Source: an optimization exercise on an open RTL-to-GDS flow (aim: small area, a short achievable clock period and few clock cycles). Production flows keep margins and buffers that such runs may drop.
RTL that was checked went through simulation tests only; none was proved equivalent to the original.
Some runs may be left out. An edit can pass the tests and still lose a function that they never use.
Function not checked in run 7: the RTL went through the layout flow alone.

--- flow/config.mk ---
export PLATFORM = sky130hd
export DESIGN_NAME = JAM
export DESIGN_NICKNAME = JAM
export VERILOG_FILES = /design/flow/design.v
export SDC_FILE = /design/flow/constraint.sdc
export NUM_CORES = 4
export LEC_CHECK = 0
export ABC_CLOCK_PERIOD_IN_PS = 2500
export CAP_MARGIN = 20
export CORE_MARGIN = 2
export CORE_UTILIZATION = 40
export SLEW_MARGIN = 20
--- flow/constraint.sdc ---
create_clock -name core_clock -period 12.0 [get_ports {clk}]
set_input_delay 2.4000 -clock core_clock [delete_from_list [all_inputs] [get_ports {clk}]]
set_output_delay 2.4000 -clock core_clock [all_outputs]
set_load 0.01 [all_outputs]
--- flow/design.v ---
module JAM(
    input  clk,
    input  rst_n,
    input  in_valid,
    input  [6:0] in_cost,
    output logic out_valid,
    output logic [3:0] out_job,
    output logic [9:0] out_cost
);
function automatic le8;
    input [7:0] a, b;
    reg [7:0] l, e;
    reg [3:0] l1, e1;
    reg [1:0] l2, e2;
    integer k;
    begin
        l = ~a & b;
        e = ~(a ^ b);
        for (k = 0; k < 4; k = k + 1) begin
            l1[k] = l[2*k+1] | (e[2*k+1] & l[2*k]);
            e1[k] = e[2*k+1] & e[2*k];
        end
        for (k = 0; k < 2; k = k + 1) begin
            l2[k] = l1[2*k+1] | (e1[2*k+1] & l1[2*k]);
            e2[k] = e1[2*k+1] & e1[2*k];
        end
        le8 = l2[1] | (e2[1] & l2[0]) | (e2[1] & e2[0]);
    end
endfunction
function automatic [9:0] add10;
    input [9:0] a, b;
    input ci;
    reg [9:0] g, p, gg, pp, gn, pn;
    integer i, d;
    begin
        g = a & b;
        p = a ^ b;
        gg = g;
        pp = p;
        gg[0] = g[0] | (p[0] & ci);
        for (d = 1; d < 10; d = d * 2) begin
            gn = gg;
            pn = pp;
            for (i = d; i < 10; i = i + 1) begin
                gn[i] = gg[i] | (pp[i] & gg[i-d]);
                pn[i] = pp[i] & pp[i-d];
            end
            gg = gn;
            pp = pn;
        end
        add10 = p ^ {gg[8:0], ci};
    end
endfunction
function automatic [6:0] add7;
    input [6:0] a, b;
    input ci;
    reg [6:0] g, p, gg, pp, gn, pn;
    integer i, d;
    begin
        g = a & b;
        p = a ^ b;
        gg = g;
        pp = p;
        gg[0] = g[0] | (p[0] & ci);
        for (d = 1; d < 7; d = d * 2) begin
            gn = gg;
            pn = pp;
            for (i = d; i < 7; i = i + 1) begin
                gn[i] = gg[i] | (pp[i] & gg[i-d]);
                pn[i] = pp[i] & pp[i-d];
            end
            gg = gn;
            pp = pn;
        end
        add7 = p ^ {gg[5:0], ci};
    end
endfunction
function automatic lt3;
    input [2:0] a, b;
    begin
        lt3 = (~a[2] & b[2]) | (~(a[2] ^ b[2]) & ((~a[1] & b[1]) | (~(a[1] ^ b[1]) & ~a[0] & b[0])));
    end
endfunction
localparam [3:0] S_IDLE   = 4'd0,    
                 S_WAIT   = 4'd1,    
                 S_RELAX  = 4'd2,    
                 S_SETTLE = 4'd3,    
                 S_LAST   = 4'd4,    
                 S_EDGE   = 4'd5,    
                 S_CHECK  = 4'd6,    
                 S_PICK   = 4'd7,    
                 S_PICK2  = 4'd8,
                 S_BFS    = 4'd9,    
                 S_ROT    = 4'd10,   
                 S_OUT    = 4'd11;   
logic [3:0] state;
logic [5:0] cnt;         
logic [3:0] nrows;       
logic [2:0] ph;          
logic       root;        
logic [2:0] ok;          
logic [7:0][7:0][6:0] A;     
logic [7:0][6:0] pr;         
logic [7:0][6:0] U;          
logic [7:0][7:0] dst;        
logic [7:0][2:0] way;        
logic [1:0][7:0] nrt;        
logic [7:0]      vis;        
logic [7:0]      vrow;       
logic [7:0][7:0] P;          
logic [7:0][7:0] T;          
logic [9:0]      cost;
logic [2:0] j1i;             
logic [7:0] xs;              
logic [9:0] K;               
logic       walking;
logic [7:0] j0;              
logic [6:0] Dw;              
logic [2:0] wph;             
logic       wbank;
logic       endc;            
logic [7:0][7:0] R5;         
logic [5:0]      xhi;        
logic [2:0]      rw, ry;     
logic [7:0]      pcols;
logic [7:0]      bF, bV;     
logic [7:0][2:0] par;        
logic [2:0]      rcur;       
logic [7:0]      carry;
logic [7:0] cm;
always_comb
    for (integer j = 0; j < 8; j = j + 1) begin
        cm[j] = 1'b0;
        for (integer x = 0; x < 8; x = x + 1) cm[j] = cm[j] | P[x][j];
    end
logic [7:0] xsel;
logic [7:0][6:0] arow;
always_comb begin
    xsel = xs;
    arow = '0;
    for (integer x = 0; x < 8; x = x + 1)
        if (xsel[x]) arow = arow | A[x];
end
logic [7:0][9:0] cp;
logic [7:0] rv;              
logic [7:0][9:0] Kx, Bx;
logic [7:0] cx;
always_comb
    for (integer j = 0; j < 8; j = j + 1) begin
        cp[j] = add10({3'd0, pr[j]}, {2'b11, ~dst[j]}, 1'b0);
        rv[j] = root & endc & vis[j];
        Kx[j] = rv[j] ? {3'd0, Dw} : (root ? 10'd0 : K);
        Bx[j] = rv[j] ? cp[j] : {3'd0, pr[j]};
        cx[j] = rv[j];
    end
logic [7:0][7:0] cand;
logic [7:0] lt, eq;
logic [7:0][9:0] s1, c1, s2, c2, sdif;
always_comb
    for (integer j = 0; j < 8; j = j + 1) begin
        s1[j] = Kx[j] ^ {3'd0, arow[j]} ^ Bx[j];
        c1[j] = ((Kx[j] & {3'd0, arow[j]}) | (Kx[j] & Bx[j]) | ({3'd0, arow[j]} & Bx[j])) << 1;
        cand[j] = add10(s1[j], c1[j], cx[j]);
        s2[j] = K ^ {3'd0, arow[j]} ^ cp[j];
        c2[j] = ((K & {3'd0, arow[j]}) | (K & cp[j]) | ({3'd0, arow[j]} & cp[j])) << 1;
        sdif[j] = add10(s2[j], c2[j], 1'b1);
        lt[j] = root | sdif[j][9];
        eq[j] = !root & ((s2[j] ^ c2[j]) == 10'h3ff);
    end
logic [7:0][7:0] le;         
logic [7:0] win;
always_comb begin
    le = '0;
    for (integer j = 0; j < 8; j = j + 1)
        for (integer k = j + 1; k < 8; k = k + 1)
            le[j][k] = le8(dst[j], dst[k]);
    for (integer j = 0; j < 8; j = j + 1) begin
        win[j] = !vis[j];
        for (integer k = 0; k < 8; k = k + 1)
            if (k > j) win[j] = win[j] & (vis[k] | le[j][k]);
            else if (k < j) win[j] = win[j] & (vis[k] | !le[k][j]);
    end
end
logic [2:0] wini;
logic [7:0] smd;
logic [9:0] smk;
logic [7:0] xcol;
logic       wfree;
logic [7:0][9:0] dmu;
always_comb begin
    wini = 3'd0;
    smd = 8'd0;
    smk = 10'd0;
    xcol = 8'd0;
    wfree = 1'b1;
    for (integer j = 0; j < 8; j = j + 1) begin
        dmu[j] = add10({2'b00, dst[j]}, {3'b111, ~U[j]}, 1'b1);
        if (win[j]) begin
            wini = wini | j;
            smd = smd | dst[j];
            smk = smk | dmu[j];
            wfree = wfree & !cm[j];
            for (integer x = 0; x < 8; x = x + 1) xcol[x] = xcol[x] | P[x][j];
        end
    end
end
logic [7:0] visn;
assign visn = vis | win;
logic [7:0] eqf;
logic [7:0][6:0] dlt, prn, un;
always_comb
    for (integer j = 0; j < 8; j = j + 1) begin
        eqf[j] = (dst[j] == {1'b0, Dw});
        dlt[j] = (endc && vis[j]) ? add7(Dw, ~dst[j][6:0], 1'b1) : 7'd0;
        prn[j] = add7(pr[j], dlt[j], 1'b0);
        un[j]  = add7(U[j], dlt[j], 1'b0);
    end
logic [2:0] j0i;
logic [2:0] wj;
logic       wr;
logic [7:0] wrow;
logic [6:0] wu;
always_comb begin
    j0i = 3'd0;
    for (integer j = 0; j < 8; j = j + 1) if (j0[j]) j0i = j0i | j;
    wj = way[j0i];
    wr = !nrt[wbank][j0i];
    for (integer x = 0; x < 8; x = x + 1) wrow[x] = wr ? (x == wph) : P[x][wj];
    wu = wr ? Dw : un[wj];
end
logic [7:0][2:0] mj;         
always_comb
    for (integer x = 0; x < 8; x = x + 1) begin
        mj[x] = 3'd0;
        for (integer j = 0; j < 8; j = j + 1) if (P[x][j]) mj[x] = mj[x] | j;
    end
logic [7:0][7:0] Ec;         
always_comb
    for (integer x = 0; x < 8; x = x + 1)
        for (integer y = 0; y < 8; y = y + 1)
            Ec[x][y] = (x != y) && ((T[x] & P[y]) != 8'd0);
logic [3:0][7:0][7:0] Ra;    
logic [5:0] xhin;
always_comb begin
    Ra[3] = Ec;
    for (integer k = 7; k >= 5; k = k - 1)
        for (integer a = 0; a < 8; a = a + 1)
            for (integer b = 0; b < 8; b = b + 1)
                if (a != k && b != k && a != b)
                    Ra[k-5][a][b] = Ra[k-4][a][b] | (Ra[k-4][a][k] & Ra[k-4][k][b]);
                else
                    Ra[k-5][a][b] = Ra[k-4][a][b];
    xhin[0] = Ra[2][7][6];
    xhin[1] = Ra[1][6][5];
    xhin[2] = Ra[1][7][5];
    xhin[3] = Ra[0][5][4];
    xhin[4] = Ra[0][6][4];
    xhin[5] = Ra[0][7][4];
end
logic [7:0][7:0] X;          
logic [4:0][7:0][7:0] Rb;    
always_comb begin
    Rb[4] = '0;
    X = '0;
    X[6][7] = xhi[0];
    X[5][6] = xhi[1];
    X[5][7] = xhi[2];
    X[4][5] = xhi[3];
    X[4][6] = xhi[4];
    X[4][7] = xhi[5];
    for (integer k = 4; k >= 1; k = k - 1) begin
        for (integer a = 0; a < 8; a = a + 1)
            for (integer b = 0; b < 8; b = b + 1)
                if (a != k && b != k && a != b)
                    Rb[k-1][a][b] = (k == 4 ? R5[a][b] : Rb[k][a][b])
                                  | ((k == 4 ? R5[a][k] : Rb[k][a][k]) & (k == 4 ? R5[k][b] : Rb[k][k][b]));
                else
                    Rb[k-1][a][b] = (k == 4 ? R5[a][b] : Rb[k][a][b]);
        for (integer y = 0; y < 8; y = y + 1)
            if (y > k - 1) X[k-1][y] = Rb[k-1][y][k-1];
    end
end
logic [7:0][7:0] imp;        
logic [7:0] impw;
always_comb
    for (integer w = 0; w < 8; w = w + 1) begin
        for (integer y = 0; y < 8; y = y + 1)
            imp[w][y] = X[w][y] & Ec[w][y] & lt3(mj[y], mj[w]);
        impw[w] = imp[w] != 8'd0;
    end
logic [2:0] iw;
always_comb begin
    iw = 3'd0;
    for (integer w = 7; w >= 0; w = w - 1) if (impw[w]) iw = w;
end
logic [7:0] icols;
always_comb begin
    icols = 8'd0;
    for (integer y = 0; y < 8; y = y + 1) if (imp[rw][y]) icols = icols | P[y];
end
logic [2:0] iy;
logic [7:0] pc1;
always_comb begin
    pc1 = pcols & (~pcols + 8'd1);
    iy = 3'd0;
    for (integer y = 0; y < 8; y = y + 1) if ((P[y] & pc1) != 8'd0) iy = iy | y;
end
logic [7:0] bN;
logic [7:0][2:0] bpar;
always_comb
    for (integer z = 0; z < 8; z = z + 1) begin
        bN[z] = 1'b0;
        bpar[z] = par[z];
        if (z >= rw && !bV[z])
            for (integer f = 7; f >= 0; f = f - 1)
                if (bF[f] && Ec[f][z]) begin bN[z] = 1'b1; bpar[z] = f; end
    end
logic [2:0] rnext;
assign rnext = par[rcur];
logic rowrdy;                
assign rowrdy = nrows > {1'b0, ph} + 4'd1;
logic gor;                   
logic [2:0] gorow;           
always_comb begin
    gor = 1'b0;
    gorow = ph;
    if (state == S_WAIT && nrows > {1'b0, ph}) gor = 1'b1;
    if (state == S_SETTLE && !walking && wfree && ph != 3'd7 && rowrdy) begin
        gor = 1'b1;
        gorow = ph + 3'd1;
    end
end
always_ff @(posedge clk or negedge rst_n) begin
    if (!rst_n) begin
        state   <= S_IDLE;
        cnt     <= 6'd0;
        nrows   <= 4'd0;
        ph      <= 3'd0;
        root    <= 1'b0;
        ok      <= 3'd0;
        walking <= 1'b0;
        endc    <= 1'b0;
    end else begin
        if (in_valid) begin
            cnt <= cnt + 6'd1;
            if (cnt[2:0] == 3'd7) nrows <= nrows + 4'd1;
        end
        if (walking && wr) walking <= 1'b0;
        root <= 1'b0;
        endc <= 1'b0;
        case (state)
            S_IDLE: begin
                ph <= 3'd0;
                if (in_valid) state <= S_WAIT;
            end
            S_WAIT:
                if (nrows > {1'b0, ph}) begin
                    state <= S_RELAX;
                    root  <= 1'b1;
                end
            S_RELAX:
                state <= S_SETTLE;
            S_SETTLE:
                if (!walking) begin
                    if (!wfree) state <= S_RELAX;
                    else begin
                        walking <= 1'b1;
                        endc    <= 1'b1;
                        ph <= ph + 3'd1;
                        if (ph == 3'd7) state <= S_LAST;
                        else if (rowrdy) begin
                            state <= S_RELAX;
                            root  <= 1'b1;
                        end else
                            state <= S_WAIT;
                    end
                end
            S_LAST:
                if (!walking) state <= S_EDGE;
            S_EDGE:
                state <= S_CHECK;
            S_CHECK:
                if (impw != 8'd0) state <= S_PICK;
                else begin
                    state <= S_OUT;
                    ok    <= 3'd0;
                end
            S_PICK:
                state <= S_PICK2;
            S_PICK2:
                state <= S_BFS;
            S_BFS:
                if (bN[rw]) state <= S_ROT;
            S_ROT:
                if (rnext == ry) state <= S_EDGE;
            S_OUT: begin
                ok <= ok + 3'd1;
                if (ok == 3'd7) begin
                    state <= S_IDLE;
                    cnt   <= 6'd0;
                    nrows <= 4'd0;
                end
            end
            default: state <= S_IDLE;
        endcase
    end
end
always_ff @(posedge clk)
    for (integer w = 0; w < 8; w = w + 1)
        for (integer j = 0; j < 8; j = j + 1)
            if (in_valid && cnt == 8*w + j)
                A[w][j] <= in_cost;
always_ff @(posedge clk) begin
    j1i <= wini;
    xs  <= gor ? (8'd1 << gorow) : xcol;
    K   <= smk;
    R5  <= Ra[0];
    xhi <= xhin;
    pcols <= icols;
end
always_ff @(posedge clk) begin
    if (state == S_IDLE) begin
        pr   <= '0;
        P    <= '0;
        cost <= 10'd0;
    end
    if (state == S_RELAX) begin
        for (integer j = 0; j < 8; j = j + 1) begin
            if ((root || !vis[j]) && lt[j]) begin
                dst[j] <= cand[j];
                if (!root) way[j] <= j1i;
                nrt[ph[0]][j] <= !root;
            end
            for (integer x = 0; x < 8; x = x + 1) begin
                if (xsel[x])
                    T[x][j] <= (!root && vis[j]) ? eq[j] : (lt[j] | eq[j]);
                else if (!root && vrow[x] && !vis[j] && lt[j])
                    T[x][j] <= 1'b0;
            end
        end
        if (root) begin
            vis  <= 8'd0;
            vrow <= xsel;
        end else
            vrow <= vrow | xsel;
    end
    if (state == S_SETTLE && !walking) begin
        vis <= visn;
        if (wfree) begin
            j0    <= win;
            Dw    <= smd[6:0];
            wph   <= ph;
            wbank <= ph[0];
        end
    end
    if (endc) begin
        cost <= add10(cost, {3'd0, Dw}, 1'b0);
        pr   <= prn;
        U    <= un;
        for (integer j = 0; j < 8; j = j + 1)
            for (integer x = 0; x < 8; x = x + 1)
                if (!(state == S_RELAX && xsel[x]))
                    T[x][j] <= T[x][j] & (eqf[j] | (vrow[x] == vis[j]));
    end
    if (walking) begin
        for (integer x = 0; x < 8; x = x + 1) P[x][j0i] <= wrow[x];
        U[j0i] <= wu;
        j0 <= 8'd1 << wj;
    end
    if (state == S_CHECK) rw <= iw;
    if (state == S_PICK2) begin
        ry <= iy;
        bF <= 8'd1 << iy;
        bV <= 8'd1 << iy;
    end
    if (state == S_BFS) begin
        bF  <= bN;
        bV  <= bV | bN;
        par <= bpar;
        rcur  <= rw;
        carry <= P[rw];
    end
    if (state == S_ROT) begin
        P[rnext] <= carry;
        carry <= P[rnext];
        rcur  <= rnext;
        if (rnext == ry) P[rw] <= P[ry];
    end
end
always_ff @(posedge clk or negedge rst_n) begin
    if (!rst_n) begin
        out_valid <= 1'b0;
        out_job   <= 4'd0;
        out_cost  <= 10'd0;
    end else if (state == S_OUT) begin
        out_valid <= 1'b1;
        out_job   <= {1'b0, mj[ok]} + 4'd1;
        out_cost  <= cost;
    end else begin
        out_valid <= 1'b0;
        out_job   <= 4'd0;
        out_cost  <= 10'd0;
    end
end
endmodule
--- flow/run.sh ---
#!/bin/bash
# synth_recipe.tcl (not shown) runs the flow's synth.tcl, then flattens the netlist and writes it again
# the make line also repeats each setting of config.mk as NAME=value (left out here)
make -C /OpenROAD-flow-scripts/flow DESIGN_CONFIG=/design/flow/config.mk WORK_HOME=/design/flow/orfs CLKGATE_MAP_FILE= SYNTH_SCRIPT=/design/flow/synth_recipe.tcl finish
**Run 1: met3 routing**

Bar = 100 µm.
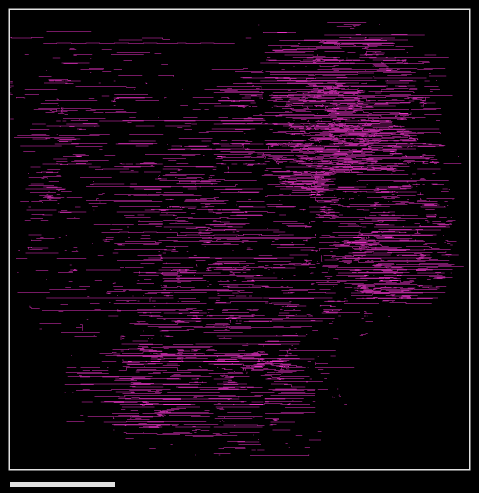
longest straight run: 174 µm
wire length on this layer: 37.9 mm
main direction: horizontal

**Run 1: register map, names as in the netlist**

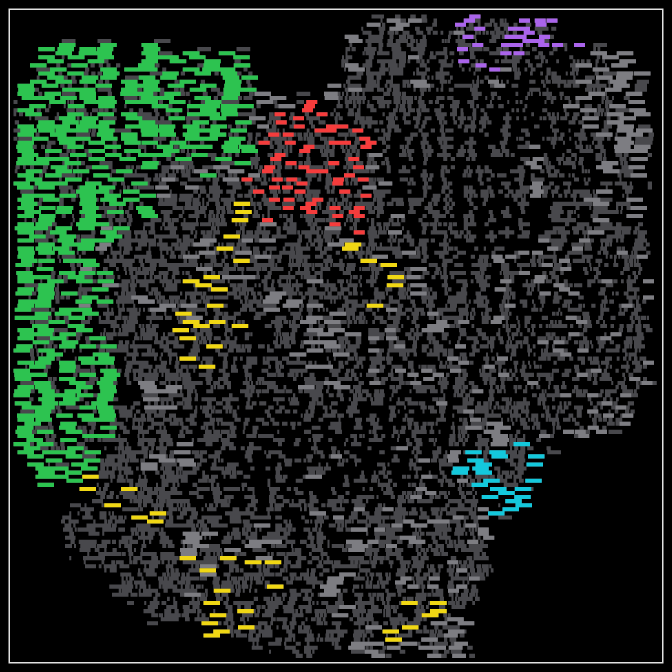
[cyan] way | sequential cells: 24
[purple] R5 | sequential cells: 29 | where: top right
[red] T | sequential cells: 64 | where: top middle
[yellow] pr | sequential cells: 56
[green] A | sequential cells: 448

==> impl_metrics.csv, run 1 <==
group,metric,value,unit
setup_path,cp.arrival,6.53,ns
synth,synth.ff_latch_count,993,
detailed_routing,wire_per_inst,32.7,µm
finish,buf_share,2.20,%
grt,grt-busiest-layer,"met2",
setup_path,reg2reg_slack,5.82,ns
grt,gr-usage-all-layers,33.8,%
clocking,ctsResizeCount,0,
synth,ys.flop_type,"edfxtp_1",
synth,synth_nets,8626,
floorplanning,start_util,40.2,%
sta,finalWorstSetupSlack,5.82,ns
clocking,clockBufferDepth,3,
detailed_routing,wl_met2,141,mm
finish,fill_cells,17800,
synth,synth-edff-count,708,
finish,multi_input_comb_cells,5686,
sta,fin_setup_tns,0,ns
detailed_routing,vias,67400,
synth,yosysUniqueCellTypes,99,
min_path,hold_start,"cost[5]",
grt,met1_usage,44.3,%
sta,fin_worst_skew,0.119,ns
grt,grt_first_pass_wirelength,469,mm
detailed_routing,drc,0,
finish,clock_buffers,146,
detailed_routing,antenna_left,0,
finish,final_nets,8479,
sta,max_freq,162,MHz
detailed_routing,maxUsedRoutingLayer,"met5",
finish,signal_buffers,232,
floorplanning,core-area,185000,µm²
min_path,hp-class,"flop to flop",
finish,seq_cell_count,993,
clocking,postCtsHoldBufs,0,
run_status,status,"finished clean",
finish,utilization,44.0,%
synth,synth_top_area_share,28.5,%
grt,antenna_found_initial,7,
detailed_routing,met1_length,131,mm
placement,dp_cells,9952,
setup_path,startpoint_type,"flop",
detailed_routing,via_per_inst,6.62,
min_path,min_to,"out_cost[5]",
sta,fin_crit_sh,51.5,%
setup_path,rr_worst_depth,17,
setup_path,critPathRequiredTime,12.35,ns
setup_path,cp_slowest_cell,"xor2_2",
setup_path,r2r_end,"dst[17]",
finish,inv_count,563,
setup_path,end_kind,"flop",
job,drv_cap,0,
detailed_routing,routed_wl,333,mm
finish,multi_input_area,43400,µm²
synth,synthCells,7739,
clocking,cts_made_buffers,116,
placement,hpwl,242,mm
synth,synth_seq_area_share,36.5,%
finish,synthToLayoutAreaGrowth,9.52,%
sta,worstMarginPinSlew,1.20,ns
sta,slew_headroom,19.1,%
synth,ys.warnings.count,1,
finish,multi_input_area_share,53.2,%
grt,met3_usage,8.58,%
finish,clk_share,4.86,%
synth,synth_area,74500,µm²
setup_path,r2r-start,"dst[17]",
grt,grt_pass1_vias,64200,
setup_path,critPathLaunch,"dst[17]",
setup_path,crit_buf_inv,1,
finish,final_common_cell,"ha_1",
min_path,worstHoldPathCells,1,
placement,portBuffers,24,
clocking,cts_tree,"done",
clocking,root_buffer,"clkbuf_16",
floorplanning,tap_cells,2480,
finish,seq_share,33.3,%
synth,synth_area_per_cell,9.62,µm²
finish,antennaDiodeCount,3,
placement,placed_area,77600,µm²
detailed_routing,dr_wl_met3,37.9,mm
sta,period_minus_slack,6.18,ns
finish,regArea,27200,µm²
sta,whs,0.501,ns
setup_path,crit_fanout,11,
setup_path,crit_type,"flop to flop",
synth,synth_top_area_cell,"edfxtp_1",
Testbench counts for the RTL of run 1, summed over its fixed seeds: cycles 29,491.
**Run 1: full-chip view from the flow's report step**

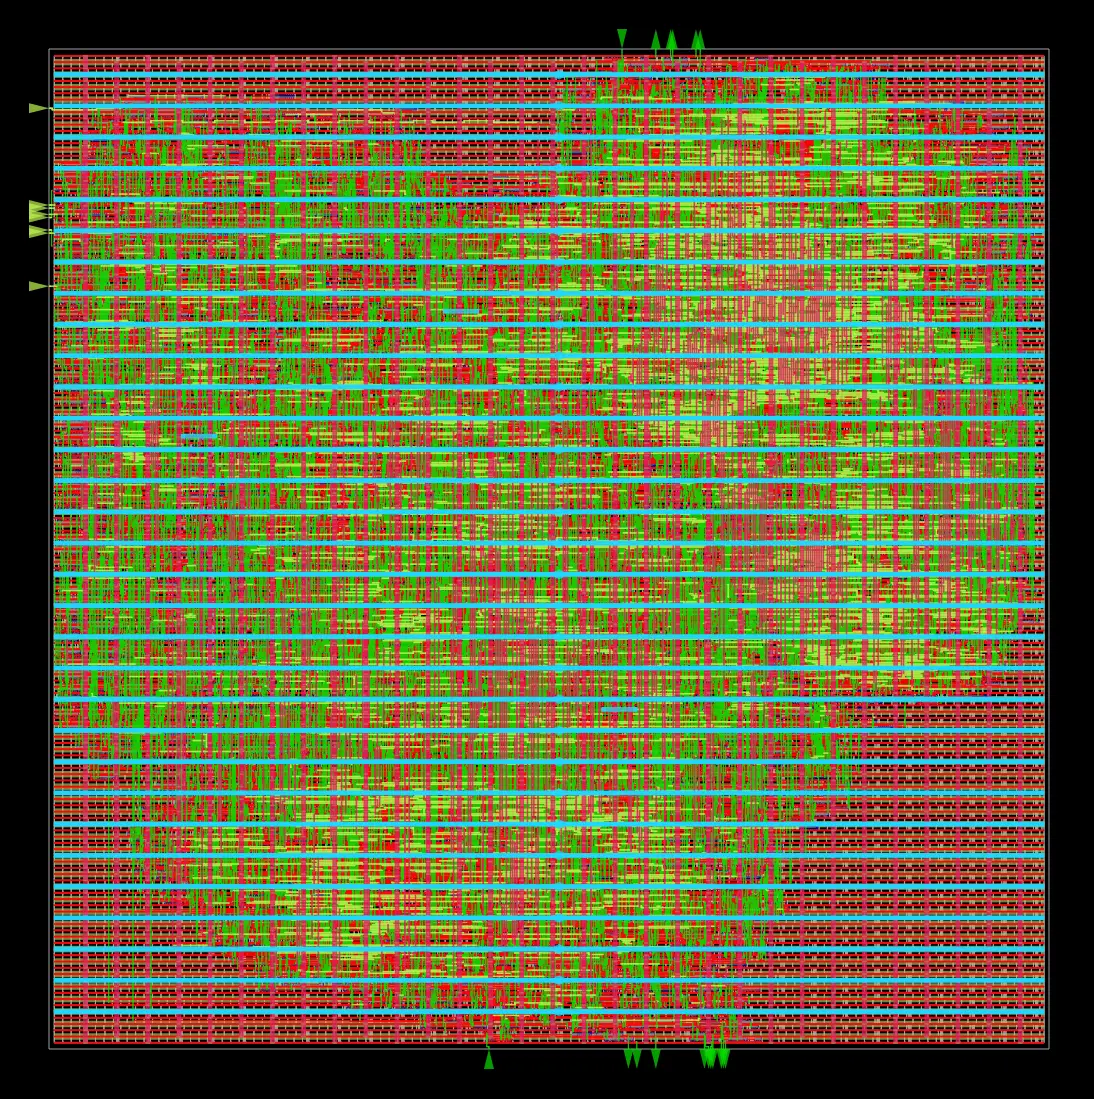
die area: 190,000 µm²
num rows: 158
# IOs: 25
die width: 435 µm

==> run 1: synth_stat cells (all sizes together), types with 65 or more instances <==
| master | n |
|---|---|
| fa | 161 |
| nor3 | 107 |
| a22oi | 525 |
| nand2 | 533 |
| ha | 716 |
| xnor2 | 190 |
| edfxtp | 708 |
| o22ai | 121 |
| xor2 | 125 |
| inv | 552 |
| nand4 | 103 |
| dfxtp | 247 |
| a31oi | 65 |
| o21ai | 356 |
| a21oi | 453 |
| clkbuf | 409 |
| a21o | 232 |
| nor2b | 114 |
| buf | 88 |
| nand3 | 130 |
| and4 | 67 |
| o21a | 67 |
| o211ai | 82 |
| mux2i | 106 |
| nor2 | 501 |
==> run 1: cells by family (layout without fill, tap and decap cells) <==
group,Yosys count,after routing,share of synthesized area [%]
other cells,0,3,0
mux,159,159,2.95
flops,993,993,36.5
xor+xnor,315,315,3.70
simple gates,1880,1880,12.4
fa+ha+maj,877,877,16.4
compound gates,2455,2455,22.7
buf+inv,1060,1015,5.49
**Run 1: cells colored by class**

Bar = 100 µm.
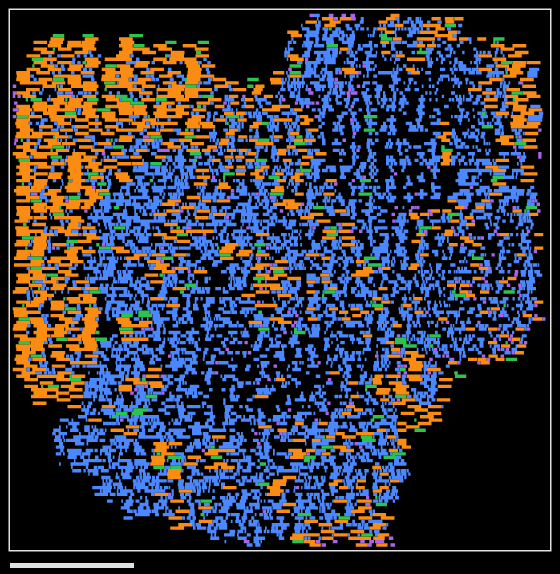

## Run 2: files that changed since run 1, shown whole
==> flow/design.v <==
module JAM(
    input  clk,
    input  rst_n,
    input  in_valid,
    input  [6:0] in_cost,
    output logic out_valid,
    output logic [3:0] out_job,
    output logic [9:0] out_cost
);
function automatic le8;
    input [7:0] a, b;
    reg [7:0] l, e;
    reg [3:0] l1, e1;
    reg [1:0] l2, e2;
    integer k;
    begin
        l = ~a & b;
        e = ~(a ^ b);
        for (k = 0; k < 4; k = k + 1) begin
            l1[k] = l[2*k+1] | (e[2*k+1] & l[2*k]);
            e1[k] = e[2*k+1] & e[2*k];
        end
        for (k = 0; k < 2; k = k + 1) begin
            l2[k] = l1[2*k+1] | (e1[2*k+1] & l1[2*k]);
            e2[k] = e1[2*k+1] & e1[2*k];
        end
        le8 = l2[1] | (e2[1] & l2[0]) | (e2[1] & e2[0]);
    end
endfunction
function automatic [9:0] add10;
    input [9:0] a, b;
    input ci;
    reg [9:0] g, p, gg, pp, gn, pn;
    integer i, d;
    begin
        g = a & b;
        p = a ^ b;
        gg = g;
        pp = p;
        gg[0] = g[0] | (p[0] & ci);
        for (d = 1; d < 10; d = d * 2) begin
            gn = gg;
            pn = pp;
            for (i = d; i < 10; i = i + 1) begin
                gn[i] = gg[i] | (pp[i] & gg[i-d]);
                pn[i] = pp[i] & pp[i-d];
            end
            gg = gn;
            pp = pn;
        end
        add10 = p ^ {gg[8:0], ci};
    end
endfunction
function automatic [6:0] add7;
    input [6:0] a, b;
    input ci;
    reg [6:0] g, p, gg, pp, gn, pn;
    integer i, d;
    begin
        g = a & b;
        p = a ^ b;
        gg = g;
        pp = p;
        gg[0] = g[0] | (p[0] & ci);
        for (d = 1; d < 7; d = d * 2) begin
            gn = gg;
            pn = pp;
            for (i = d; i < 7; i = i + 1) begin
                gn[i] = gg[i] | (pp[i] & gg[i-d]);
                pn[i] = pp[i] & pp[i-d];
            end
            gg = gn;
            pp = pn;
        end
        add7 = p ^ {gg[5:0], ci};
    end
endfunction
function automatic [6:0] add7x3;
    input [6:0] a, b, c;
    input ci;
    reg [6:0] s, cy;
    begin
        s = a ^ b ^ c;
        cy = (a & b) | (a & c) | (b & c);
        add7x3 = add7(s, {cy[5:0], 1'b0}, ci);
    end
endfunction
function automatic lt3;
    input [2:0] a, b;
    begin
        lt3 = (~a[2] & b[2]) | (~(a[2] ^ b[2]) & ((~a[1] & b[1]) | (~(a[1] ^ b[1]) & ~a[0] & b[0])));
    end
endfunction
function automatic [7:0] rot8;
    input [7:0] v;
    begin
        rot8 = {v[0], v[7:1]};
    end
endfunction
localparam [3:0] S_IDLE   = 4'd0,    
                 S_WAIT   = 4'd1,    
                 S_RELAX  = 4'd2,    
                 S_SETTLE = 4'd3,    
                 S_LAST   = 4'd4,    
                 S_EDGE   = 4'd5,    
                 S_CHECK  = 4'd6,    
                 S_PICK   = 4'd7,    
                 S_PICK2  = 4'd11,
                 S_BFS    = 4'd8,    
                 S_ROT    = 4'd9,    
                 S_OUT    = 4'd10;   
logic [3:0] state;
logic [5:0] cnt;         
logic [3:0] nrows;       
logic [2:0] ph;          
logic [7:0] phh;         
logic       root;        
logic [2:0] ok;          
logic [2:0] rho;         
logic [7:0][7:0][6:0] A;     
logic [7:0][7:0][6:0] nA;    
logic [7:0][6:0] pr;         
logic [7:0][6:0] U;          
logic [7:0][7:0] dst;        
logic [7:0][2:0] way;        
logic [1:0][7:0] nrt;        
logic [7:0]      vis;        
logic [7:0]      vrow;       
logic [7:0][7:0] P;          
logic [7:0][7:0] T;          
logic [9:0]      cost;
logic [7:0][6:0] arow;       
logic [7:0] xs;              
logic [2:0] j1p;             
logic [9:0] K;               
logic [7:0] ltr, eqr;        
logic [7:0][7:0] candr;
logic       rootr;
logic [7:0] xsr;
logic       rlx;             
logic [7:0] updr;            
logic [7:0] kmask;           
logic       walking;
logic [7:0] j0;              
logic [6:0] Dw;              
logic [2:0] wph;             
logic       wbank;
logic       endc;            
logic [7:0][7:0] R5;         
logic [5:0]      xhi;        
logic [2:0]      rw, ry;     
logic [7:0]      bF, bV;     
logic [7:0][2:0] par;        
logic [2:0]      rcur;       
logic [7:0]      carry;
logic [7:0] cm;
always_comb
    for (integer j = 0; j < 8; j = j + 1) begin
        cm[j] = 1'b0;
        for (integer x = 0; x < 8; x = x + 1) cm[j] = cm[j] | P[x][j];
    end
logic [7:0] rv;
logic [7:0][9:0] Kx;
logic [7:0][7:0] cand;
logic [7:0] lt, eq;
logic [7:0][9:0] s1, c1, s2, c2, sdif, sum1;
always_comb
    for (integer j = 0; j < 8; j = j + 1) begin
        rv[j] = root & kmask[j];
        Kx[j] = K & {10{!root | kmask[j]}};
        s1[j] = Kx[j] ^ {3'd0, arow[j]} ^ {3'd0, pr[j]};
        c1[j] = ((Kx[j] & {3'd0, arow[j]}) | (Kx[j] & {3'd0, pr[j]}) | ({3'd0, arow[j]} & {3'd0, pr[j]})) << 1;
        s2[j] = s1[j] ^ c1[j] ^ {2'b11, ~dst[j]};
        c2[j] = ((s1[j] & c1[j]) | (s1[j] & {2'b11, ~dst[j]}) | (c1[j] & {2'b11, ~dst[j]})) << 1;
        sdif[j] = add10(s2[j], c2[j], 1'b1);
        sum1[j] = add10(s1[j], c1[j], 1'b0);
        cand[j] = rv[j] ? sdif[j][7:0] : sum1[j][7:0];
        lt[j] = root | sdif[j][9];
        eq[j] = !root & ((s2[j] ^ c2[j]) == 10'h3ff);
    end
logic [7:0][7:0] le;         
logic [7:0] win;
logic [7:0] upd;             
logic [7:0][7:0] deff;       
always_comb begin
    for (integer j = 0; j < 8; j = j + 1) begin
        upd[j] = updr[j];
        deff[j] = upd[j] ? candr[j] : dst[j];
    end
    le = '0;
    for (integer j = 0; j < 8; j = j + 1)
        for (integer k = j + 1; k < 8; k = k + 1)
            le[j][k] = le8(deff[j], deff[k]);
    for (integer j = 0; j < 8; j = j + 1) begin
        win[j] = !vis[j];
        for (integer k = 0; k < 8; k = k + 1)
            if (k > j) win[j] = win[j] & (vis[k] | le[j][k]);
            else if (k < j) win[j] = win[j] & (vis[k] | !le[k][j]);
    end
end
logic [2:0] wini;
logic [7:0] smd;
logic [9:0] smk;
logic [7:0] xcol;
logic       wfree;
logic [7:0][9:0] dmu;
always_comb begin
    wini = 3'd0;
    smd = 8'd0;
    smk = 10'd0;
    xcol = 8'd0;
    wfree = 1'b1;
    for (integer j = 0; j < 8; j = j + 1) begin
        dmu[j] = add10({2'b00, deff[j]}, {3'b111, ~U[j]}, 1'b1);
        if (win[j]) begin
            wini = wini | j;
            smd = smd | deff[j];
            smk = smk | dmu[j];
            wfree = wfree & !cm[j];
            for (integer x = 0; x < 8; x = x + 1) xcol[x] = xcol[x] | P[x][j];
        end
    end
end
logic rowrdy;                
assign rowrdy = nrows > {1'b0, ph} + 4'd1 || (in_valid && cnt == {ph + 3'd1, 3'b111});
logic settle;                
assign settle = state == S_SETTLE && !walking;
logic gor;                   
logic [2:0] gorow;           
always_comb begin
    gor = 1'b0;
    gorow = ph;
    if (state == S_WAIT && (nrows > {1'b0, ph} || (in_valid && cnt == {ph, 3'b111}))) gor = 1'b1;
    if (settle && wfree && ph != 3'd7 && rowrdy) begin
        gor = 1'b1;
        gorow = ph + 3'd1;
    end
end
logic [7:0] xsel;             
always_comb begin
    xsel = xs;
    arow = '0;
    for (integer x = 0; x < 8; x = x + 1)
        if (xsel[x]) arow = arow | A[x];
end
logic [7:0] eqf;
logic [7:0][6:0] prn, un;
always_comb
    for (integer j = 0; j < 8; j = j + 1) begin
        eqf[j] = (dst[j] == {1'b0, Dw});
        prn[j] = (endc && vis[j]) ? add7x3(pr[j], Dw, ~dst[j][6:0], 1'b1) : pr[j];
        un[j]  = (endc && vis[j]) ? add7x3(U[j],  Dw, ~dst[j][6:0], 1'b1) : U[j];
    end
logic [7:0] wjh;             
logic       wr;              
logic [7:0] wrow;
logic [6:0] wu, wus, wds;
always_comb begin
    wr = 1'b1;
    for (integer c = 0; c < 8; c = c + 1) wr = wr & !(j0[c] & nrt[wbank][c]);
    for (integer q = 0; q < 8; q = q + 1) begin
        wjh[q] = 1'b0;
        for (integer c = 0; c < 8; c = c + 1)
            wjh[q] = wjh[q] | (j0[c] & (way[c] == ((q - c + 8) % 8)));
    end
    wus = 7'd0;
    wds = 7'd0;
    for (integer x = 0; x < 8; x = x + 1) wrow[x] = wr & (x == wph);
    for (integer q = 0; q < 8; q = q + 1)
        if (wjh[q]) begin
            wus = wus | un[q];
            wds = wds | dst[q][6:0];
            for (integer x = 0; x < 8; x = x + 1) wrow[x] = wrow[x] | (!wr & P[x][q]);
        end
    wu = wr ? Dw : wus;
end
logic [7:0][2:0] mlab;       
logic [7:0][2:0] mlabr;      
always_comb
    for (integer x = 0; x < 8; x = x + 1) begin
        mlab[x] = 3'd0;
        for (integer j = 0; j < 8; j = j + 1) if (P[x][j]) mlab[x] = mlab[x] | j;
        mlab[x] = mlab[x] + rho;
    end
logic [7:0][7:0] lessm;      
always_comb begin
    lessm = '0;
    for (integer a = 0; a < 8; a = a + 1)
        for (integer b = a + 1; b < 8; b = b + 1) begin
            lessm[a][b] = lt3(mlabr[a], mlabr[b]);
            lessm[b][a] = !lessm[a][b];
        end
end
logic [7:0][7:0] Ec;         
always_comb
    for (integer x = 0; x < 8; x = x + 1)
        for (integer y = 0; y < 8; y = y + 1)
            Ec[x][y] = (x != y) && ((T[x] & P[y]) != 8'd0);
logic [3:0][7:0][7:0] Ra;    
logic [5:0] xhin;
always_comb begin
    Ra[3] = Ec;
    for (integer k = 7; k >= 5; k = k - 1)
        for (integer a = 0; a < 8; a = a + 1)
            for (integer b = 0; b < 8; b = b + 1)
                if (a != k && b != k && a != b)
                    Ra[k-5][a][b] = Ra[k-4][a][b] | (Ra[k-4][a][k] & Ra[k-4][k][b]);
                else
                    Ra[k-5][a][b] = Ra[k-4][a][b];
    xhin[0] = Ra[2][7][6];
    xhin[1] = Ra[1][6][5];
    xhin[2] = Ra[1][7][5];
    xhin[3] = Ra[0][5][4];
    xhin[4] = Ra[0][6][4];
    xhin[5] = Ra[0][7][4];
end
logic [7:0][7:0] X;          
logic [4:0][7:0][7:0] Rb;    
always_comb begin
    Rb[4] = R5;
    X = '0;
    X[6][7] = xhi[0];
    X[5][6] = xhi[1];
    X[5][7] = xhi[2];
    X[4][5] = xhi[3];
    X[4][6] = xhi[4];
    X[4][7] = xhi[5];
    for (integer k = 4; k >= 1; k = k - 1) begin
        for (integer a = 0; a < 8; a = a + 1)
            for (integer b = 0; b < 8; b = b + 1)
                if (a != k && b != k && a != b)
                    Rb[k-1][a][b] = Rb[k][a][b] | (Rb[k][a][k] & Rb[k][k][b]);
                else
                    Rb[k-1][a][b] = Rb[k][a][b];
        for (integer y = 0; y < 8; y = y + 1)
            if (y > k - 1) X[k-1][y] = Rb[k-1][y][k-1];
    end
end
logic [7:0][7:0] imp;        
logic [7:0] impw;
always_comb
    for (integer w = 0; w < 8; w = w + 1) begin
        for (integer y = 0; y < 8; y = y + 1)
            imp[w][y] = X[w][y] & Ec[w][y] & lessm[y][w];
        impw[w] = imp[w] != 8'd0;
    end
logic [2:0] iw;
always_comb begin
    iw = 3'd0;
    for (integer w = 7; w >= 0; w = w - 1) if (impw[w]) iw = w;
end
logic [7:0] ivld, ivldr, ibest;
logic [2:0] iy;
always_comb begin
    ivld = ivldr;
    iy = 3'd0;
    for (integer y = 0; y < 8; y = y + 1) begin
        ibest[y] = ivld[y];
        for (integer z = 0; z < 8; z = z + 1)
            if (z != y) ibest[y] = ibest[y] & !(ivld[z] & lessm[z][y]);
        if (ibest[y]) iy = iy | y;
    end
end
logic [7:0] bN;
logic [7:0][2:0] bpar;
always_comb
    for (integer z = 0; z < 8; z = z + 1) begin
        bN[z] = 1'b0;
        bpar[z] = par[z];
        if (z >= rw && !bV[z])
            for (integer f = 7; f >= 0; f = f - 1)
                if (bF[f] && Ec[f][z]) begin bN[z] = 1'b1; bpar[z] = f; end
    end
logic [2:0] rnext;
assign rnext = par[rcur];
always_ff @(posedge clk or negedge rst_n) begin
    if (!rst_n) begin
        state   <= S_IDLE;
        cnt     <= 6'd0;
        nrows   <= 4'd0;
        ph      <= 3'd0;
        phh     <= 8'd1;
        root    <= 1'b0;
        ok      <= 3'd0;
        rho     <= 3'd0;
        walking <= 1'b0;
        endc    <= 1'b0;
    end else begin
        rho <= (state == S_IDLE && !in_valid) ? 3'd0 : rho + 3'd1;
        if (in_valid) begin
            cnt <= cnt + 6'd1;
            if (cnt[2:0] == 3'd7) nrows <= nrows + 4'd1;
        end
        if (walking && wr) walking <= 1'b0;
        root <= gor;
        endc <= 1'b0;
        case (state)
            S_IDLE: begin
                ph  <= 3'd0;
                phh <= 8'd1;
                if (in_valid) state <= S_WAIT;
            end
            S_WAIT:
                if (gor) state <= S_RELAX;
            S_RELAX:
                state <= S_SETTLE;
            S_SETTLE:
                if (settle) begin
                    if (!wfree) state <= S_RELAX;
                    else begin
                        walking <= 1'b1;
                        endc    <= 1'b1;
                        ph  <= ph + 3'd1;
                        phh <= {phh[6:0], phh[7]};
                        if (ph == 3'd7) state <= S_LAST;
                        else if (gor) state <= S_RELAX;
                        else state <= S_WAIT;
                    end
                end
            S_LAST:
                if (!walking || wr) state <= S_EDGE;
            S_EDGE:
                state <= S_CHECK;
            S_CHECK:
                if (impw != 8'd0) state <= S_PICK;
                else begin
                    state <= S_OUT;
                    ok    <= 3'd1;
                end
            S_PICK:
                state <= S_PICK2;
            S_PICK2:
                state <= S_BFS;
            S_BFS:
                if (bN[rw]) state <= S_ROT;
            S_ROT:
                if (rnext == ry) state <= S_EDGE;
            S_OUT: begin
                ok <= ok + 3'd1;
                if (ok == 3'd7) begin
                    state <= S_IDLE;
                    cnt   <= 6'd0;
                    nrows <= 4'd0;
                end
            end
            default: state <= S_IDLE;
        endcase
    end
end
logic [7:0][6:0] npr, nU;
logic [7:0][7:0] ndst;
logic [7:0][2:0] nway;
logic [1:0][7:0] nnrt;
logic [7:0] nvis;
logic [7:0][7:0] nP, nT;
logic [7:0] nj0, ncarry;
always_comb begin
    nA = A;
    for (integer w = 0; w < 8; w = w + 1)
        if (in_valid && cnt[5:3] == w) nA[w][0] = in_cost;
    npr = prn;
    nU = un;
    ndst = dst;
    nway = way;
    nnrt = nrt;
    nvis = vis;
    nP = P;
    nT = T;
    nj0 = j0;
    ncarry = carry;
    if (state == S_IDLE) begin
        npr = '0;
        nU = '0;
        nP = '0;
    end
    if (endc)
        for (integer x = 0; x < 8; x = x + 1)
            for (integer j = 0; j < 8; j = j + 1)
                nT[x][j] = T[x][j] & (eqf[j] | (vrow[x] == vis[j]));
    if (state == S_RELAX && root) nvis = 8'd0;
    if (state == S_SETTLE && rlx) begin
        ndst = deff;
        for (integer j = 0; j < 8; j = j + 1) begin
            if (upd[j]) begin
                nnrt[ph[0]][j] = !rootr;
                if (!rootr) nway[j] = j1p - j;
            end
            for (integer x = 0; x < 8; x = x + 1) begin
                if (xsr[x])
                    nT[x][j] = (!rootr && vis[j]) ? eqr[j] : (ltr[j] | eqr[j]);
                else if (!rootr && vrow[x] && !vis[j] && ltr[j])
                    nT[x][j] = 1'b0;
            end
        end
    end
    if (settle) begin
        nvis = vis | win;
        nj0 = win;
    end
    if (walking) begin
        for (integer q = 0; q < 8; q = q + 1)
            if (j0[q]) begin
                for (integer x = 0; x < 8; x = x + 1) nP[x][q] = wrow[x];
                nU[q] = wu;
            end
        nj0 = wjh;
    end
    if (state == S_BFS) ncarry = P[rw];
    if (state == S_ROT) begin
        nP[rnext] = carry;
        ncarry = P[rnext];
        if (rnext == ry) nP[rw] = P[ry];
    end
end
always_ff @(posedge clk) begin
    for (integer w = 0; w < 8; w = w + 1)
        for (integer j = 0; j < 8; j = j + 1)
            A[w][j] <= nA[w][(j + 1) % 8];
    for (integer j = 0; j < 8; j = j + 1) begin
        pr[j]   <= npr[(j + 1) % 8];
        U[j]    <= nU[(j + 1) % 8];
        dst[j]  <= ndst[(j + 1) % 8];
        way[j]  <= nway[(j + 1) % 8];
    end
    for (integer b = 0; b < 2; b = b + 1) nrt[b] <= rot8(nnrt[b]);
    vis <= rot8(nvis);
    kmask <= rot8((state == S_WAIT) ? 8'd0 : (vis | win));
    ltr   <= rot8(lt);
    eqr   <= rot8(eq);
    rlx   <= state == S_RELAX;
    updr  <= rot8({8{state == S_RELAX}} & (~vis | {8{root}}) & lt);
    for (integer j = 0; j < 8; j = j + 1) candr[j] <= cand[(j + 1) % 8];
    rootr <= root;
    xsr   <= xsel;
    for (integer x = 0; x < 8; x = x + 1) begin
        P[x] <= rot8(nP[x]);
        T[x] <= rot8(nT[x]);
    end
    j0    <= rot8(nj0);
    carry <= rot8(ncarry);
    xs  <= (state == S_WAIT) ? phh : (wfree ? {phh[6:0], phh[7]} : xcol);
    if (settle) j1p <= wini - 3'd2;
    K   <= (state == S_WAIT) ? 10'd0 : smk;
    R5  <= Ra[0];
    mlabr <= mlab;
    ivldr <= imp[rw];
    xhi <= xhin;
    if (state == S_IDLE) cost <= 10'd0;
    else if (endc) cost <= add10(cost, {3'd0, Dw}, 1'b0);
    if (state == S_RELAX)
        vrow <= root ? xsel : (vrow | xsel);
    if (settle) begin
        Dw    <= smd[6:0];
        wph   <= ph;
        wbank <= ph[0];
    end
    if (state == S_CHECK) rw <= iw;
    if (state == S_PICK2) begin
        ry <= iy;
        bF <= 8'd1 << iy;
        bV <= 8'd1 << iy;
    end
    if (state == S_BFS) begin
        bF   <= bN;
        bV   <= bV | bN;
        par  <= bpar;
        rcur <= rw;
    end
    if (state == S_ROT) rcur <= rnext;
end
always_ff @(posedge clk or negedge rst_n) begin
    if (!rst_n) begin
        out_valid <= 1'b0;
        out_job   <= 4'd0;
        out_cost  <= 10'd0;
    end else if (state == S_OUT || (state == S_CHECK && impw == 8'd0)) begin
        out_valid <= 1'b1;
        out_job   <= {1'b0, mlabr[state == S_OUT ? ok : 3'd0]} + 4'd1;
        out_cost  <= cost;
    end else begin
        out_valid <= 1'b0;
        out_job   <= 4'd0;
        out_cost  <= 10'd0;
    end
end
endmodule
==> flow/config.mk <==
export PLATFORM = sky130hd
export DESIGN_NAME = JAM
export DESIGN_NICKNAME = JAM
export VERILOG_FILES = /design/flow/design.v
export SDC_FILE = /design/flow/constraint.sdc
export NUM_CORES = 4
export LEC_CHECK = 0
export ABC_CLOCK_PERIOD_IN_PS = 2500
export CAP_MARGIN = 20
export CORE_MARGIN = 2
export CORE_UTILIZATION = 45
export SLEW_MARGIN = 20
**Run 2: cells colored by class**

Bar = 100 µm.
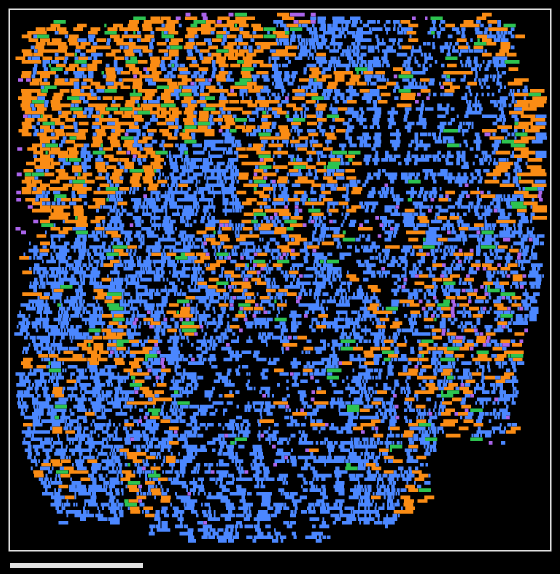
[blue] combinational and other logic | cells: 6,402 | share of their area: 61%
[green] clock drivers and dummy loads | cells: 226 | share of their area: 5.6%
[purple] other buffers and delay cells | cells: 219 | share of their area: 2.2%
[orange] flops | cells: 1,134 | share of their area: 31%

**Run 2: placement view**

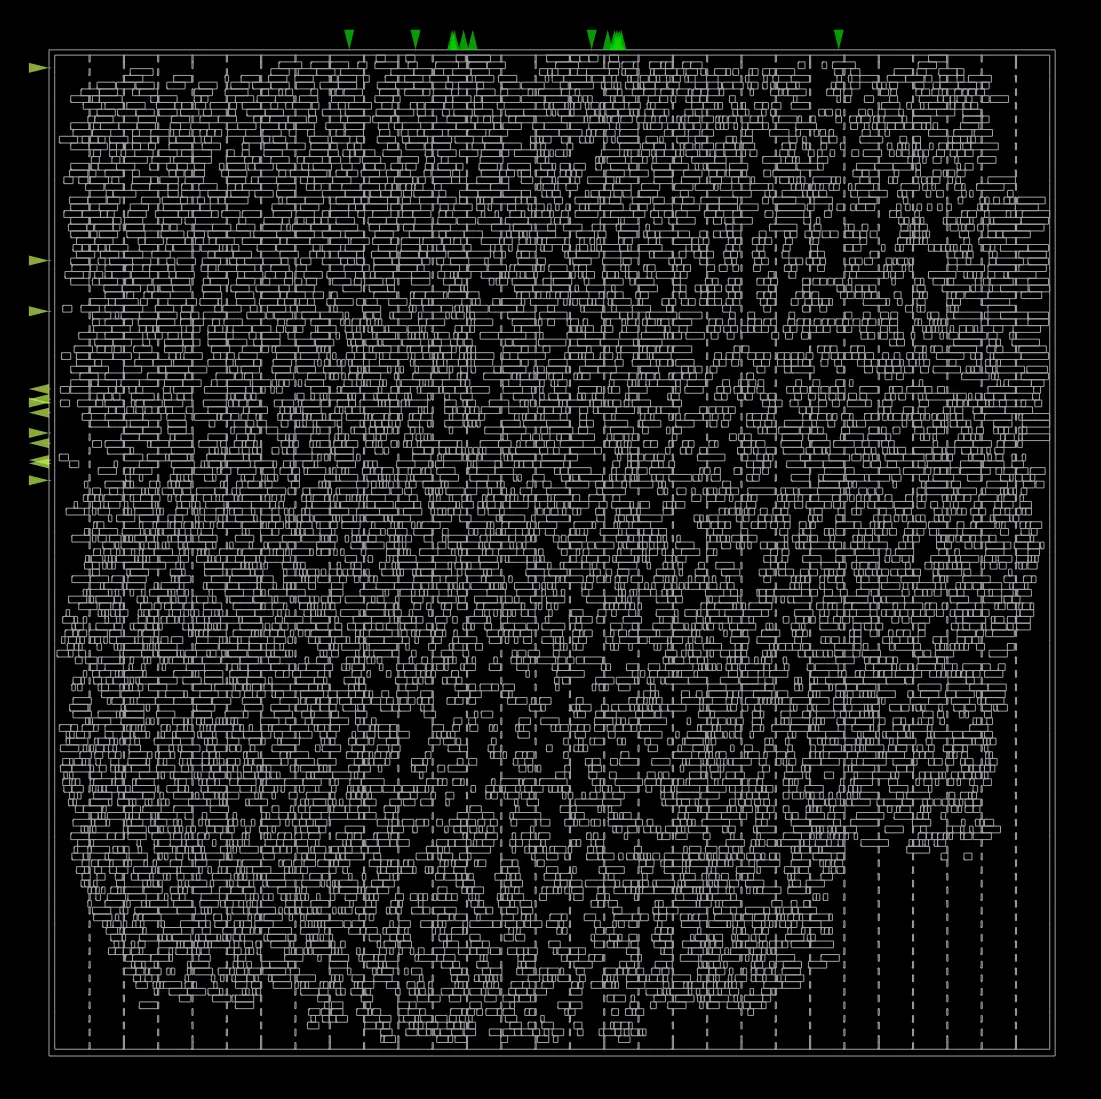
Seq/total area: 29.9%
num rows: 147

==> impl_metrics.csv, run 2 <==
group,metric,value,unit
run_status,status,"finished clean",
setup_path,crit_end,"phh[4]",
setup_path,reg2reg_slack,6.01,ns
synth,ys.warnings.count,1,
synth,ys.flop_type,"dfxtp_1",
detailed_routing,vias,66300,
setup_path,crit_top_cell,"a22o_1",
placement,hpwl,242,mm
sta,fin_setup_tns,0,ns
finish,utilization,49.4,%
detailed_routing,antenna_left,0,
detailed_routing,dr_wl_met3,38.9,mm
synth,synthCells,8033,
synth,synth_top_area_share,28.1,%
finish,design_area,79000,µm²
min_path,hp-class,"flop to flop",
synth,synth_area_per_cell,8.99,µm²
sta,period_minus_slack,5.99,ns
min_path,hold_start,"A[376]",
sta,fin_crit_sh,49.9,%
finish,synthToLayoutAreaGrowth,9.41,%
synth,synth_area,72200,µm²
clocking,postCtsHoldBufs,0,
finish,largest_register,"A",
setup_path,critPathLaunch,"updr[4]",
grt,gr-usage-all-layers,38.6,%
finish,largest_reg_flops,448,
clocking,ctsResizeCount,0,
synth,synth_nets,8949,
setup_path,end_kind,"flop",
grt,met1_usage,50.3,%
grt,met2_usage,56.1,%
sta,max_freq,167,MHz
setup_path,cp_slowest_cell,"dfxtp_1",
floorplanning,start_util,45.2,%
finish,final_nets,8794,
synth,yosysMostFrequentCell,"dfxtp_1",
detailed_routing,wire_per_inst,32.2,µm
min_path,min_to,"A[369]",
setup_path,r2r_end,"phh[4]",
synth,synth_seq_area_share,32.7,%
setup_path,rr_worst_depth,13,
finish,final_common_cell,"dfxtp_1",
sta,worstMarginPinSlew,1.21,ns
clocking,htreeDepth,3,
synth,synth_top_area_cell,"dfxtp_1",
grt,grt_pass1_vias,62900,
setup_path,cp.arrival,6.67,ns
floorplanning,core-area,160000,µm²
detailed_routing,drt-pass1-iter-count,14,
grt,met3_usage,12.1,%
detailed_routing,wl_met2,133,mm
setup_path,crit_type,"flop to flop",
clocking,path_clk_slew,0.06,ns
sta,fin_worst_skew,0.104,ns
detailed_routing,drc,0,
synth,synth-edff-count,70,
detailed_routing,via_per_inst,6.58,
sta,whs,0.321,ns
setup_path,r2r-start,"updr[4]",
clocking,cts.sinks,1134,
grt,antenna_found_initial,19,
placement,placed_area,74700,µm²
setup_path,crit_family,"simple AND/OR/NAND/NOR gates",
finish,layoutNonFillerInstCount,10100,
detailed_routing,met1_length,129,mm
synth,synthTopCellsByArea,"dfxtp_1 28%, ha_1 11%, fa_1 7.1%, a22oi_1 5.7%, inv_1 4.3%",
setup_path,worstSetupPathDepth,13,
grt,grt_first_pass_wirelength,458,mm
clocking,cts_tree,"done",
synth,synth_common_cells,"1,015 x dfxtp_1, 824 x inv_1, 711 x nand2_1",
floorplanning,io-pin-count,25,
placement,dp_cells,9839,
setup_path,startpoint_type,"flop",
placement,portBuffers,24,
detailed_routing,routed_wl,324,mm
clocking,clockBufferDepth,3,
floorplanning,die_x,405,µm
synth,synth.ff_latch_count,1134,
setup_path,critPathRequiredTime,12.68,ns
detailed_routing,maxUsedRoutingLayer,"met5",
job,drv_cap,0,
placement,place.gp.congestion,1.05,
synth,yosysUniqueCellTypes,99,
setup_path,slowest_delay,0.97,ns
floorplanning,die-area,164000,µm²
synth,async_flop_share,4.32,%
setup_path,crit_buf_inv,2,
clocking,root_buffer,"clkbuf_16",
min_path,worstHoldPathCells,0,
setup_path,crit_fanout,30,
grt,grt-busiest-layer,"met2",
sta,slew_headroom,18.5,%
clocking,cts_made_buffers,121,
sta,finalWorstSetupSlack,6.01,ns
Testbench counts for the RTL of run 2, summed over its fixed seeds: cycles 28,532.
==> run 2: cell types whose count changed after synthesis, sizes merged, moves of 96 or more <==
cell | previous run | this run
dfxtp | 247 | 1015
edfxtp | 708 | 70
fa | 161 | 257
inv | 552 | 824
nand2 | 533 | 712
nor2 | 501 | 309
==> run 2: cell type report <==
| cell class | count | area [µm²] |
|---|---|---|
| fillers | 15000 | 81000 |
| diodes | 9 | 22.5 |
| clock buffers | 170 | 3490 |
| clock inverters | 56 | 758 |
| multi-input cells | 5575 | 43700 |
| well taps | 2086 | 2610 |
| repair buffers | 219 | 1710 |
| flip-flops and latches | 1134 | 23700 |
| inverters | 827 | 3100 |
==> run 2: cells by family after synthesis <==
family,after synthesis,share of synthesized area (%)
adders and majority gates,906,18.4
and+or+nand+nor,1799,12.3
DFF,1134,32.7
muxes,247,4.15
AOI/OAI and AO/OA,2366,22.4
xor gates and xnor gates,257,3.13
buffers and inverters,1324,6.93
## Run 3: what changed since run 2
==> flow/flow/run.sh (new file) <==
#!/bin/bash
# Standard layout, with timing repair aiming well below the clock period.
set -euo pipefail
bash standard.sh SETUP_SLACK_MARGIN=8 finish > flow_make.log 2>&1
==> flow/standard.sh (new file) <==
#!/bin/bash
# synth_recipe.tcl (not shown) runs the flow's synth.tcl, then flattens the netlist and writes it again
# the make line also repeats each setting of config.mk as NAME=value (left out here)
make -C /OpenROAD-flow-scripts/flow DESIGN_CONFIG=/design/flow/config.mk WORK_HOME=/design/flow/orfs CLKGATE_MAP_FILE= SYNTH_SCRIPT=/design/flow/synth_recipe.tcl "${@:-finish}"
removed: flow/run.sh
==> impl_metrics.csv, run 3 <==
group,metric,value,unit
placement,placed_area,74800,µm²
floorplanning,start_util,45.2,%
finish,largest_reg_flops,448,
setup_path,cp_slowest_cell,"a221oi_2",
job,drv_cap,0,
sta,period_minus_slack,4.16,ns
sta,whs,0.337,ns
synth,synth_seq_area_share,32.7,%
finish,dominant_cells,"multi-input combinational cells",
grt,grt-busiest-layer,"met2",
synth,yosysMostFrequentCell,"dfxtp_1",
setup_path,cp.arrival,4.82,ns
synth,yosysUniqueCellTypes,99,
placement,hpwl,246,mm
setup_path,crit_family,"compound AO/OA/AOI/OAI gates",
clocking,cts.sinks,1134,
setup_path,slowest_delay,0.55,ns
synth,synth_top_area_share,28.1,%
grt,met2_usage,58.4,%
floorplanning,tap_cells,2086,
synth,synth_top_area_cell,"dfxtp_1",
synth,ys.warnings.count,1,
finish,multi_input_comb_cells,5577,
setup_path,critPathRequiredTime,12.67,ns
detailed_routing,wl_met2,139,mm
synth,synthTopCellsByArea,"dfxtp_1 28%, ha_1 11%, fa_1 7.1%, a22oi_1 5.7%, inv_1 4.3%",
detailed_routing,routed_wl,341,mm
finish,final_common_cell,"dfxtp_1",
floorplanning,io-pin-count,25,
sta,fin_setup_tns,0,ns
floorplanning,core-area,160000,µm²
synth,synthCells,8033,
clocking,cts_made_buffers,130,
synth,synth_nets,8949,
placement,place.gp.congestion,1.04,
setup_path,crit_buf_inv,4,
sta,slew_headroom,15.5,%
run_status,status,"finished clean",
synth,synth_area_per_cell,8.99,µm²
grt,met3_usage,12.4,%
grt,grt_pass1_vias,63900,
finish,buf_share,5.36,%
synth,async_flop_share,4.32,%
detailed_routing,antenna_left,0,
clocking,path_clk_slew,0.06,ns
min_path,hp-class,"flop to flop",
synth,ys.flop_type,"dfxtp_1",
placement,dp_cells,9841,
finish,multi_input_area,45400,µm²
sta,max_freq,241,MHz
sta,worstMarginPinSlew,1.26,ns
sta,finalWorstSetupSlack,7.84,ns
setup_path,crit_top_cell,"o2bb2ai_1",
finish,final_nets,9065,
finish,design_area,84000,µm²
floorplanning,die-area,164000,µm²
finish,clock_buffers,168,
finish,signal_buffers,479,
finish,regArea,23800,µm²
setup_path,crit_fanout,16,
finish,fill_cells,14600,
detailed_routing,wire_per_inst,32.9,µm
detailed_routing,vias,68300,
synth,synth-edff-count,70,
detailed_routing,drt-pass1-iter-count,19,
detailed_routing,dr_wl_met3,42.6,mm
detailed_routing,drc,0,
detailed_routing,met1_length,130,mm
finish,multi_input_area_share,54.0,%
clocking,root_buffer,"clkbuf_16",
grt,antenna_found_initial,17,
detailed_routing,via_per_inst,6.60,
setup_path,crit_type,"flop to flop",
setup_path,end_kind,"flop",
placement,portBuffers,24,
detailed_routing,maxUsedRoutingLayer,"met5",
clocking,postCtsHoldBufs,0,
finish,synthToLayoutAreaGrowth,16.3,%
clocking,clockBufferDepth,3,
grt,grt_first_pass_wirelength,473,mm
sta,fin_crit_sh,34.6,%
finish,clk_share,5.39,%
floorplanning,rows,147,
finish,inv_count,827,
sta,fin_worst_skew,0.0704,ns
finish,antennaDiodeCount,9,
synth,synth_common_cells,"1,015 x dfxtp_1, 824 x inv_1, 711 x nand2_1",
synth,synth_area,72200,µm²
-- run 3: logic make-up (layout without fill, tap and decap cells) --
logic type,count (synthesis),after routing,synth area share (%)
xor+xnor,257,257,3.13
compound gates,2366,2367,22.4
other cells,0,9,0
flops,1134,1134,32.7
simple gates,1799,1800,12.3
fa+ha+maj,906,906,18.4
buf+inv,1324,1540,6.93
mux,247,247,4.15
-- run 3: worst paths after layout --
kind / depth (start not counted) / slack (ns) / start / to
setup / recovery: 15 / 7.84 / updr[7] / state[1]
setup reg to reg: 15 / 7.84 / updr[7] / state[1]
min in group asynchronous: 2 / 1.77 / rst_n / out_cost[9]
hold / removal: 0 / 0.34 / A[65] / A[58]
hold reg to reg: 0 / 0.34 / A[65] / A[58]
max in group asynchronous: 2 / 9.56 / rst_n / endc
-- run 3: timing repair --
item / CTS / global route
pin swaps: 71 / 113
setup buffers: 157 / 87
resized for setup: 440 / 176
gates cloned: 11 / 6
endpoints found under the setup margin: 258 / 189
**Run 3: cells colored by class**

Bar = 100 µm.
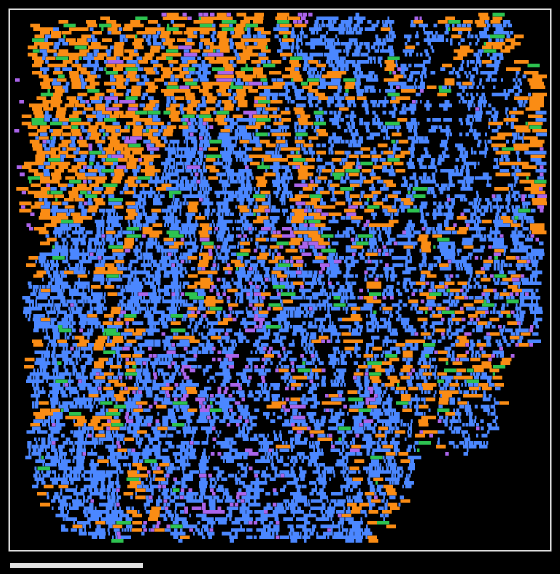
Seq/total area: 28.3%
final core occ: 52.5%

**Run 3: full-chip view from the flow's report step**

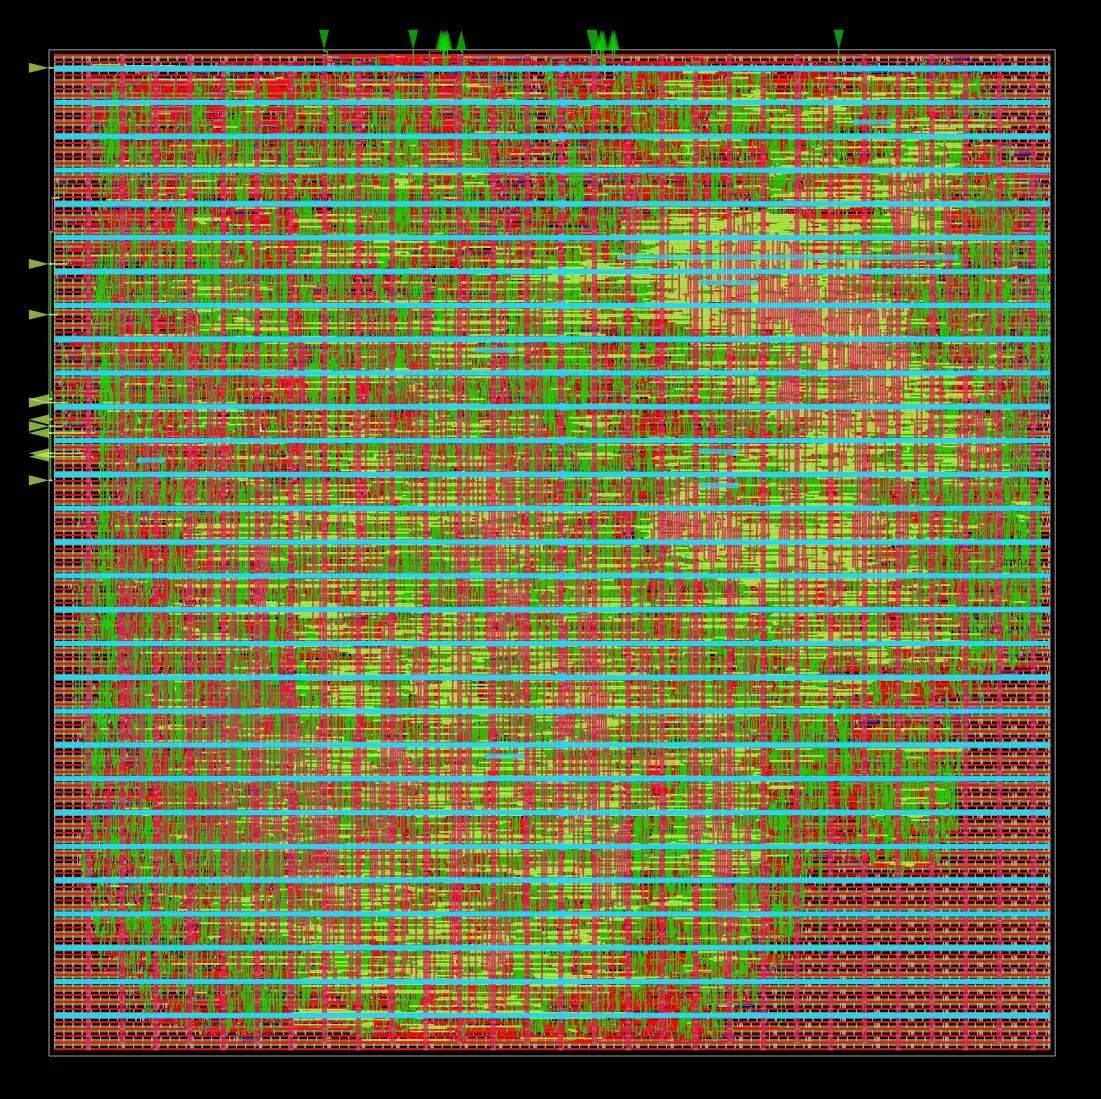
die width: 405 µm
Die H: 405 µm
non-filler instance count after layout: 10.3k

**Run 3: register map, names as in the netlist**

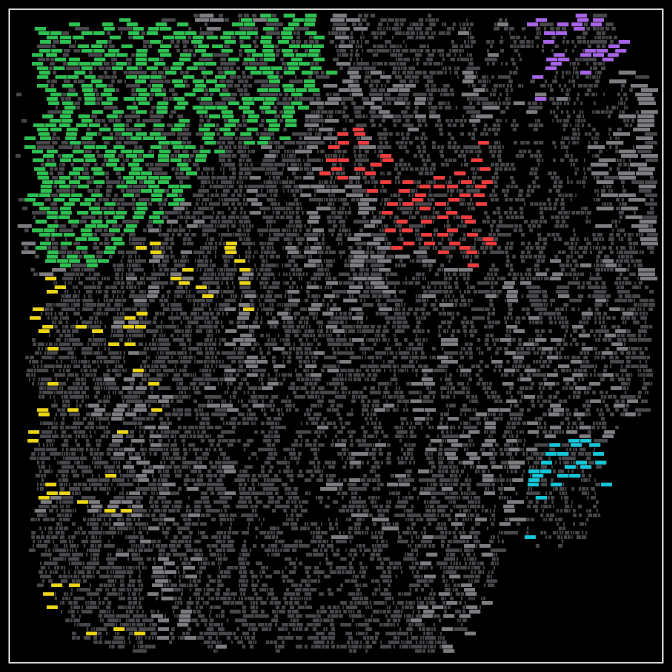

## Run 4: what changed since run 3
--- a/flow/config.mk
+++ b/flow/config.mk
@@ -9,4 +9,7 @@
 export CAP_MARGIN = 20
 export CORE_MARGIN = 2
 export CORE_UTILIZATION = 45
+export CTS_BUF_LIST = sky130_fd_sc_hd__clkbuf_8
+export CTS_CLUSTER_DIAMETER = 100
+export CTS_CLUSTER_SIZE = 14
 export SLEW_MARGIN = 20
**Run 4: register map, names as in the netlist**

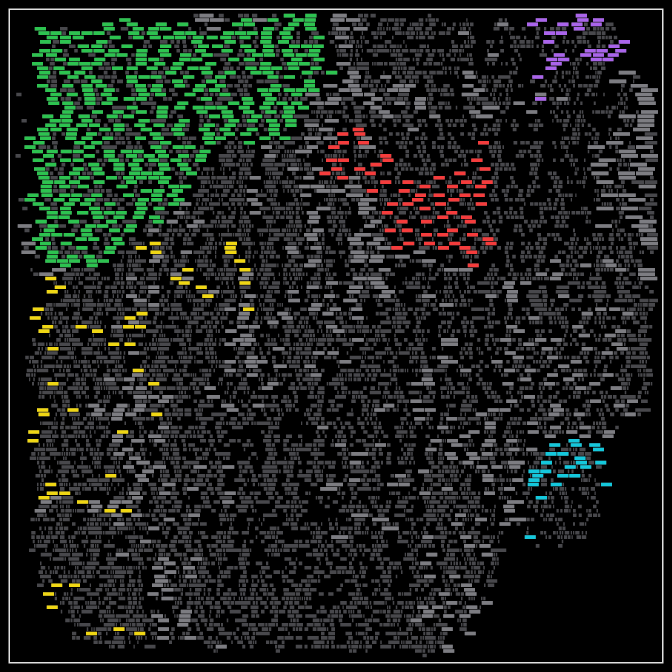
[green] A | sequential cells: 448 | where: top left
[purple] R5 | sequential cells: 29 | where: top right
[red] T | sequential cells: 64
[yellow] pr | sequential cells: 56
[cyan] way | sequential cells: 24
not colored: 513

**Run 4: placement view**

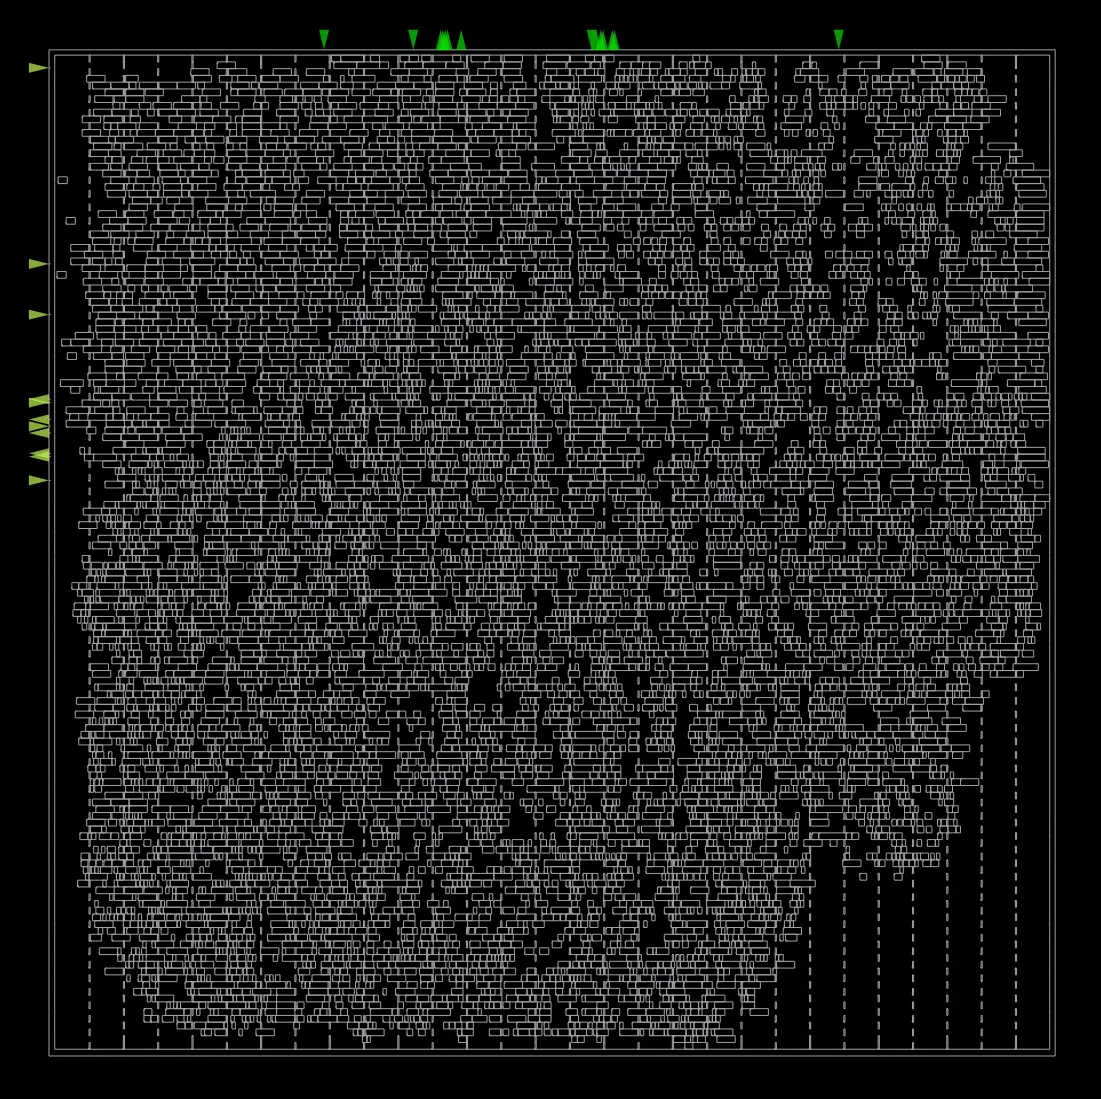
Seq/total area: 29.2%
n_taps: 2,086
Core ar.: 160,000 µm²
Fillers: 15.0k
non-filler instance count after layout: 10.3k

==> impl_metrics.csv, run 4 <==
group,metric,value,unit
finish,buf_share,5.60,%
finish,synthToLayoutAreaGrowth,12.7,%
synth,synth_xor_area_share,3.13,%
finish,multi_input_area,45600,µm²
setup_path,cp.arrival,4.75,ns
synth,async_flop_share,4.32,%
finish,inv_count,827,
grt,antenna_found_initial,11,
floorplanning,die_x,405,µm
floorplanning,io-pin-count,25,
finish,final_nets,9036,
finish,clk_share,1.99,%
detailed_routing,drt-pass1-iter-count,23,
synth,ys.flop_type,"dfxtp_1",
placement,place.gp.congestion,1.04,
floorplanning,die-area,164000,µm²
placement,dp_cells,9841,
synth,yosys.area_share.simple,12.3,%
synth,yosysMostFrequentCell,"dfxtp_1",
detailed_routing,antenna_left,0,
run_status,status,"finished clean",
clocking,cts_made_buffers,95,
sta,whs,0.316,ns
job,drv_cap,0,
finish,clock_buffers,95,
finish,multi_input_comb_cells,5577,
synth,synthTopCellsByArea,"dfxtp_1 28%, ha_1 11%, fa_1 7.1%, a22oi_1 5.7%, inv_1 4.3%",
floorplanning,start_util,45.2,%
sta,fin_worst_skew,0.110,ns
finish,antennaDiodeCount,9,
setup_path,crit_type,"flop to flop",
grt,gr-usage-all-layers,39.9,%
synth,synth_common_cells,"1,015 x dfxtp_1, 824 x inv_1, 711 x nand2_1",
grt,grt_first_pass_wirelength,470,mm
sta,slew_headroom,9.87,%
placement,placed_area,74800,µm²
floorplanning,rows,147,
setup_path,critPathRequiredTime,12.60,ns
setup_path,cp_slowest_cell,"a222oi_1",
-- run 4: cell counts after synthesis --
No cell type changed its count.
-- run 4: final timing paths --
| kind | endpoint | slack [ns] | cells after the start |
|---|---|---|---|
| max | Dw[0] | 7.85 | 12 |
| min | A[175] | 0.32 | 0 |
| max reg2reg | Dw[0] | 7.85 | 12 |
| min reg2reg | A[175] | 0.32 | 0 |
| max in group asynchronous | endc | 9.69 | 2 |
| min in group asynchronous | out_job[3] | 1.69 | 2 |
-- run 4: layer usage --
layer  global-route usage, %  up-vias  share of wire [%]
li1                        -    29000                  -
met1                    51.3    32800                 38
met2                    57.7     4753                 41
met3                    11.8     1373                 12
met4                    26.2       14                8.3
met5                   0.387        -              0.069
## Run 5: what changed since run 4
--- a/flow/config.mk
+++ b/flow/config.mk
@@ -10,6 +10,6 @@
 export CORE_MARGIN = 2
 export CORE_UTILIZATION = 45
 export CTS_BUF_LIST = sky130_fd_sc_hd__clkbuf_8
-export CTS_CLUSTER_DIAMETER = 100
-export CTS_CLUSTER_SIZE = 14
+export CTS_CLUSTER_DIAMETER = 80
+export CTS_CLUSTER_SIZE = 12
 export SLEW_MARGIN = 20
**Run 5: full-chip view from the flow's report step**

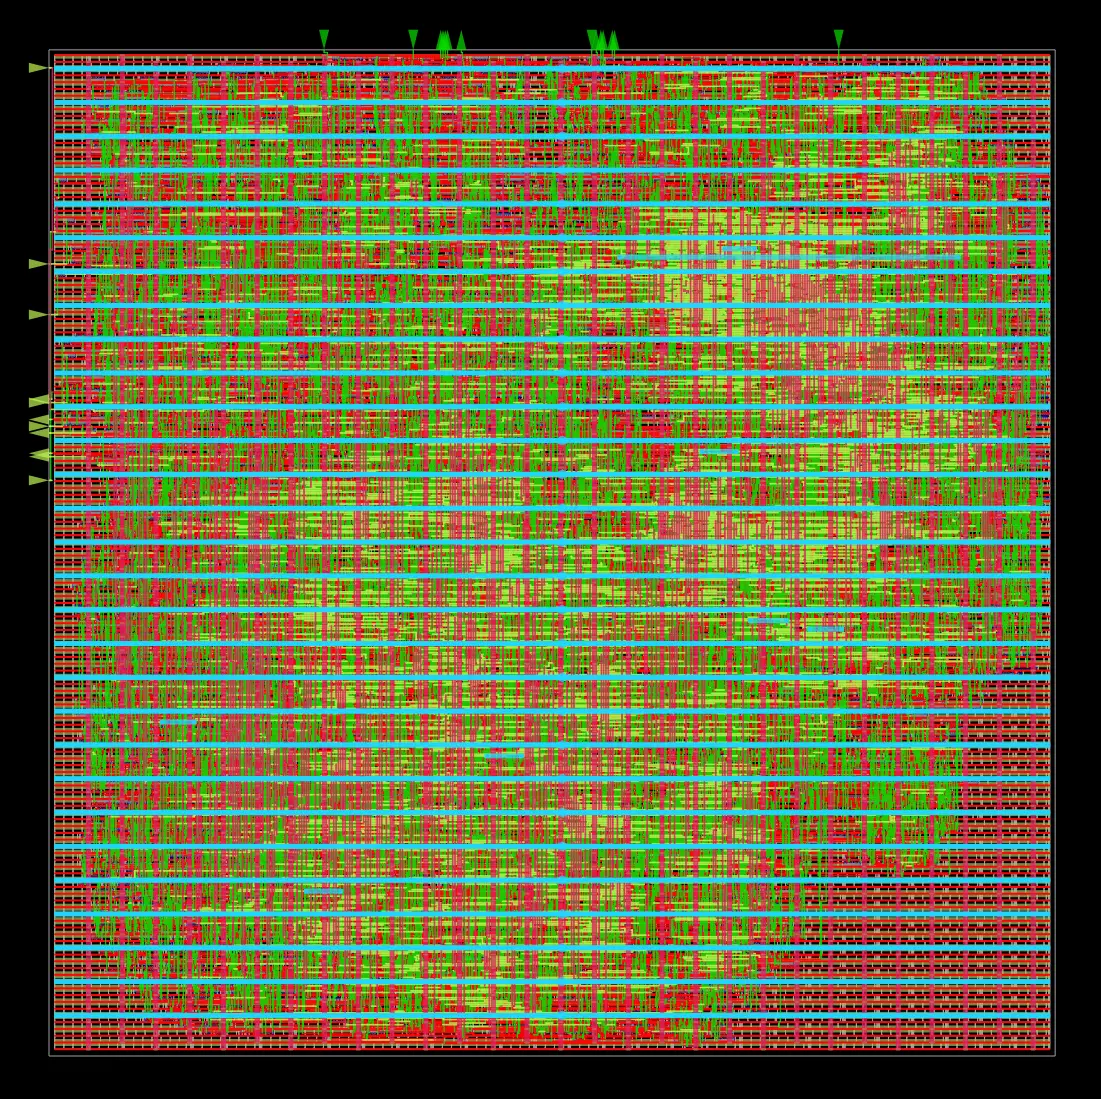
post-route cell area: 81,300 µm²
non-filler instance count after layout: 10.3k
die area: 164,000 µm²
Routed WL: 339 mm
final core occ: 50.8%

==> impl_metrics.csv, run 5 <==
group,metric,value,unit
sta,finalWorstSetupSlack,7.88,ns
synth,yosys.area_share.adder,18.4,%
setup_path,r2r_end,"state[1]",
detailed_routing,wire_per_inst,33.1,µm
sta,worstMarginPinSlew,1.29,ns
finish,final_common_cell,"dfxtp_1",
synth,synth_xor_area_share,3.13,%
clocking,cts_made_buffers,113,
detailed_routing,antenna_left,0,
setup_path,r2r-start,"updr[7]",
grt,antenna_found_initial,15,
synth,synthTopCellsByArea,"dfxtp_1 28%, ha_1 11%, fa_1 7.1%, a22oi_1 5.7%, inv_1 4.3%",
clocking,cts_setup_buffers,156,
clocking,root_buffer,"clkbuf_8",
placement,hpwl,246,mm
detailed_routing,drc,0,
synth,synth-edff-count,70,
grt,grt_max_degree,82,
min_path,hp-class,"flop to flop",
synth,async_flop_share,4.32,%
synth,synthMuxAreaShare,4.15,%
synth,ys.flop_type,"dfxtp_1",
floorplanning,die_x,405,µm
clocking,htreeDepth,3,
setup_path,rr_worst_depth,15,
sta,slew_headroom,13.9,%
detailed_routing,vias,67900,
synth,yosysMostFrequentCell,"dfxtp_1",
setup_path,critPathLaunch,"updr[7]",
setup_path,crit_type,"flop to flop",
synth,yosys.area_share.simple,12.3,%
setup_path,end_kind,"flop",
setup_path,crit_end,"state[1]",
grt,grt_pass1_vias,63700,
sta,period_minus_slack,4.12,ns
placement,placed_area,74800,µm²
synth,synth_top_area_cell,"dfxtp_1",
floorplanning,rows,147,
setup_path,critPathRequiredTime,12.80,ns
finish,largest_reg_flops,448,
synth,synth_nets,8949,
clocking,cts_tree,"done",
floorplanning,io-pin-count,25,
job,drv_cap,0,
sta,slew_violations,0,
placement,portBuffers,24,
sta,max_freq,243,MHz
clocking,ctsResizeCount,440,
finish,largest_register,"A",
detailed_routing,via_per_inst,6.63,
setup_path,reg2reg_slack,7.88,ns
synth,synth_top_family_by_area,"compound AO/OA/AOI/OAI gates",
synth,synthCells,8033,
min_path,hold_start,"A[77]",
grt,gr-usage-all-layers,40.0,%
synth,ys.warnings.count,1,
clocking,cts.sinks,1134,
synth,synth_seq_area_share,32.7,%
finish,final_nets,9027,
synth,synth.ff_latch_count,1134,
detailed_routing,drtIter0Drc,9681,
finish,layout-drive-gt1-share,14.4,%
placement,place.gp.congestion,1.04,
floorplanning,die_y,405,µm
detailed_routing,drt-pass1-iter-count,11,
sta,whs,0.319,ns
placement,dp_slack,6.15,ns
grt,grt_first_pass_wirelength,472,mm
floorplanning,core-area,160000,µm²
sta,fin_setup_tns,0,ns
setup_path,cp.arrival,4.92,ns
setup_path,startpoint_type,"flop",
run_status,status,"finished clean",
clocking,clockBufferDepth,3,
finish,synthToLayoutAreaGrowth,12.6,%
min_path,worstHoldPathCells,0,
clocking,path_clk_slew,0.10,ns
setup_path,crit_fanout,16,
sta,fin_worst_skew,0.115,ns
synth,synth_common_cells,"1,015 x dfxtp_1, 824 x inv_1, 711 x nand2_1",
synth,yosysUniqueCellTypes,99,
clocking,postCtsHoldBufs,0,
sta,fin_crit_sh,34.3,%
grt,gr-total-overflow,0,
min_path,min_to,"A[70]",
synth,synth_top_area_share,28.1,%
synth,synth_area_per_cell,8.99,µm²
placement,dp_cells,9841,
floorplanning,start_util,45.2,%
synth,synth_area,72200,µm²
synth,synth-compound-area-share,22.4,%
**Run 5: register map, names as in the netlist**

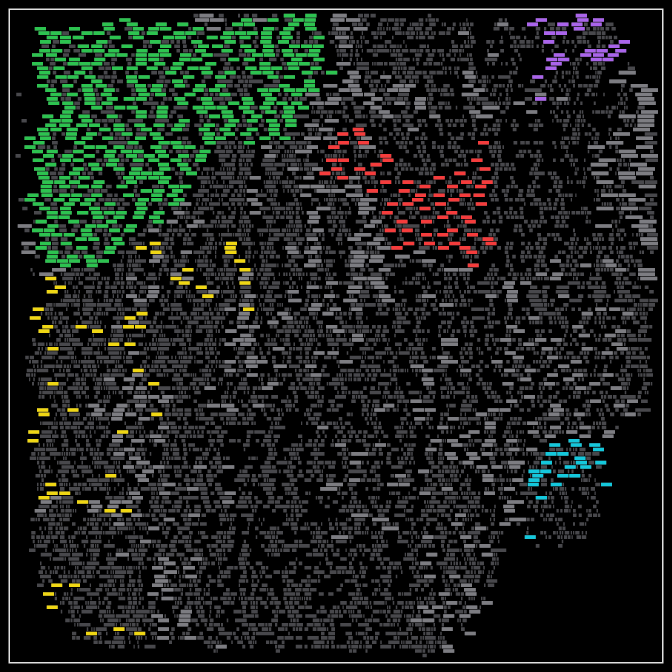
[red] T | sequential cells: 64
[cyan] way | sequential cells: 24
[yellow] pr | sequential cells: 56
[purple] R5 | sequential cells: 29 | where: top right
[green] A | sequential cells: 448 | where: top left
not colored: 513

-- run 5: cell counts after synthesis --
No cell type changed its count.
-- run 5: worst max-delay path, cell delays in order, from the launching register on --
cell       delay, ns
dfxtp_4         0.50
mux2i_2         0.38
inv_2           0.27
ha_1            0.37
o211ai_1        0.11
a211oi_2        0.33
nor4_2          0.12
a2111o_1        0.40
nor4_4          0.34
bufbuf_16       0.35
a22o_4          0.16
nor3_4          0.05
buf_4           0.16
buf_4           0.14
o2bb2ai_1       0.12
a31o_1          0.22
-- run 5: cell families after synthesis --
kind of cell,after synthesis
adders and majority gates,906
AOI/OAI and AO/OA,2366
DFF,1134
and+or+nand+nor,1799
buffers and inverters,1324
xor gates and xnor gates,257
muxes,247
-- run 5: layer usage --
metal	track usage, %	wire length (µm)
met5	0.565	230
met4	26.1	28200
met3	12.0	41600
met2	58.3	139000
met1	51.3	131000
-- run 5: area by class of cell --
cell class              instances  area [µm²]
fillers                     15000       78700
multi-input cells            5576       45400
flip-flops and latches       1134       23800
repair buffers                459        4280
inverters                     827        3220
well taps                    2086        2610
clock buffers                 116        1600
clock inverters                50         458
diodes                          6        15.0
**Run 5: met3 routing**

Bar = 100 µm.
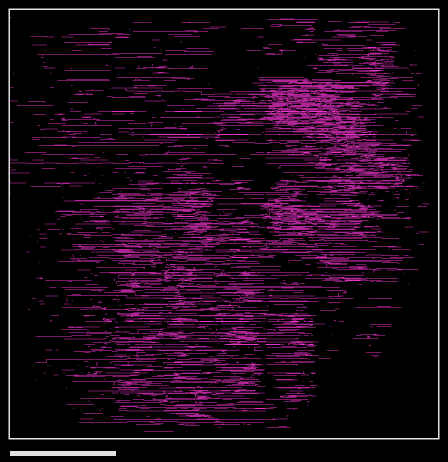

## Run 6: what changed since run 5
--- a/flow/design.v
+++ b/flow/design.v
@@ -85,6 +85,31 @@
         add7x3 = add7(s, {cy[5:0], 1'b0}, ci);
     end
 endfunction
+function automatic ge9;
+    input [8:0] a, b;
+    reg [8:0] g, e;
+    reg [4:0] g1, e1;
+    reg [2:0] g2, e2;
+    reg g3, e3;
+    integer k;
+    begin
+        g = a & ~b;
+        e = ~(a ^ b);
+        for (k = 0; k < 4; k = k + 1) begin
+            g1[k] = g[2*k+2] | (e[2*k+2] & g[2*k+1]);
+            e1[k] = e[2*k+2] & e[2*k+1];
+        end
+        g1[4] = g[0];
+        e1[4] = e[0];
+        g2[0] = g1[3] | (e1[3] & g1[2]);
+        e2[0] = e1[3] & e1[2];
+        g2[1] = g1[1] | (e1[1] & g1[0]);
+        e2[1] = e1[1] & e1[0];
+        g3 = g2[0] | (e2[0] & g2[1]);
+        e3 = e2[0] & e2[1];
+        ge9 = g3 | (e3 & (g1[4] | e1[4]));
+    end
+endfunction
 function automatic lt3;
     input [2:0] a, b;
     begin
@@ -172,9 +197,9 @@
         c1[j] = ((Kx[j] & {3'd0, arow[j]}) | (Kx[j] & {3'd0, pr[j]}) | ({3'd0, arow[j]} & {3'd0, pr[j]})) << 1;
         s2[j] = s1[j] ^ c1[j] ^ {2'b11, ~dst[j]};
         c2[j] = ((s1[j] & c1[j]) | (s1[j] & {2'b11, ~dst[j]}) | (c1[j] & {2'b11, ~dst[j]})) << 1;
-        sdif[j] = add10(s2[j], c2[j], 1'b1);
+        sdif[j] = {s2[j][9] ^ c2[j][9] ^ ge9(s2[j][8:0], ~c2[j][8:0]), 9'd0};
         sum1[j] = add10(s1[j], c1[j], 1'b0);
-        cand[j] = rv[j] ? sdif[j][7:0] : sum1[j][7:0];
+        cand[j] = rv[j] ? add10(s2[j], c2[j], 1'b1) : sum1[j][7:0];
         lt[j] = root | sdif[j][9];
         eq[j] = !root & ((s2[j] ^ c2[j]) == 10'h3ff);
     end
--- a/flow/config.mk
+++ b/flow/config.mk
@@ -9,7 +9,4 @@
 export CAP_MARGIN = 20
 export CORE_MARGIN = 2
 export CORE_UTILIZATION = 45
-export CTS_BUF_LIST = sky130_fd_sc_hd__clkbuf_8
-export CTS_CLUSTER_DIAMETER = 80
-export CTS_CLUSTER_SIZE = 12
 export SLEW_MARGIN = 20
**Run 6: met3 routing**

Bar = 100 µm.
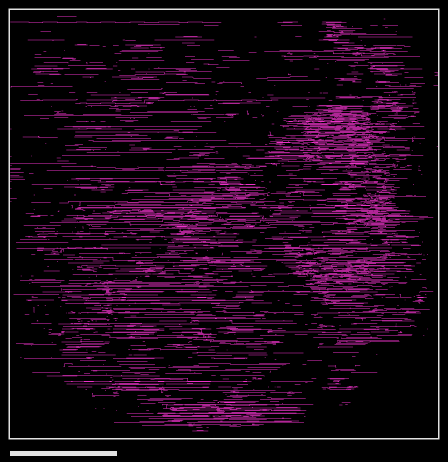
Routed WL: 339 mm
DR vias: 67.9k
met3 global-route usage: 11.9%

==> impl_metrics.csv, run 6 <==
group,metric,value,unit
sta,fin_setup_tns,0,ns
detailed_routing,antenna_left,0,
run_status,status,"finished clean",
synth,synth_top_family_by_area,"compound AO/OA/AOI/OAI gates",
synth,yosys.area_share.adder,18.6,%
setup_path,reg2reg_slack,7.69,ns
detailed_routing,drc,0,
finish,largest_reg_flops,448,
placement,dp_cells,9745,
synth,synth_common_cells,"1,015 x dfxtp_1, 771 x inv_1, 680 x nand2_1",
finish,regArea,23800,µm²
floorplanning,io-pin-count,25,
sta,fin_crit_sh,35.9,%
grt,gr-usage-all-layers,40.6,%
floorplanning,start_util,45.4,%
clocking,cts_setup_buffers,183,
sta,slew_violations,0,
grt,met2_usage,59.6,%
setup_path,critPathLaunch,"updr[3]",
clocking,root_buffer,"clkbuf_16",
setup_path,crit_family,"compound AO/OA/AOI/OAI gates",
finish,synthToLayoutAreaGrowth,18.5,%
clocking,path_clk_slew,0.06,ns
setup_path,crit_end,"xs[7]",
clocking,clockBufferDepth,3,
placement,place.gp.congestion,1.04,
placement,hpwl,239,mm
setup_path,r2r_end,"xs[7]",
synth,synthTopCellsByArea,"dfxtp_1 29%, ha_1 11%, fa_1 7.2%, a22oi_1 5.7%, inv_1 4.1%",
sta,period_minus_slack,4.31,ns
synth,synth-edff-count,70,
detailed_routing,maxUsedRoutingLayer,"met5",
detailed_routing,via_per_inst,6.59,
clocking,ctsResizeCount,507,
synth,yosysUniqueCellTypes,96,
min_path,hp-class,"flop to flop",
synth,synth_area_per_cell,8.99,µm²
finish,final_nets,9031,
finish,largest_register,"A",
finish,final_common_cell,"dfxtp_1",
floorplanning,die_y,402,µm
setup_path,crit_fanout,6,
clocking,postCtsHoldBufs,0,
synth,ys.warnings.count,1,
setup_path,startpoint_type,"flop",
Testbench counts for the RTL of run 6, summed over its fixed seeds: cycles 28,532.
**Run 6: placement view**

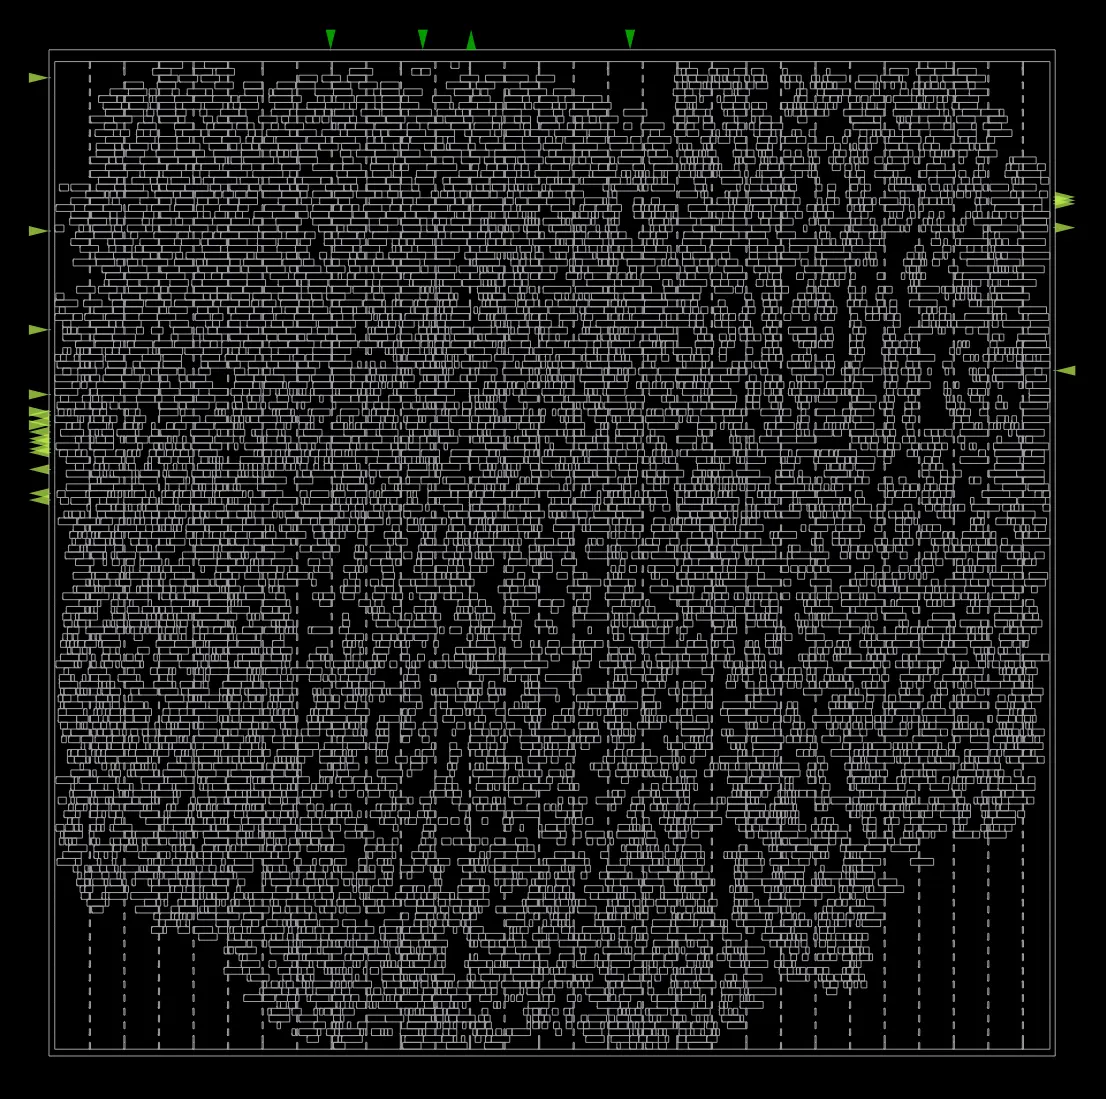
non-filler instance count after layout: 10.3k
Fillers: 14.1k
Core ar.: 157,000 µm²

## run 6: cell count changes after synthesis, moves of 30 or more
cell       delta
nand2_1      -31
nand3_1      -46
o21ai_0      -55
o221ai_1     +30
o2bb2ai_1    -57
a31oi_1      +58
nor2_1       +91
o22ai_1      +44
a21oi_1      +99
inv_1        -53
## run 6: cell type report
cell class                 instances  area share, %
timing repair buffer             540           6.32
inverter                         776           3.56
tap                             2058           3.05
clock buffer                     186           4.47
clock inverter                    55          0.977
sequential                      1134           28.2
antenna                           11         0.0326
multi-input combinational       5531           53.4
## run 6: per-stage QoR
stage	setup slack [ns]	hold slack [ns]	area (µm²)
global route	7.68	0.329	84400
global placement	5.87	0.334	74100
floorplan	7.97	0.331	71300
finish	7.69	0.312	84400
detailed placement	5.86	0.337	74100
CTS	7.85	0.315	82600
**Run 6: register map, names as in the netlist**

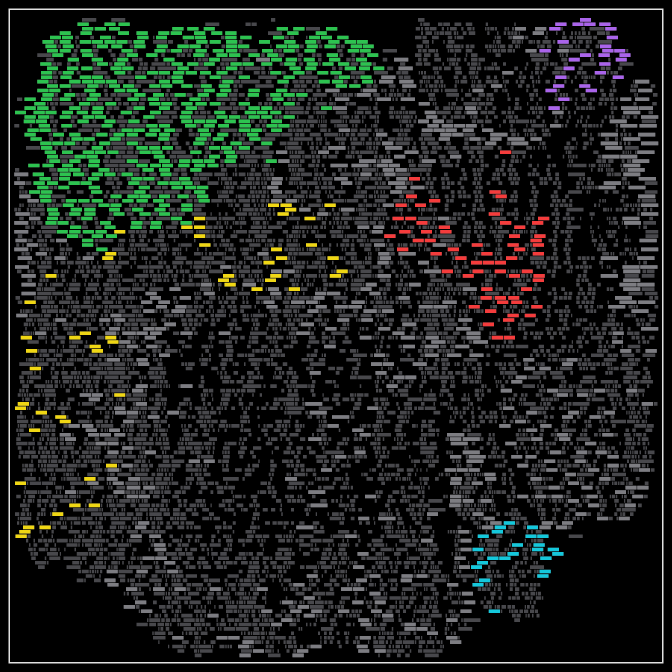

--- run 7 (changed files replaced; the others as in run 6) ---
removed: flow/flow/run.sh
removed: flow/standard.sh
==> flow/design.v <==
module JAM(
    input  clk,
    input  rst_n,
    input  in_valid,
    input  [6:0] in_cost,
    output logic out_valid,
    output logic [3:0] out_job,
    output logic [9:0] out_cost
);
localparam [3:0] S_IDLE   = 4'd0,    
                 S_WAIT   = 4'd1,    
                 S_RELAX  = 4'd2,    
                 S_SETTLE = 4'd3,    
                 S_END    = 4'd4,    
                 S_WALK   = 4'd5,    
                 S_EDGE   = 4'd6,    
                 S_CHECK  = 4'd7,    
                 S_BFS    = 4'd8,    
                 S_ROT    = 4'd9,    
                 S_OUT    = 4'd10;   
logic [3:0] state;
logic [5:0] cnt;         
logic [3:0] nrows;       
logic [2:0] ph;          
logic       root;        
logic [2:0] ok;          
logic [7:0][7:0][6:0] A;     
logic [7:0][6:0] pr;         
logic [7:0][6:0] U;          
logic [7:0][7:0] dst;       
logic [7:0][2:0] way;        
logic [7:0]      wroot;      
logic [7:0]      vis;        
logic [7:0]      vrow;       
logic [7:0][7:0] P;          
logic [7:0][7:0] T;          
logic [9:0]      cost;
logic [7:0] j1;              
logic [2:0] j1i;             
logic [7:0] xs;              
logic [8:0] K;               
logic [6:0] Dfin;
logic [7:0] j0;              
logic [7:0][7:0] E;          
logic [7:0]      bF, bV;     
logic [7:0][2:0] par;        
logic [2:0]      rw, ry;     
logic [2:0]      rcur;       
logic [7:0]      carry;
logic [7:0] cm;              
always_comb
    for (integer j = 0; j < 8; j = j + 1) begin
        cm[j] = 1'b0;
        for (integer x = 0; x < 8; x = x + 1) cm[j] = cm[j] | P[x][j];
    end
logic [7:0] xsel;
logic [7:0][6:0] arow;
always_comb begin
    xsel = root ? (8'd1 << ph) : xs;
    arow = '0;
    for (integer x = 0; x < 8; x = x + 1)
        if (xsel[x]) arow = arow | A[x];
end
logic [7:0][7:0] cand;
logic [7:0][9:0] csum;
logic [7:0] lt, eq;
always_comb
    for (integer j = 0; j < 8; j = j + 1) begin
        csum[j] = (root ? 10'd0 : {K[8], K}) + {3'd0, arow[j]} + {3'd0, pr[j]};
        cand[j] = (csum[j][9:8] != 2'b00) ? 8'hff : csum[j][7:0];
        lt[j] = root | (cand[j] < dst[j]);
        eq[j] = !root & (cand[j] == dst[j]);
    end
logic [2:0] smi;
logic [7:0] smd;
logic [3:0][7:0] sd0;
logic [3:0][2:0] si0;
logic [1:0][7:0] sd1;
logic [1:0][2:0] si1;
logic [7:0][7:0] dmask;
always_comb begin
    for (integer j = 0; j < 8; j = j + 1)
        dmask[j] = vis[j] ? 8'hff : dst[j];
    for (integer k = 0; k < 4; k = k + 1) begin
        if (dmask[2*k+1] < dmask[2*k]) begin sd0[k] = dmask[2*k+1]; si0[k] = 2*k+1; end
        else                           begin sd0[k] = dmask[2*k];   si0[k] = 2*k;   end
    end
    for (integer k = 0; k < 2; k = k + 1) begin
        if (sd0[2*k+1] < sd0[2*k]) begin sd1[k] = sd0[2*k+1]; si1[k] = si0[2*k+1]; end
        else                       begin sd1[k] = sd0[2*k];   si1[k] = si0[2*k];   end
    end
    if (sd1[1] < sd1[0]) begin smd = sd1[1]; smi = si1[1]; end
    else                 begin smd = sd1[0]; smi = si1[0]; end
end
logic [7:0] smh;
assign smh = 8'd1 << smi;
logic [7:0] xcol;            
always_comb
    for (integer x = 0; x < 8; x = x + 1) xcol[x] = P[x][smi];
logic [7:0] eqf;
logic [7:0][6:0] dlt;
always_comb
    for (integer j = 0; j < 8; j = j + 1) begin
        eqf[j] = (dst[j] == {1'b0, Dfin});
        dlt[j] = vis[j] ? (Dfin - dst[j][6:0]) : 7'd0;
    end
logic [2:0] j0i;
always_comb begin
    j0i = 3'd0;
    for (integer j = 0; j < 8; j = j + 1) if (j0[j]) j0i = j;
end
logic [2:0] wj;      
logic       wr;
assign wj = way[j0i];
assign wr = wroot[j0i];
logic [7:0] wrow;    
always_comb
    for (integer x = 0; x < 8; x = x + 1) wrow[x] = wr ? (x == ph) : P[x][wj];
logic [7:0][2:0] mj;
always_comb
    for (integer x = 0; x < 8; x = x + 1) begin
        mj[x] = 3'd0;
        for (integer j = 0; j < 8; j = j + 1) if (P[x][j]) mj[x] = j;
    end
logic [7:0][7:0] Ec;
always_comb
    for (integer x = 0; x < 8; x = x + 1)
        for (integer y = 0; y < 8; y = y + 1)
            Ec[x][y] = (x != y) && ((T[x] & P[y]) != 8'd0);
logic [7:0][7:0] X;
logic [8:0][7:0][7:0] R;
always_comb begin
    R[8] = E;
    for (integer k = 7; k >= 1; k = k - 1) begin
        for (integer a = 0; a < 8; a = a + 1)
            for (integer b = 0; b < 8; b = b + 1)
                if (a != k && b != k && a != b)
                    R[k][a][b] = R[k+1][a][b] | (R[k+1][a][k] & R[k+1][k][b]);
                else
                    R[k][a][b] = R[k+1][a][b];
    end
    R[0] = R[1];
    for (integer w = 0; w < 8; w = w + 1)
        for (integer y = 0; y < 8; y = y + 1)
            X[w][y] = (y > w && w < 7) ? R[w+1][y][w] : 1'b0;
end
logic [7:0][7:0] imp;    
logic [7:0] impw;
always_comb
    for (integer w = 0; w < 8; w = w + 1) begin
        for (integer y = 0; y < 8; y = y + 1)
            imp[w][y] = X[w][y] & E[w][y] & (mj[y] < mj[w]);
        impw[w] = imp[w] != 8'd0;
    end
logic [2:0] iw;
logic [2:0] iy;
logic [7:0] icols;
logic [2:0] ijc;
always_comb begin
    iw = 3'd0;
    for (integer w = 7; w >= 0; w = w - 1) if (impw[w]) iw = w;
    icols = 8'd0;
    for (integer y = 0; y < 8; y = y + 1) if (imp[iw][y]) icols = icols | P[y];
    ijc = 3'd0;
    for (integer j = 7; j >= 0; j = j - 1) if (icols[j]) ijc = j;
    iy = 3'd0;
    for (integer y = 0; y < 8; y = y + 1) if (P[y][ijc]) iy = y;
end
logic [7:0] bN;
logic [7:0][2:0] bpar;
always_comb
    for (integer z = 0; z < 8; z = z + 1) begin
        bN[z] = 1'b0;
        bpar[z] = par[z];
        if ((z > rw || z == rw) && !bV[z]) begin
            for (integer f = 7; f >= 0; f--)
                if (bF[f] && E[f][z]) begin bN[z] = 1'b1; bpar[z] = f; end
        end
    end
always_ff @(posedge clk or negedge rst_n) begin
    if (!rst_n) begin
        state <= S_IDLE;
        cnt   <= 6'd0;
        nrows <= 4'd0;
        ph    <= 3'd0;
        root  <= 1'b0;
        ok    <= 3'd0;
    end else begin
        if (in_valid) begin
            cnt <= cnt + 6'd1;
            if (cnt[2:0] == 3'd7) nrows <= nrows + 4'd1;
        end
        case (state)
            S_IDLE: begin
                nrows <= 4'd0;
                cnt   <= in_valid ? 6'd1 : 6'd0;
                ph    <= 3'd0;
                if (in_valid) state <= S_WAIT;
            end
            S_WAIT:
                if (nrows > {1'b0, ph}) begin
                    state <= S_RELAX;
                    root  <= 1'b1;
                end
            S_RELAX: begin
                root  <= 1'b0;
                state <= S_SETTLE;
            end
            S_SETTLE:
                state <= cm[smi] ? S_RELAX : S_END;
            S_END:
                state <= S_WALK;
            S_WALK:
                if (wr) begin
                    ph <= ph + 3'd1;
                    if (ph == 3'd7) state <= S_EDGE;
                    else if (nrows > {1'b0, ph} + 4'd1) begin
                        state <= S_RELAX;
                        root  <= 1'b1;
                    end else
                        state <= S_WAIT;
                end
            S_EDGE:
                state <= S_CHECK;
            S_CHECK:
                if (impw != 8'd0) state <= S_BFS;
                else begin
                    state <= S_OUT;
                    ok    <= 3'd0;
                end
            S_BFS:
                if (bN[rw]) state <= S_ROT;
            S_ROT:
                if (par[rcur] == ry) state <= S_EDGE;
            S_OUT: begin
                ok <= ok + 3'd1;
                if (ok == 3'd7) state <= S_IDLE;
            end
            default: state <= S_IDLE;
        endcase
    end
end
always_ff @(posedge clk)
    for (integer w = 0; w < 8; w = w + 1)
        for (integer j = 0; j < 8; j = j + 1)
            if (in_valid && cnt == 8*w + j)
                A[w][j] <= in_cost;
always_ff @(posedge clk) begin
    case (state)
        S_IDLE: begin
            pr   <= '0;
            P    <= '0;
            cost <= 10'd0;
        end
        S_RELAX: begin
            for (integer j = 0; j < 8; j = j + 1) begin
                if ((root || !vis[j]) && lt[j]) begin
                    dst[j]  <= cand[j];
                    way[j]   <= j1i;
                    wroot[j] <= root;
                end
                for (integer x = 0; x < 8; x = x + 1) begin
                    if (xsel[x])
                        T[x][j] <= (!root && vis[j]) ? eq[j] : (lt[j] | eq[j]);
                    else if (!root && vrow[x] && !vis[j] && lt[j])
                        T[x][j] <= 1'b0;
                end
            end
            if (root) begin
                vis  <= 8'd0;
                vrow <= xsel;
            end else
                vrow <= vrow | xsel;
        end
        S_SETTLE: begin
            vis <= vis | smh;
            j1  <= smh;
            j1i <= smi;
            xs  <= xcol;
            K   <= {2'b00, smd[6:0]} - {2'b00, U[smi]};
            Dfin <= smd[6:0];
            j0  <= smh;
        end
        S_END: begin
            cost <= cost + {3'd0, Dfin};
            for (integer j = 0; j < 8; j = j + 1) begin
                pr[j] <= pr[j] + dlt[j];
                U[j]  <= U[j] + dlt[j];
                for (integer x = 0; x < 8; x = x + 1)
                    T[x][j] <= T[x][j] & (eqf[j] | (vrow[x] == vis[j]));
            end
        end
        S_WALK: begin
            for (integer x = 0; x < 8; x = x + 1) P[x][j0i] <= wrow[x];
            U[j0i] <= wr ? Dfin : U[wj];
            j0 <= 8'd1 << wj;
        end
        S_EDGE:
            E <= Ec;
        S_CHECK: begin
            rw <= iw;
            ry <= iy;
            bF <= 8'd1 << iy;
            bV <= 8'd1 << iy;
        end
        S_BFS: begin
            bF  <= bN;
            bV  <= bV | bN;
            par <= bpar;
            rcur  <= rw;
            carry <= P[rw];
        end
        S_ROT: begin
            P[par[rcur]] <= carry;
            carry <= P[par[rcur]];
            rcur  <= par[rcur];
            if (par[rcur] == ry) P[rw] <= P[ry];
        end
        default: ;
    endcase
end
always_ff @(posedge clk or negedge rst_n) begin
    if (!rst_n) begin
        out_valid <= 1'b0;
        out_job   <= 4'd0;
        out_cost  <= 10'd0;
    end else if (state == S_OUT) begin
        out_valid <= 1'b1;
        out_job   <= {1'b0, mj[ok]} + 4'd1;
        out_cost  <= cost;
    end else begin
        out_valid <= 1'b0;
        out_job   <= 4'd0;
        out_cost  <= 10'd0;
    end
end
endmodule
==> flow/run.sh <==
#!/bin/bash
# synth_recipe.tcl (not shown) runs the flow's synth.tcl, then flattens the netlist and writes it again
# the make line also repeats each setting of config.mk as NAME=value (left out here)
make -C /OpenROAD-flow-scripts/flow DESIGN_CONFIG=/design/flow/config.mk WORK_HOME=/design/flow/orfs CLKGATE_MAP_FILE= SYNTH_SCRIPT=/design/flow/synth_recipe.tcl finish
==> flow/config.mk <==
export PLATFORM = sky130hd
export DESIGN_NAME = JAM
export DESIGN_NICKNAME = JAM
export VERILOG_FILES = /design/flow/design.v
export SDC_FILE = /design/flow/constraint.sdc
export NUM_CORES = 4
export LEC_CHECK = 0
export ABC_CLOCK_PERIOD_IN_PS = 3500
export CAP_MARGIN = 20
export CORE_MARGIN = 2
export CORE_UTILIZATION = 40
export SLEW_MARGIN = 20
**Run 7: register map, names as in the netlist**

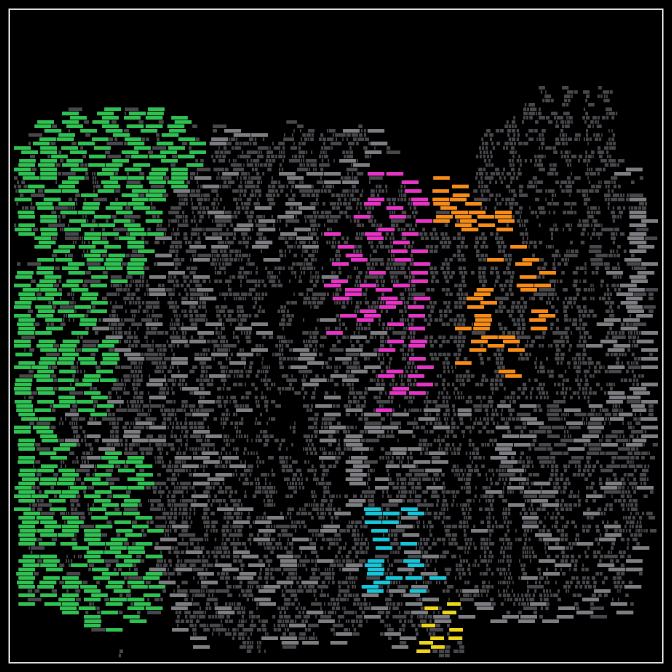
Register Area: 29,600 µm²
Seq/total area: 40.4%

==> impl_metrics.csv, run 7 <==
group,metric,value,unit
run_status,status,"finished clean",
setup_path,end_kind,"flop",
placement,hpwl,185,mm
detailed_routing,wire_per_inst,30.4,µm
detailed_routing,drc,0,
finish,fill_cells,15700,
sta,fin_setup_tns,0,ns
synth,synthCells,6619,
grt,gr-usage-all-layers,30.5,%
setup_path,cp.arrival,10.46,ns
clocking,cts_tree,"done",
clocking,cts_made_buffers,108,
sta,slew_headroom,19.9,%
grt,met3_usage,7.24,%
synth,ys.warnings.count,1,
setup_path,crit_family,"simple AND/OR/NAND/NOR gates",
grt,met2_usage,46.9,%
finish,largest_register,"A",
synth,yosysUniqueCellTypes,96,
clocking,ctsResizeCount,0,
detailed_routing,routed_wl,266,mm
min_path,hp-class,"flop to flop",
detailed_routing,drt-pass1-iter-count,14,
synth,synthMuxAreaShare,2.94,%
detailed_routing,drtIter0Drc,9200,
grt,grt-busiest-layer,"met2",
synth,synth_seq_area_share,44.4,%
setup_path,crit_type,"flop to flop",
synth,synth-compound-area-share,20.8,%
synth,synth_xor_area_share,3.15,%
detailed_routing,via_per_inst,6.54,
synth,synth_common_cells,"956 x edfxtp_1, 513 x nor2_1, 464 x nand2_1",
sta,fin_crit_sh,82.9,%
floorplanning,die-area,170000,µm²
placement,dp_slack,2.31,ns
synth,synthTopCellsByArea,"edfxtp_1 43%, ha_1 8.1%, a22oi_1 4.3%, o21ai_0 3.4%, nor2_1 2.9%",
floorplanning,die_y,412,µm
finish,utilization,44.3,%
sta,max_freq,101,MHz
finish,largest_reg_flops,448,
sta,period_minus_slack,9.95,ns
synth,synth.ff_latch_count,992,
finish,design_area,73200,µm²
setup_path,startpoint_type,"flop",
floorplanning,start_util,40.4,%
sta,whs,0.535,ns
sta,finalWorstSetupSlack,2.05,ns
synth,synth_top_area_share,43.1,%
setup_path,crit_buf_inv,4,
synth,ys.flop_type,"edfxtp_1",
detailed_routing,vias,57200,
synth,synth-edff-count,956,
synth,synth_top_area_cell,"edfxtp_1",
synth,synth_top_family_by_area,"compound AO/OA/AOI/OAI gates",
clocking,clockBufferDepth,3,
grt,antenna_found_initial,12,
placement,portBuffers,24,
synth,yosys.area_share.adder,10.8,%
placement,dp_cells,8529,
clocking,postCtsHoldBufs,0,
sta,worstMarginPinSlew,1.19,ns
floorplanning,die_x,412,µm
job,drv_cap,0,
clocking,path_clk_slew,0.06,ns
placement,place.gp.congestion,1.06,
detailed_routing,antenna_left,0,
grt,met1_usage,39.1,%
grt,gr-total-overflow,0,
synth,synth_nets,7153,
finish,layout-drive-gt1-share,8.05,%
finish,final_nets,6987,
grt,grt_first_pass_wirelength,380,mm
finish,multi_input_area,33900,µm²
clocking,root_buffer,"clkbuf_16",
sta,fin_worst_skew,0.0698,ns
finish,synthToLayoutAreaGrowth,9.85,%
clocking,htreeDepth,3,
finish,final_common_cell,"edfxtp_1",
detailed_routing,maxUsedRoutingLayer,"met5",
detailed_routing,dr_wl_met3,29.5,mm
setup_path,slowest_delay,0.80,ns
floorplanning,core-area,165000,µm²
setup_path,critPathRequiredTime,12.51,ns
synth,synth_area_per_cell,10.1,µm²
sta,slew_violations,0,
clocking,cts_setup_buffers,0,
grt,grt_max_degree,90,
synth,async_flop_share,3.63,%
synth,yosysMostFrequentCell,"edfxtp_1",
placement,placed_area,69400,µm²
setup_path,crit_fanout,22,
detailed_routing,met1_length,101,mm
setup_path,cp_slowest_cell,"edfxtp_1",
floorplanning,io-pin-count,25,
synth,synth_area,66700,µm²
**Run 7: full-chip view from the flow's report step**

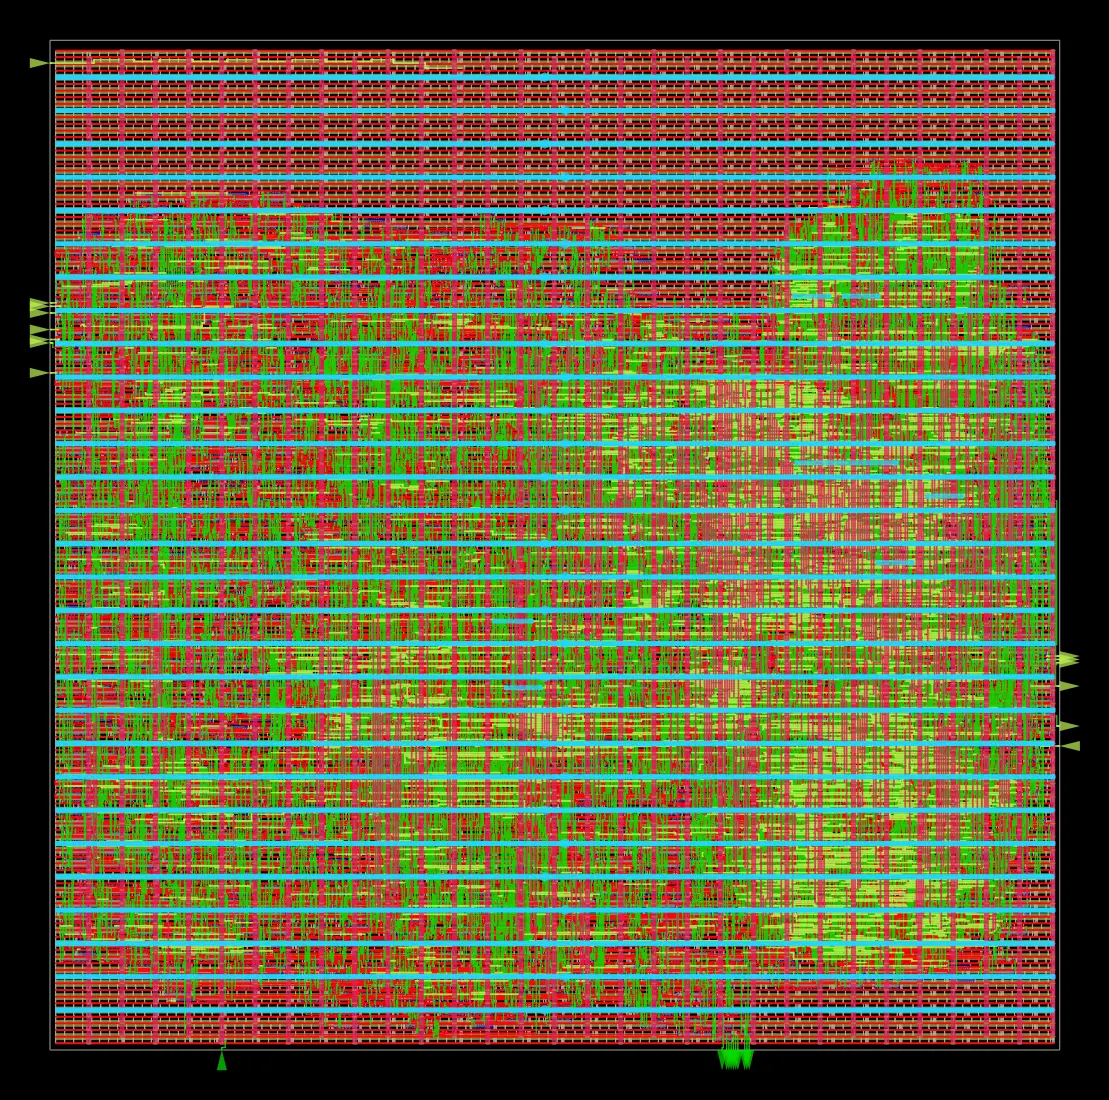
num rows: 149
non-filler instance count after layout: 8,740

==> run 7: path summary, 6_finish.rpt <==
path                         start          end  slack (ns)  cells past startpoint
max in group asynchronous    rst_n         root        9.70                      2
max reg2reg                 vis[6]         K[6]        2.05                     40
min                        cost[9]  out_cost[9]        0.54                      1
max                         vis[6]         K[6]        2.05                     40
min in group asynchronous    rst_n       cnt[4]        1.71                      2
min reg2reg                cost[9]  out_cost[9]        0.54                      1
==> run 7: cell type report <==
cell class	instances	share of cell area (%)
multi-input combinational	4716	46.3
antenna	5	0.0171
clock inverter	73	1.26
tap	2189	3.74
inverter	428	2.19
sequential	992	40.4
clock buffer	130	3.86
timing repair buffer	207	2.22
==> run 7: cell families after synthesis <==
family / Yosys count
AOI/OAI and AO/OA: 2069
and+or+nand+nor: 1746
DFF: 992
buffers and inverters: 911
adders and majority gates: 524
xor gates and xnor gates: 240
muxes: 137
==> run 7: worst reg2reg max path: cells and delay by family (launching register included) <==
kind | cells | cell delay, ns
xor+xnor | 1 | 0.08
fa+ha+maj | 5 | 1.33
buf+inv | 4 | 1.43
simple gates | 12 | 3.13
flops | 1 | 0.80
compound gates | 18 | 2.95

## Gallery

Placement view.
(a)
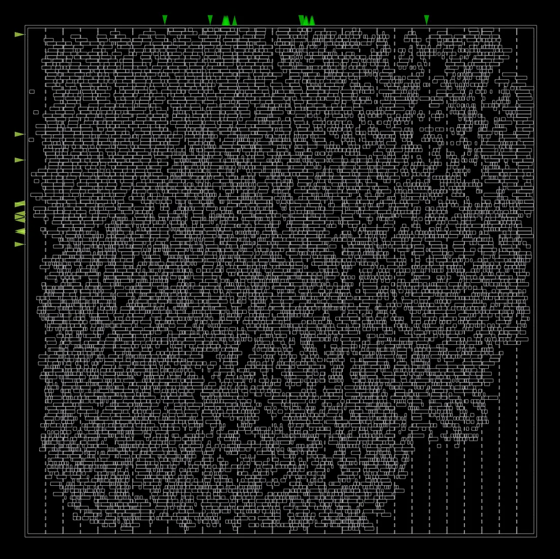
(b)
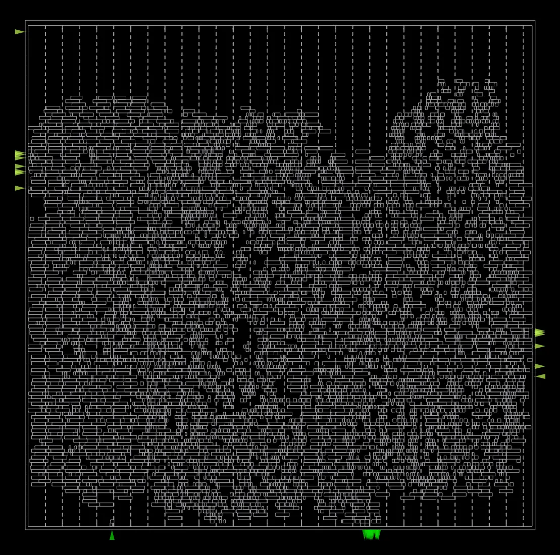
(c)
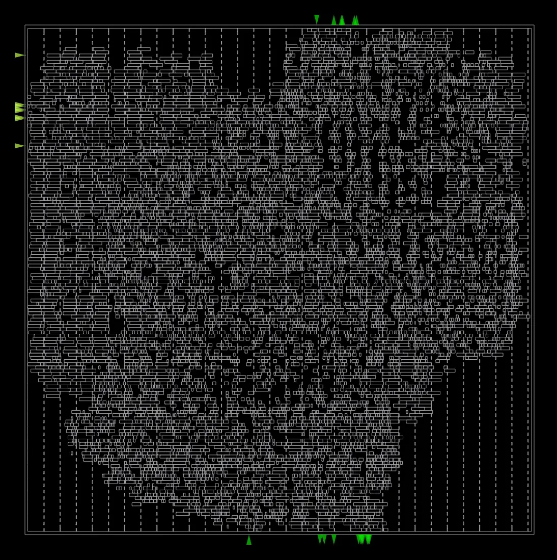
The one with the fewest cells is (b).
The one with the highest utilization is (a).
(a) comes from run 3.
(b) comes from run 7.
(c) comes from run 1.


==> layout pictures side by side <==
Cells colored by class.
Bar = 100 µm.
picture 1
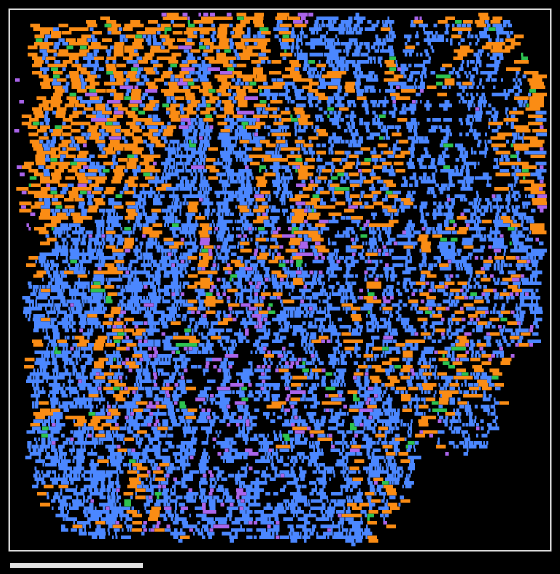
picture 2
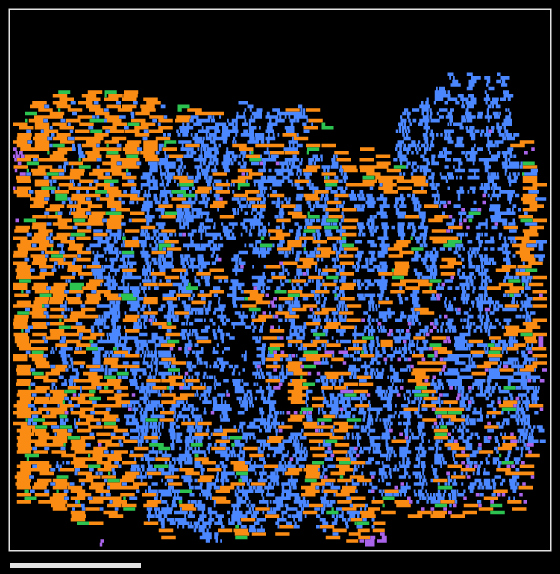
run 5 -> picture 1
run 7 -> picture 2

Key to picture 1:
[green] clock drivers and dummy loads | cells: 166 | share of their area: 2.6%
[orange] flops | cells: 1,134 | share of their area: 30%
[purple] other buffers and delay cells | cells: 459 | share of their area: 5.4%
[blue] combinational and other logic | cells: 6,403 | share of their area: 62%

re-timing with driven ports:
Ports are ideal in the flow. The routed layouts listed here were re-timed in OpenROAD.
Step 1 sets driving cells, clkbuf_16 on the clock port and buf_2 on the other inputs (assumed; they add their load-dependent delay and slew).
Step 2 moves the port delays by t, midway between the first and last clock arrival at a register: inputs arrive t later, outputs are due t later. That takes back most of the time a late clock gives input paths.
Slacks: ideal / step 1 / step 2; pairs: ideal / step 1.
run | t, ns | setup WS [ns] | hold slack, ns
run 1 | 0.864 | 5.815 / 5.815 / 5.815 | 0.501 / 0.501 / 0.501
run 2 | 0.867 | 6.010 / 6.010 / 6.010 | 0.321 / 0.321 / 0.321
run 3 | 0.882 | 7.843 / 7.843 / 7.223 | 0.337 / 0.337 / 0.337
run 4 | 0.976 | 7.850 / 7.850 / 7.139 | 0.316 / 0.316 / 0.316
run 5 | 0.993 | 7.881 / 7.881 / 7.028 | 0.319 / 0.319 / 0.319
run 6 | 0.879 | 7.689 / 7.689 / 7.177 | 0.312 / 0.312 / 0.312
run 7 | 0.843 | 2.050 / 2.050 / 2.050 | 0.535 / 0.535 / 0.535
After both steps every run listed still meets setup and hold. For run 5, which loses most, drivers alone change the setup slack by 0.000 ns; drivers and shift together by -0.853 ns.
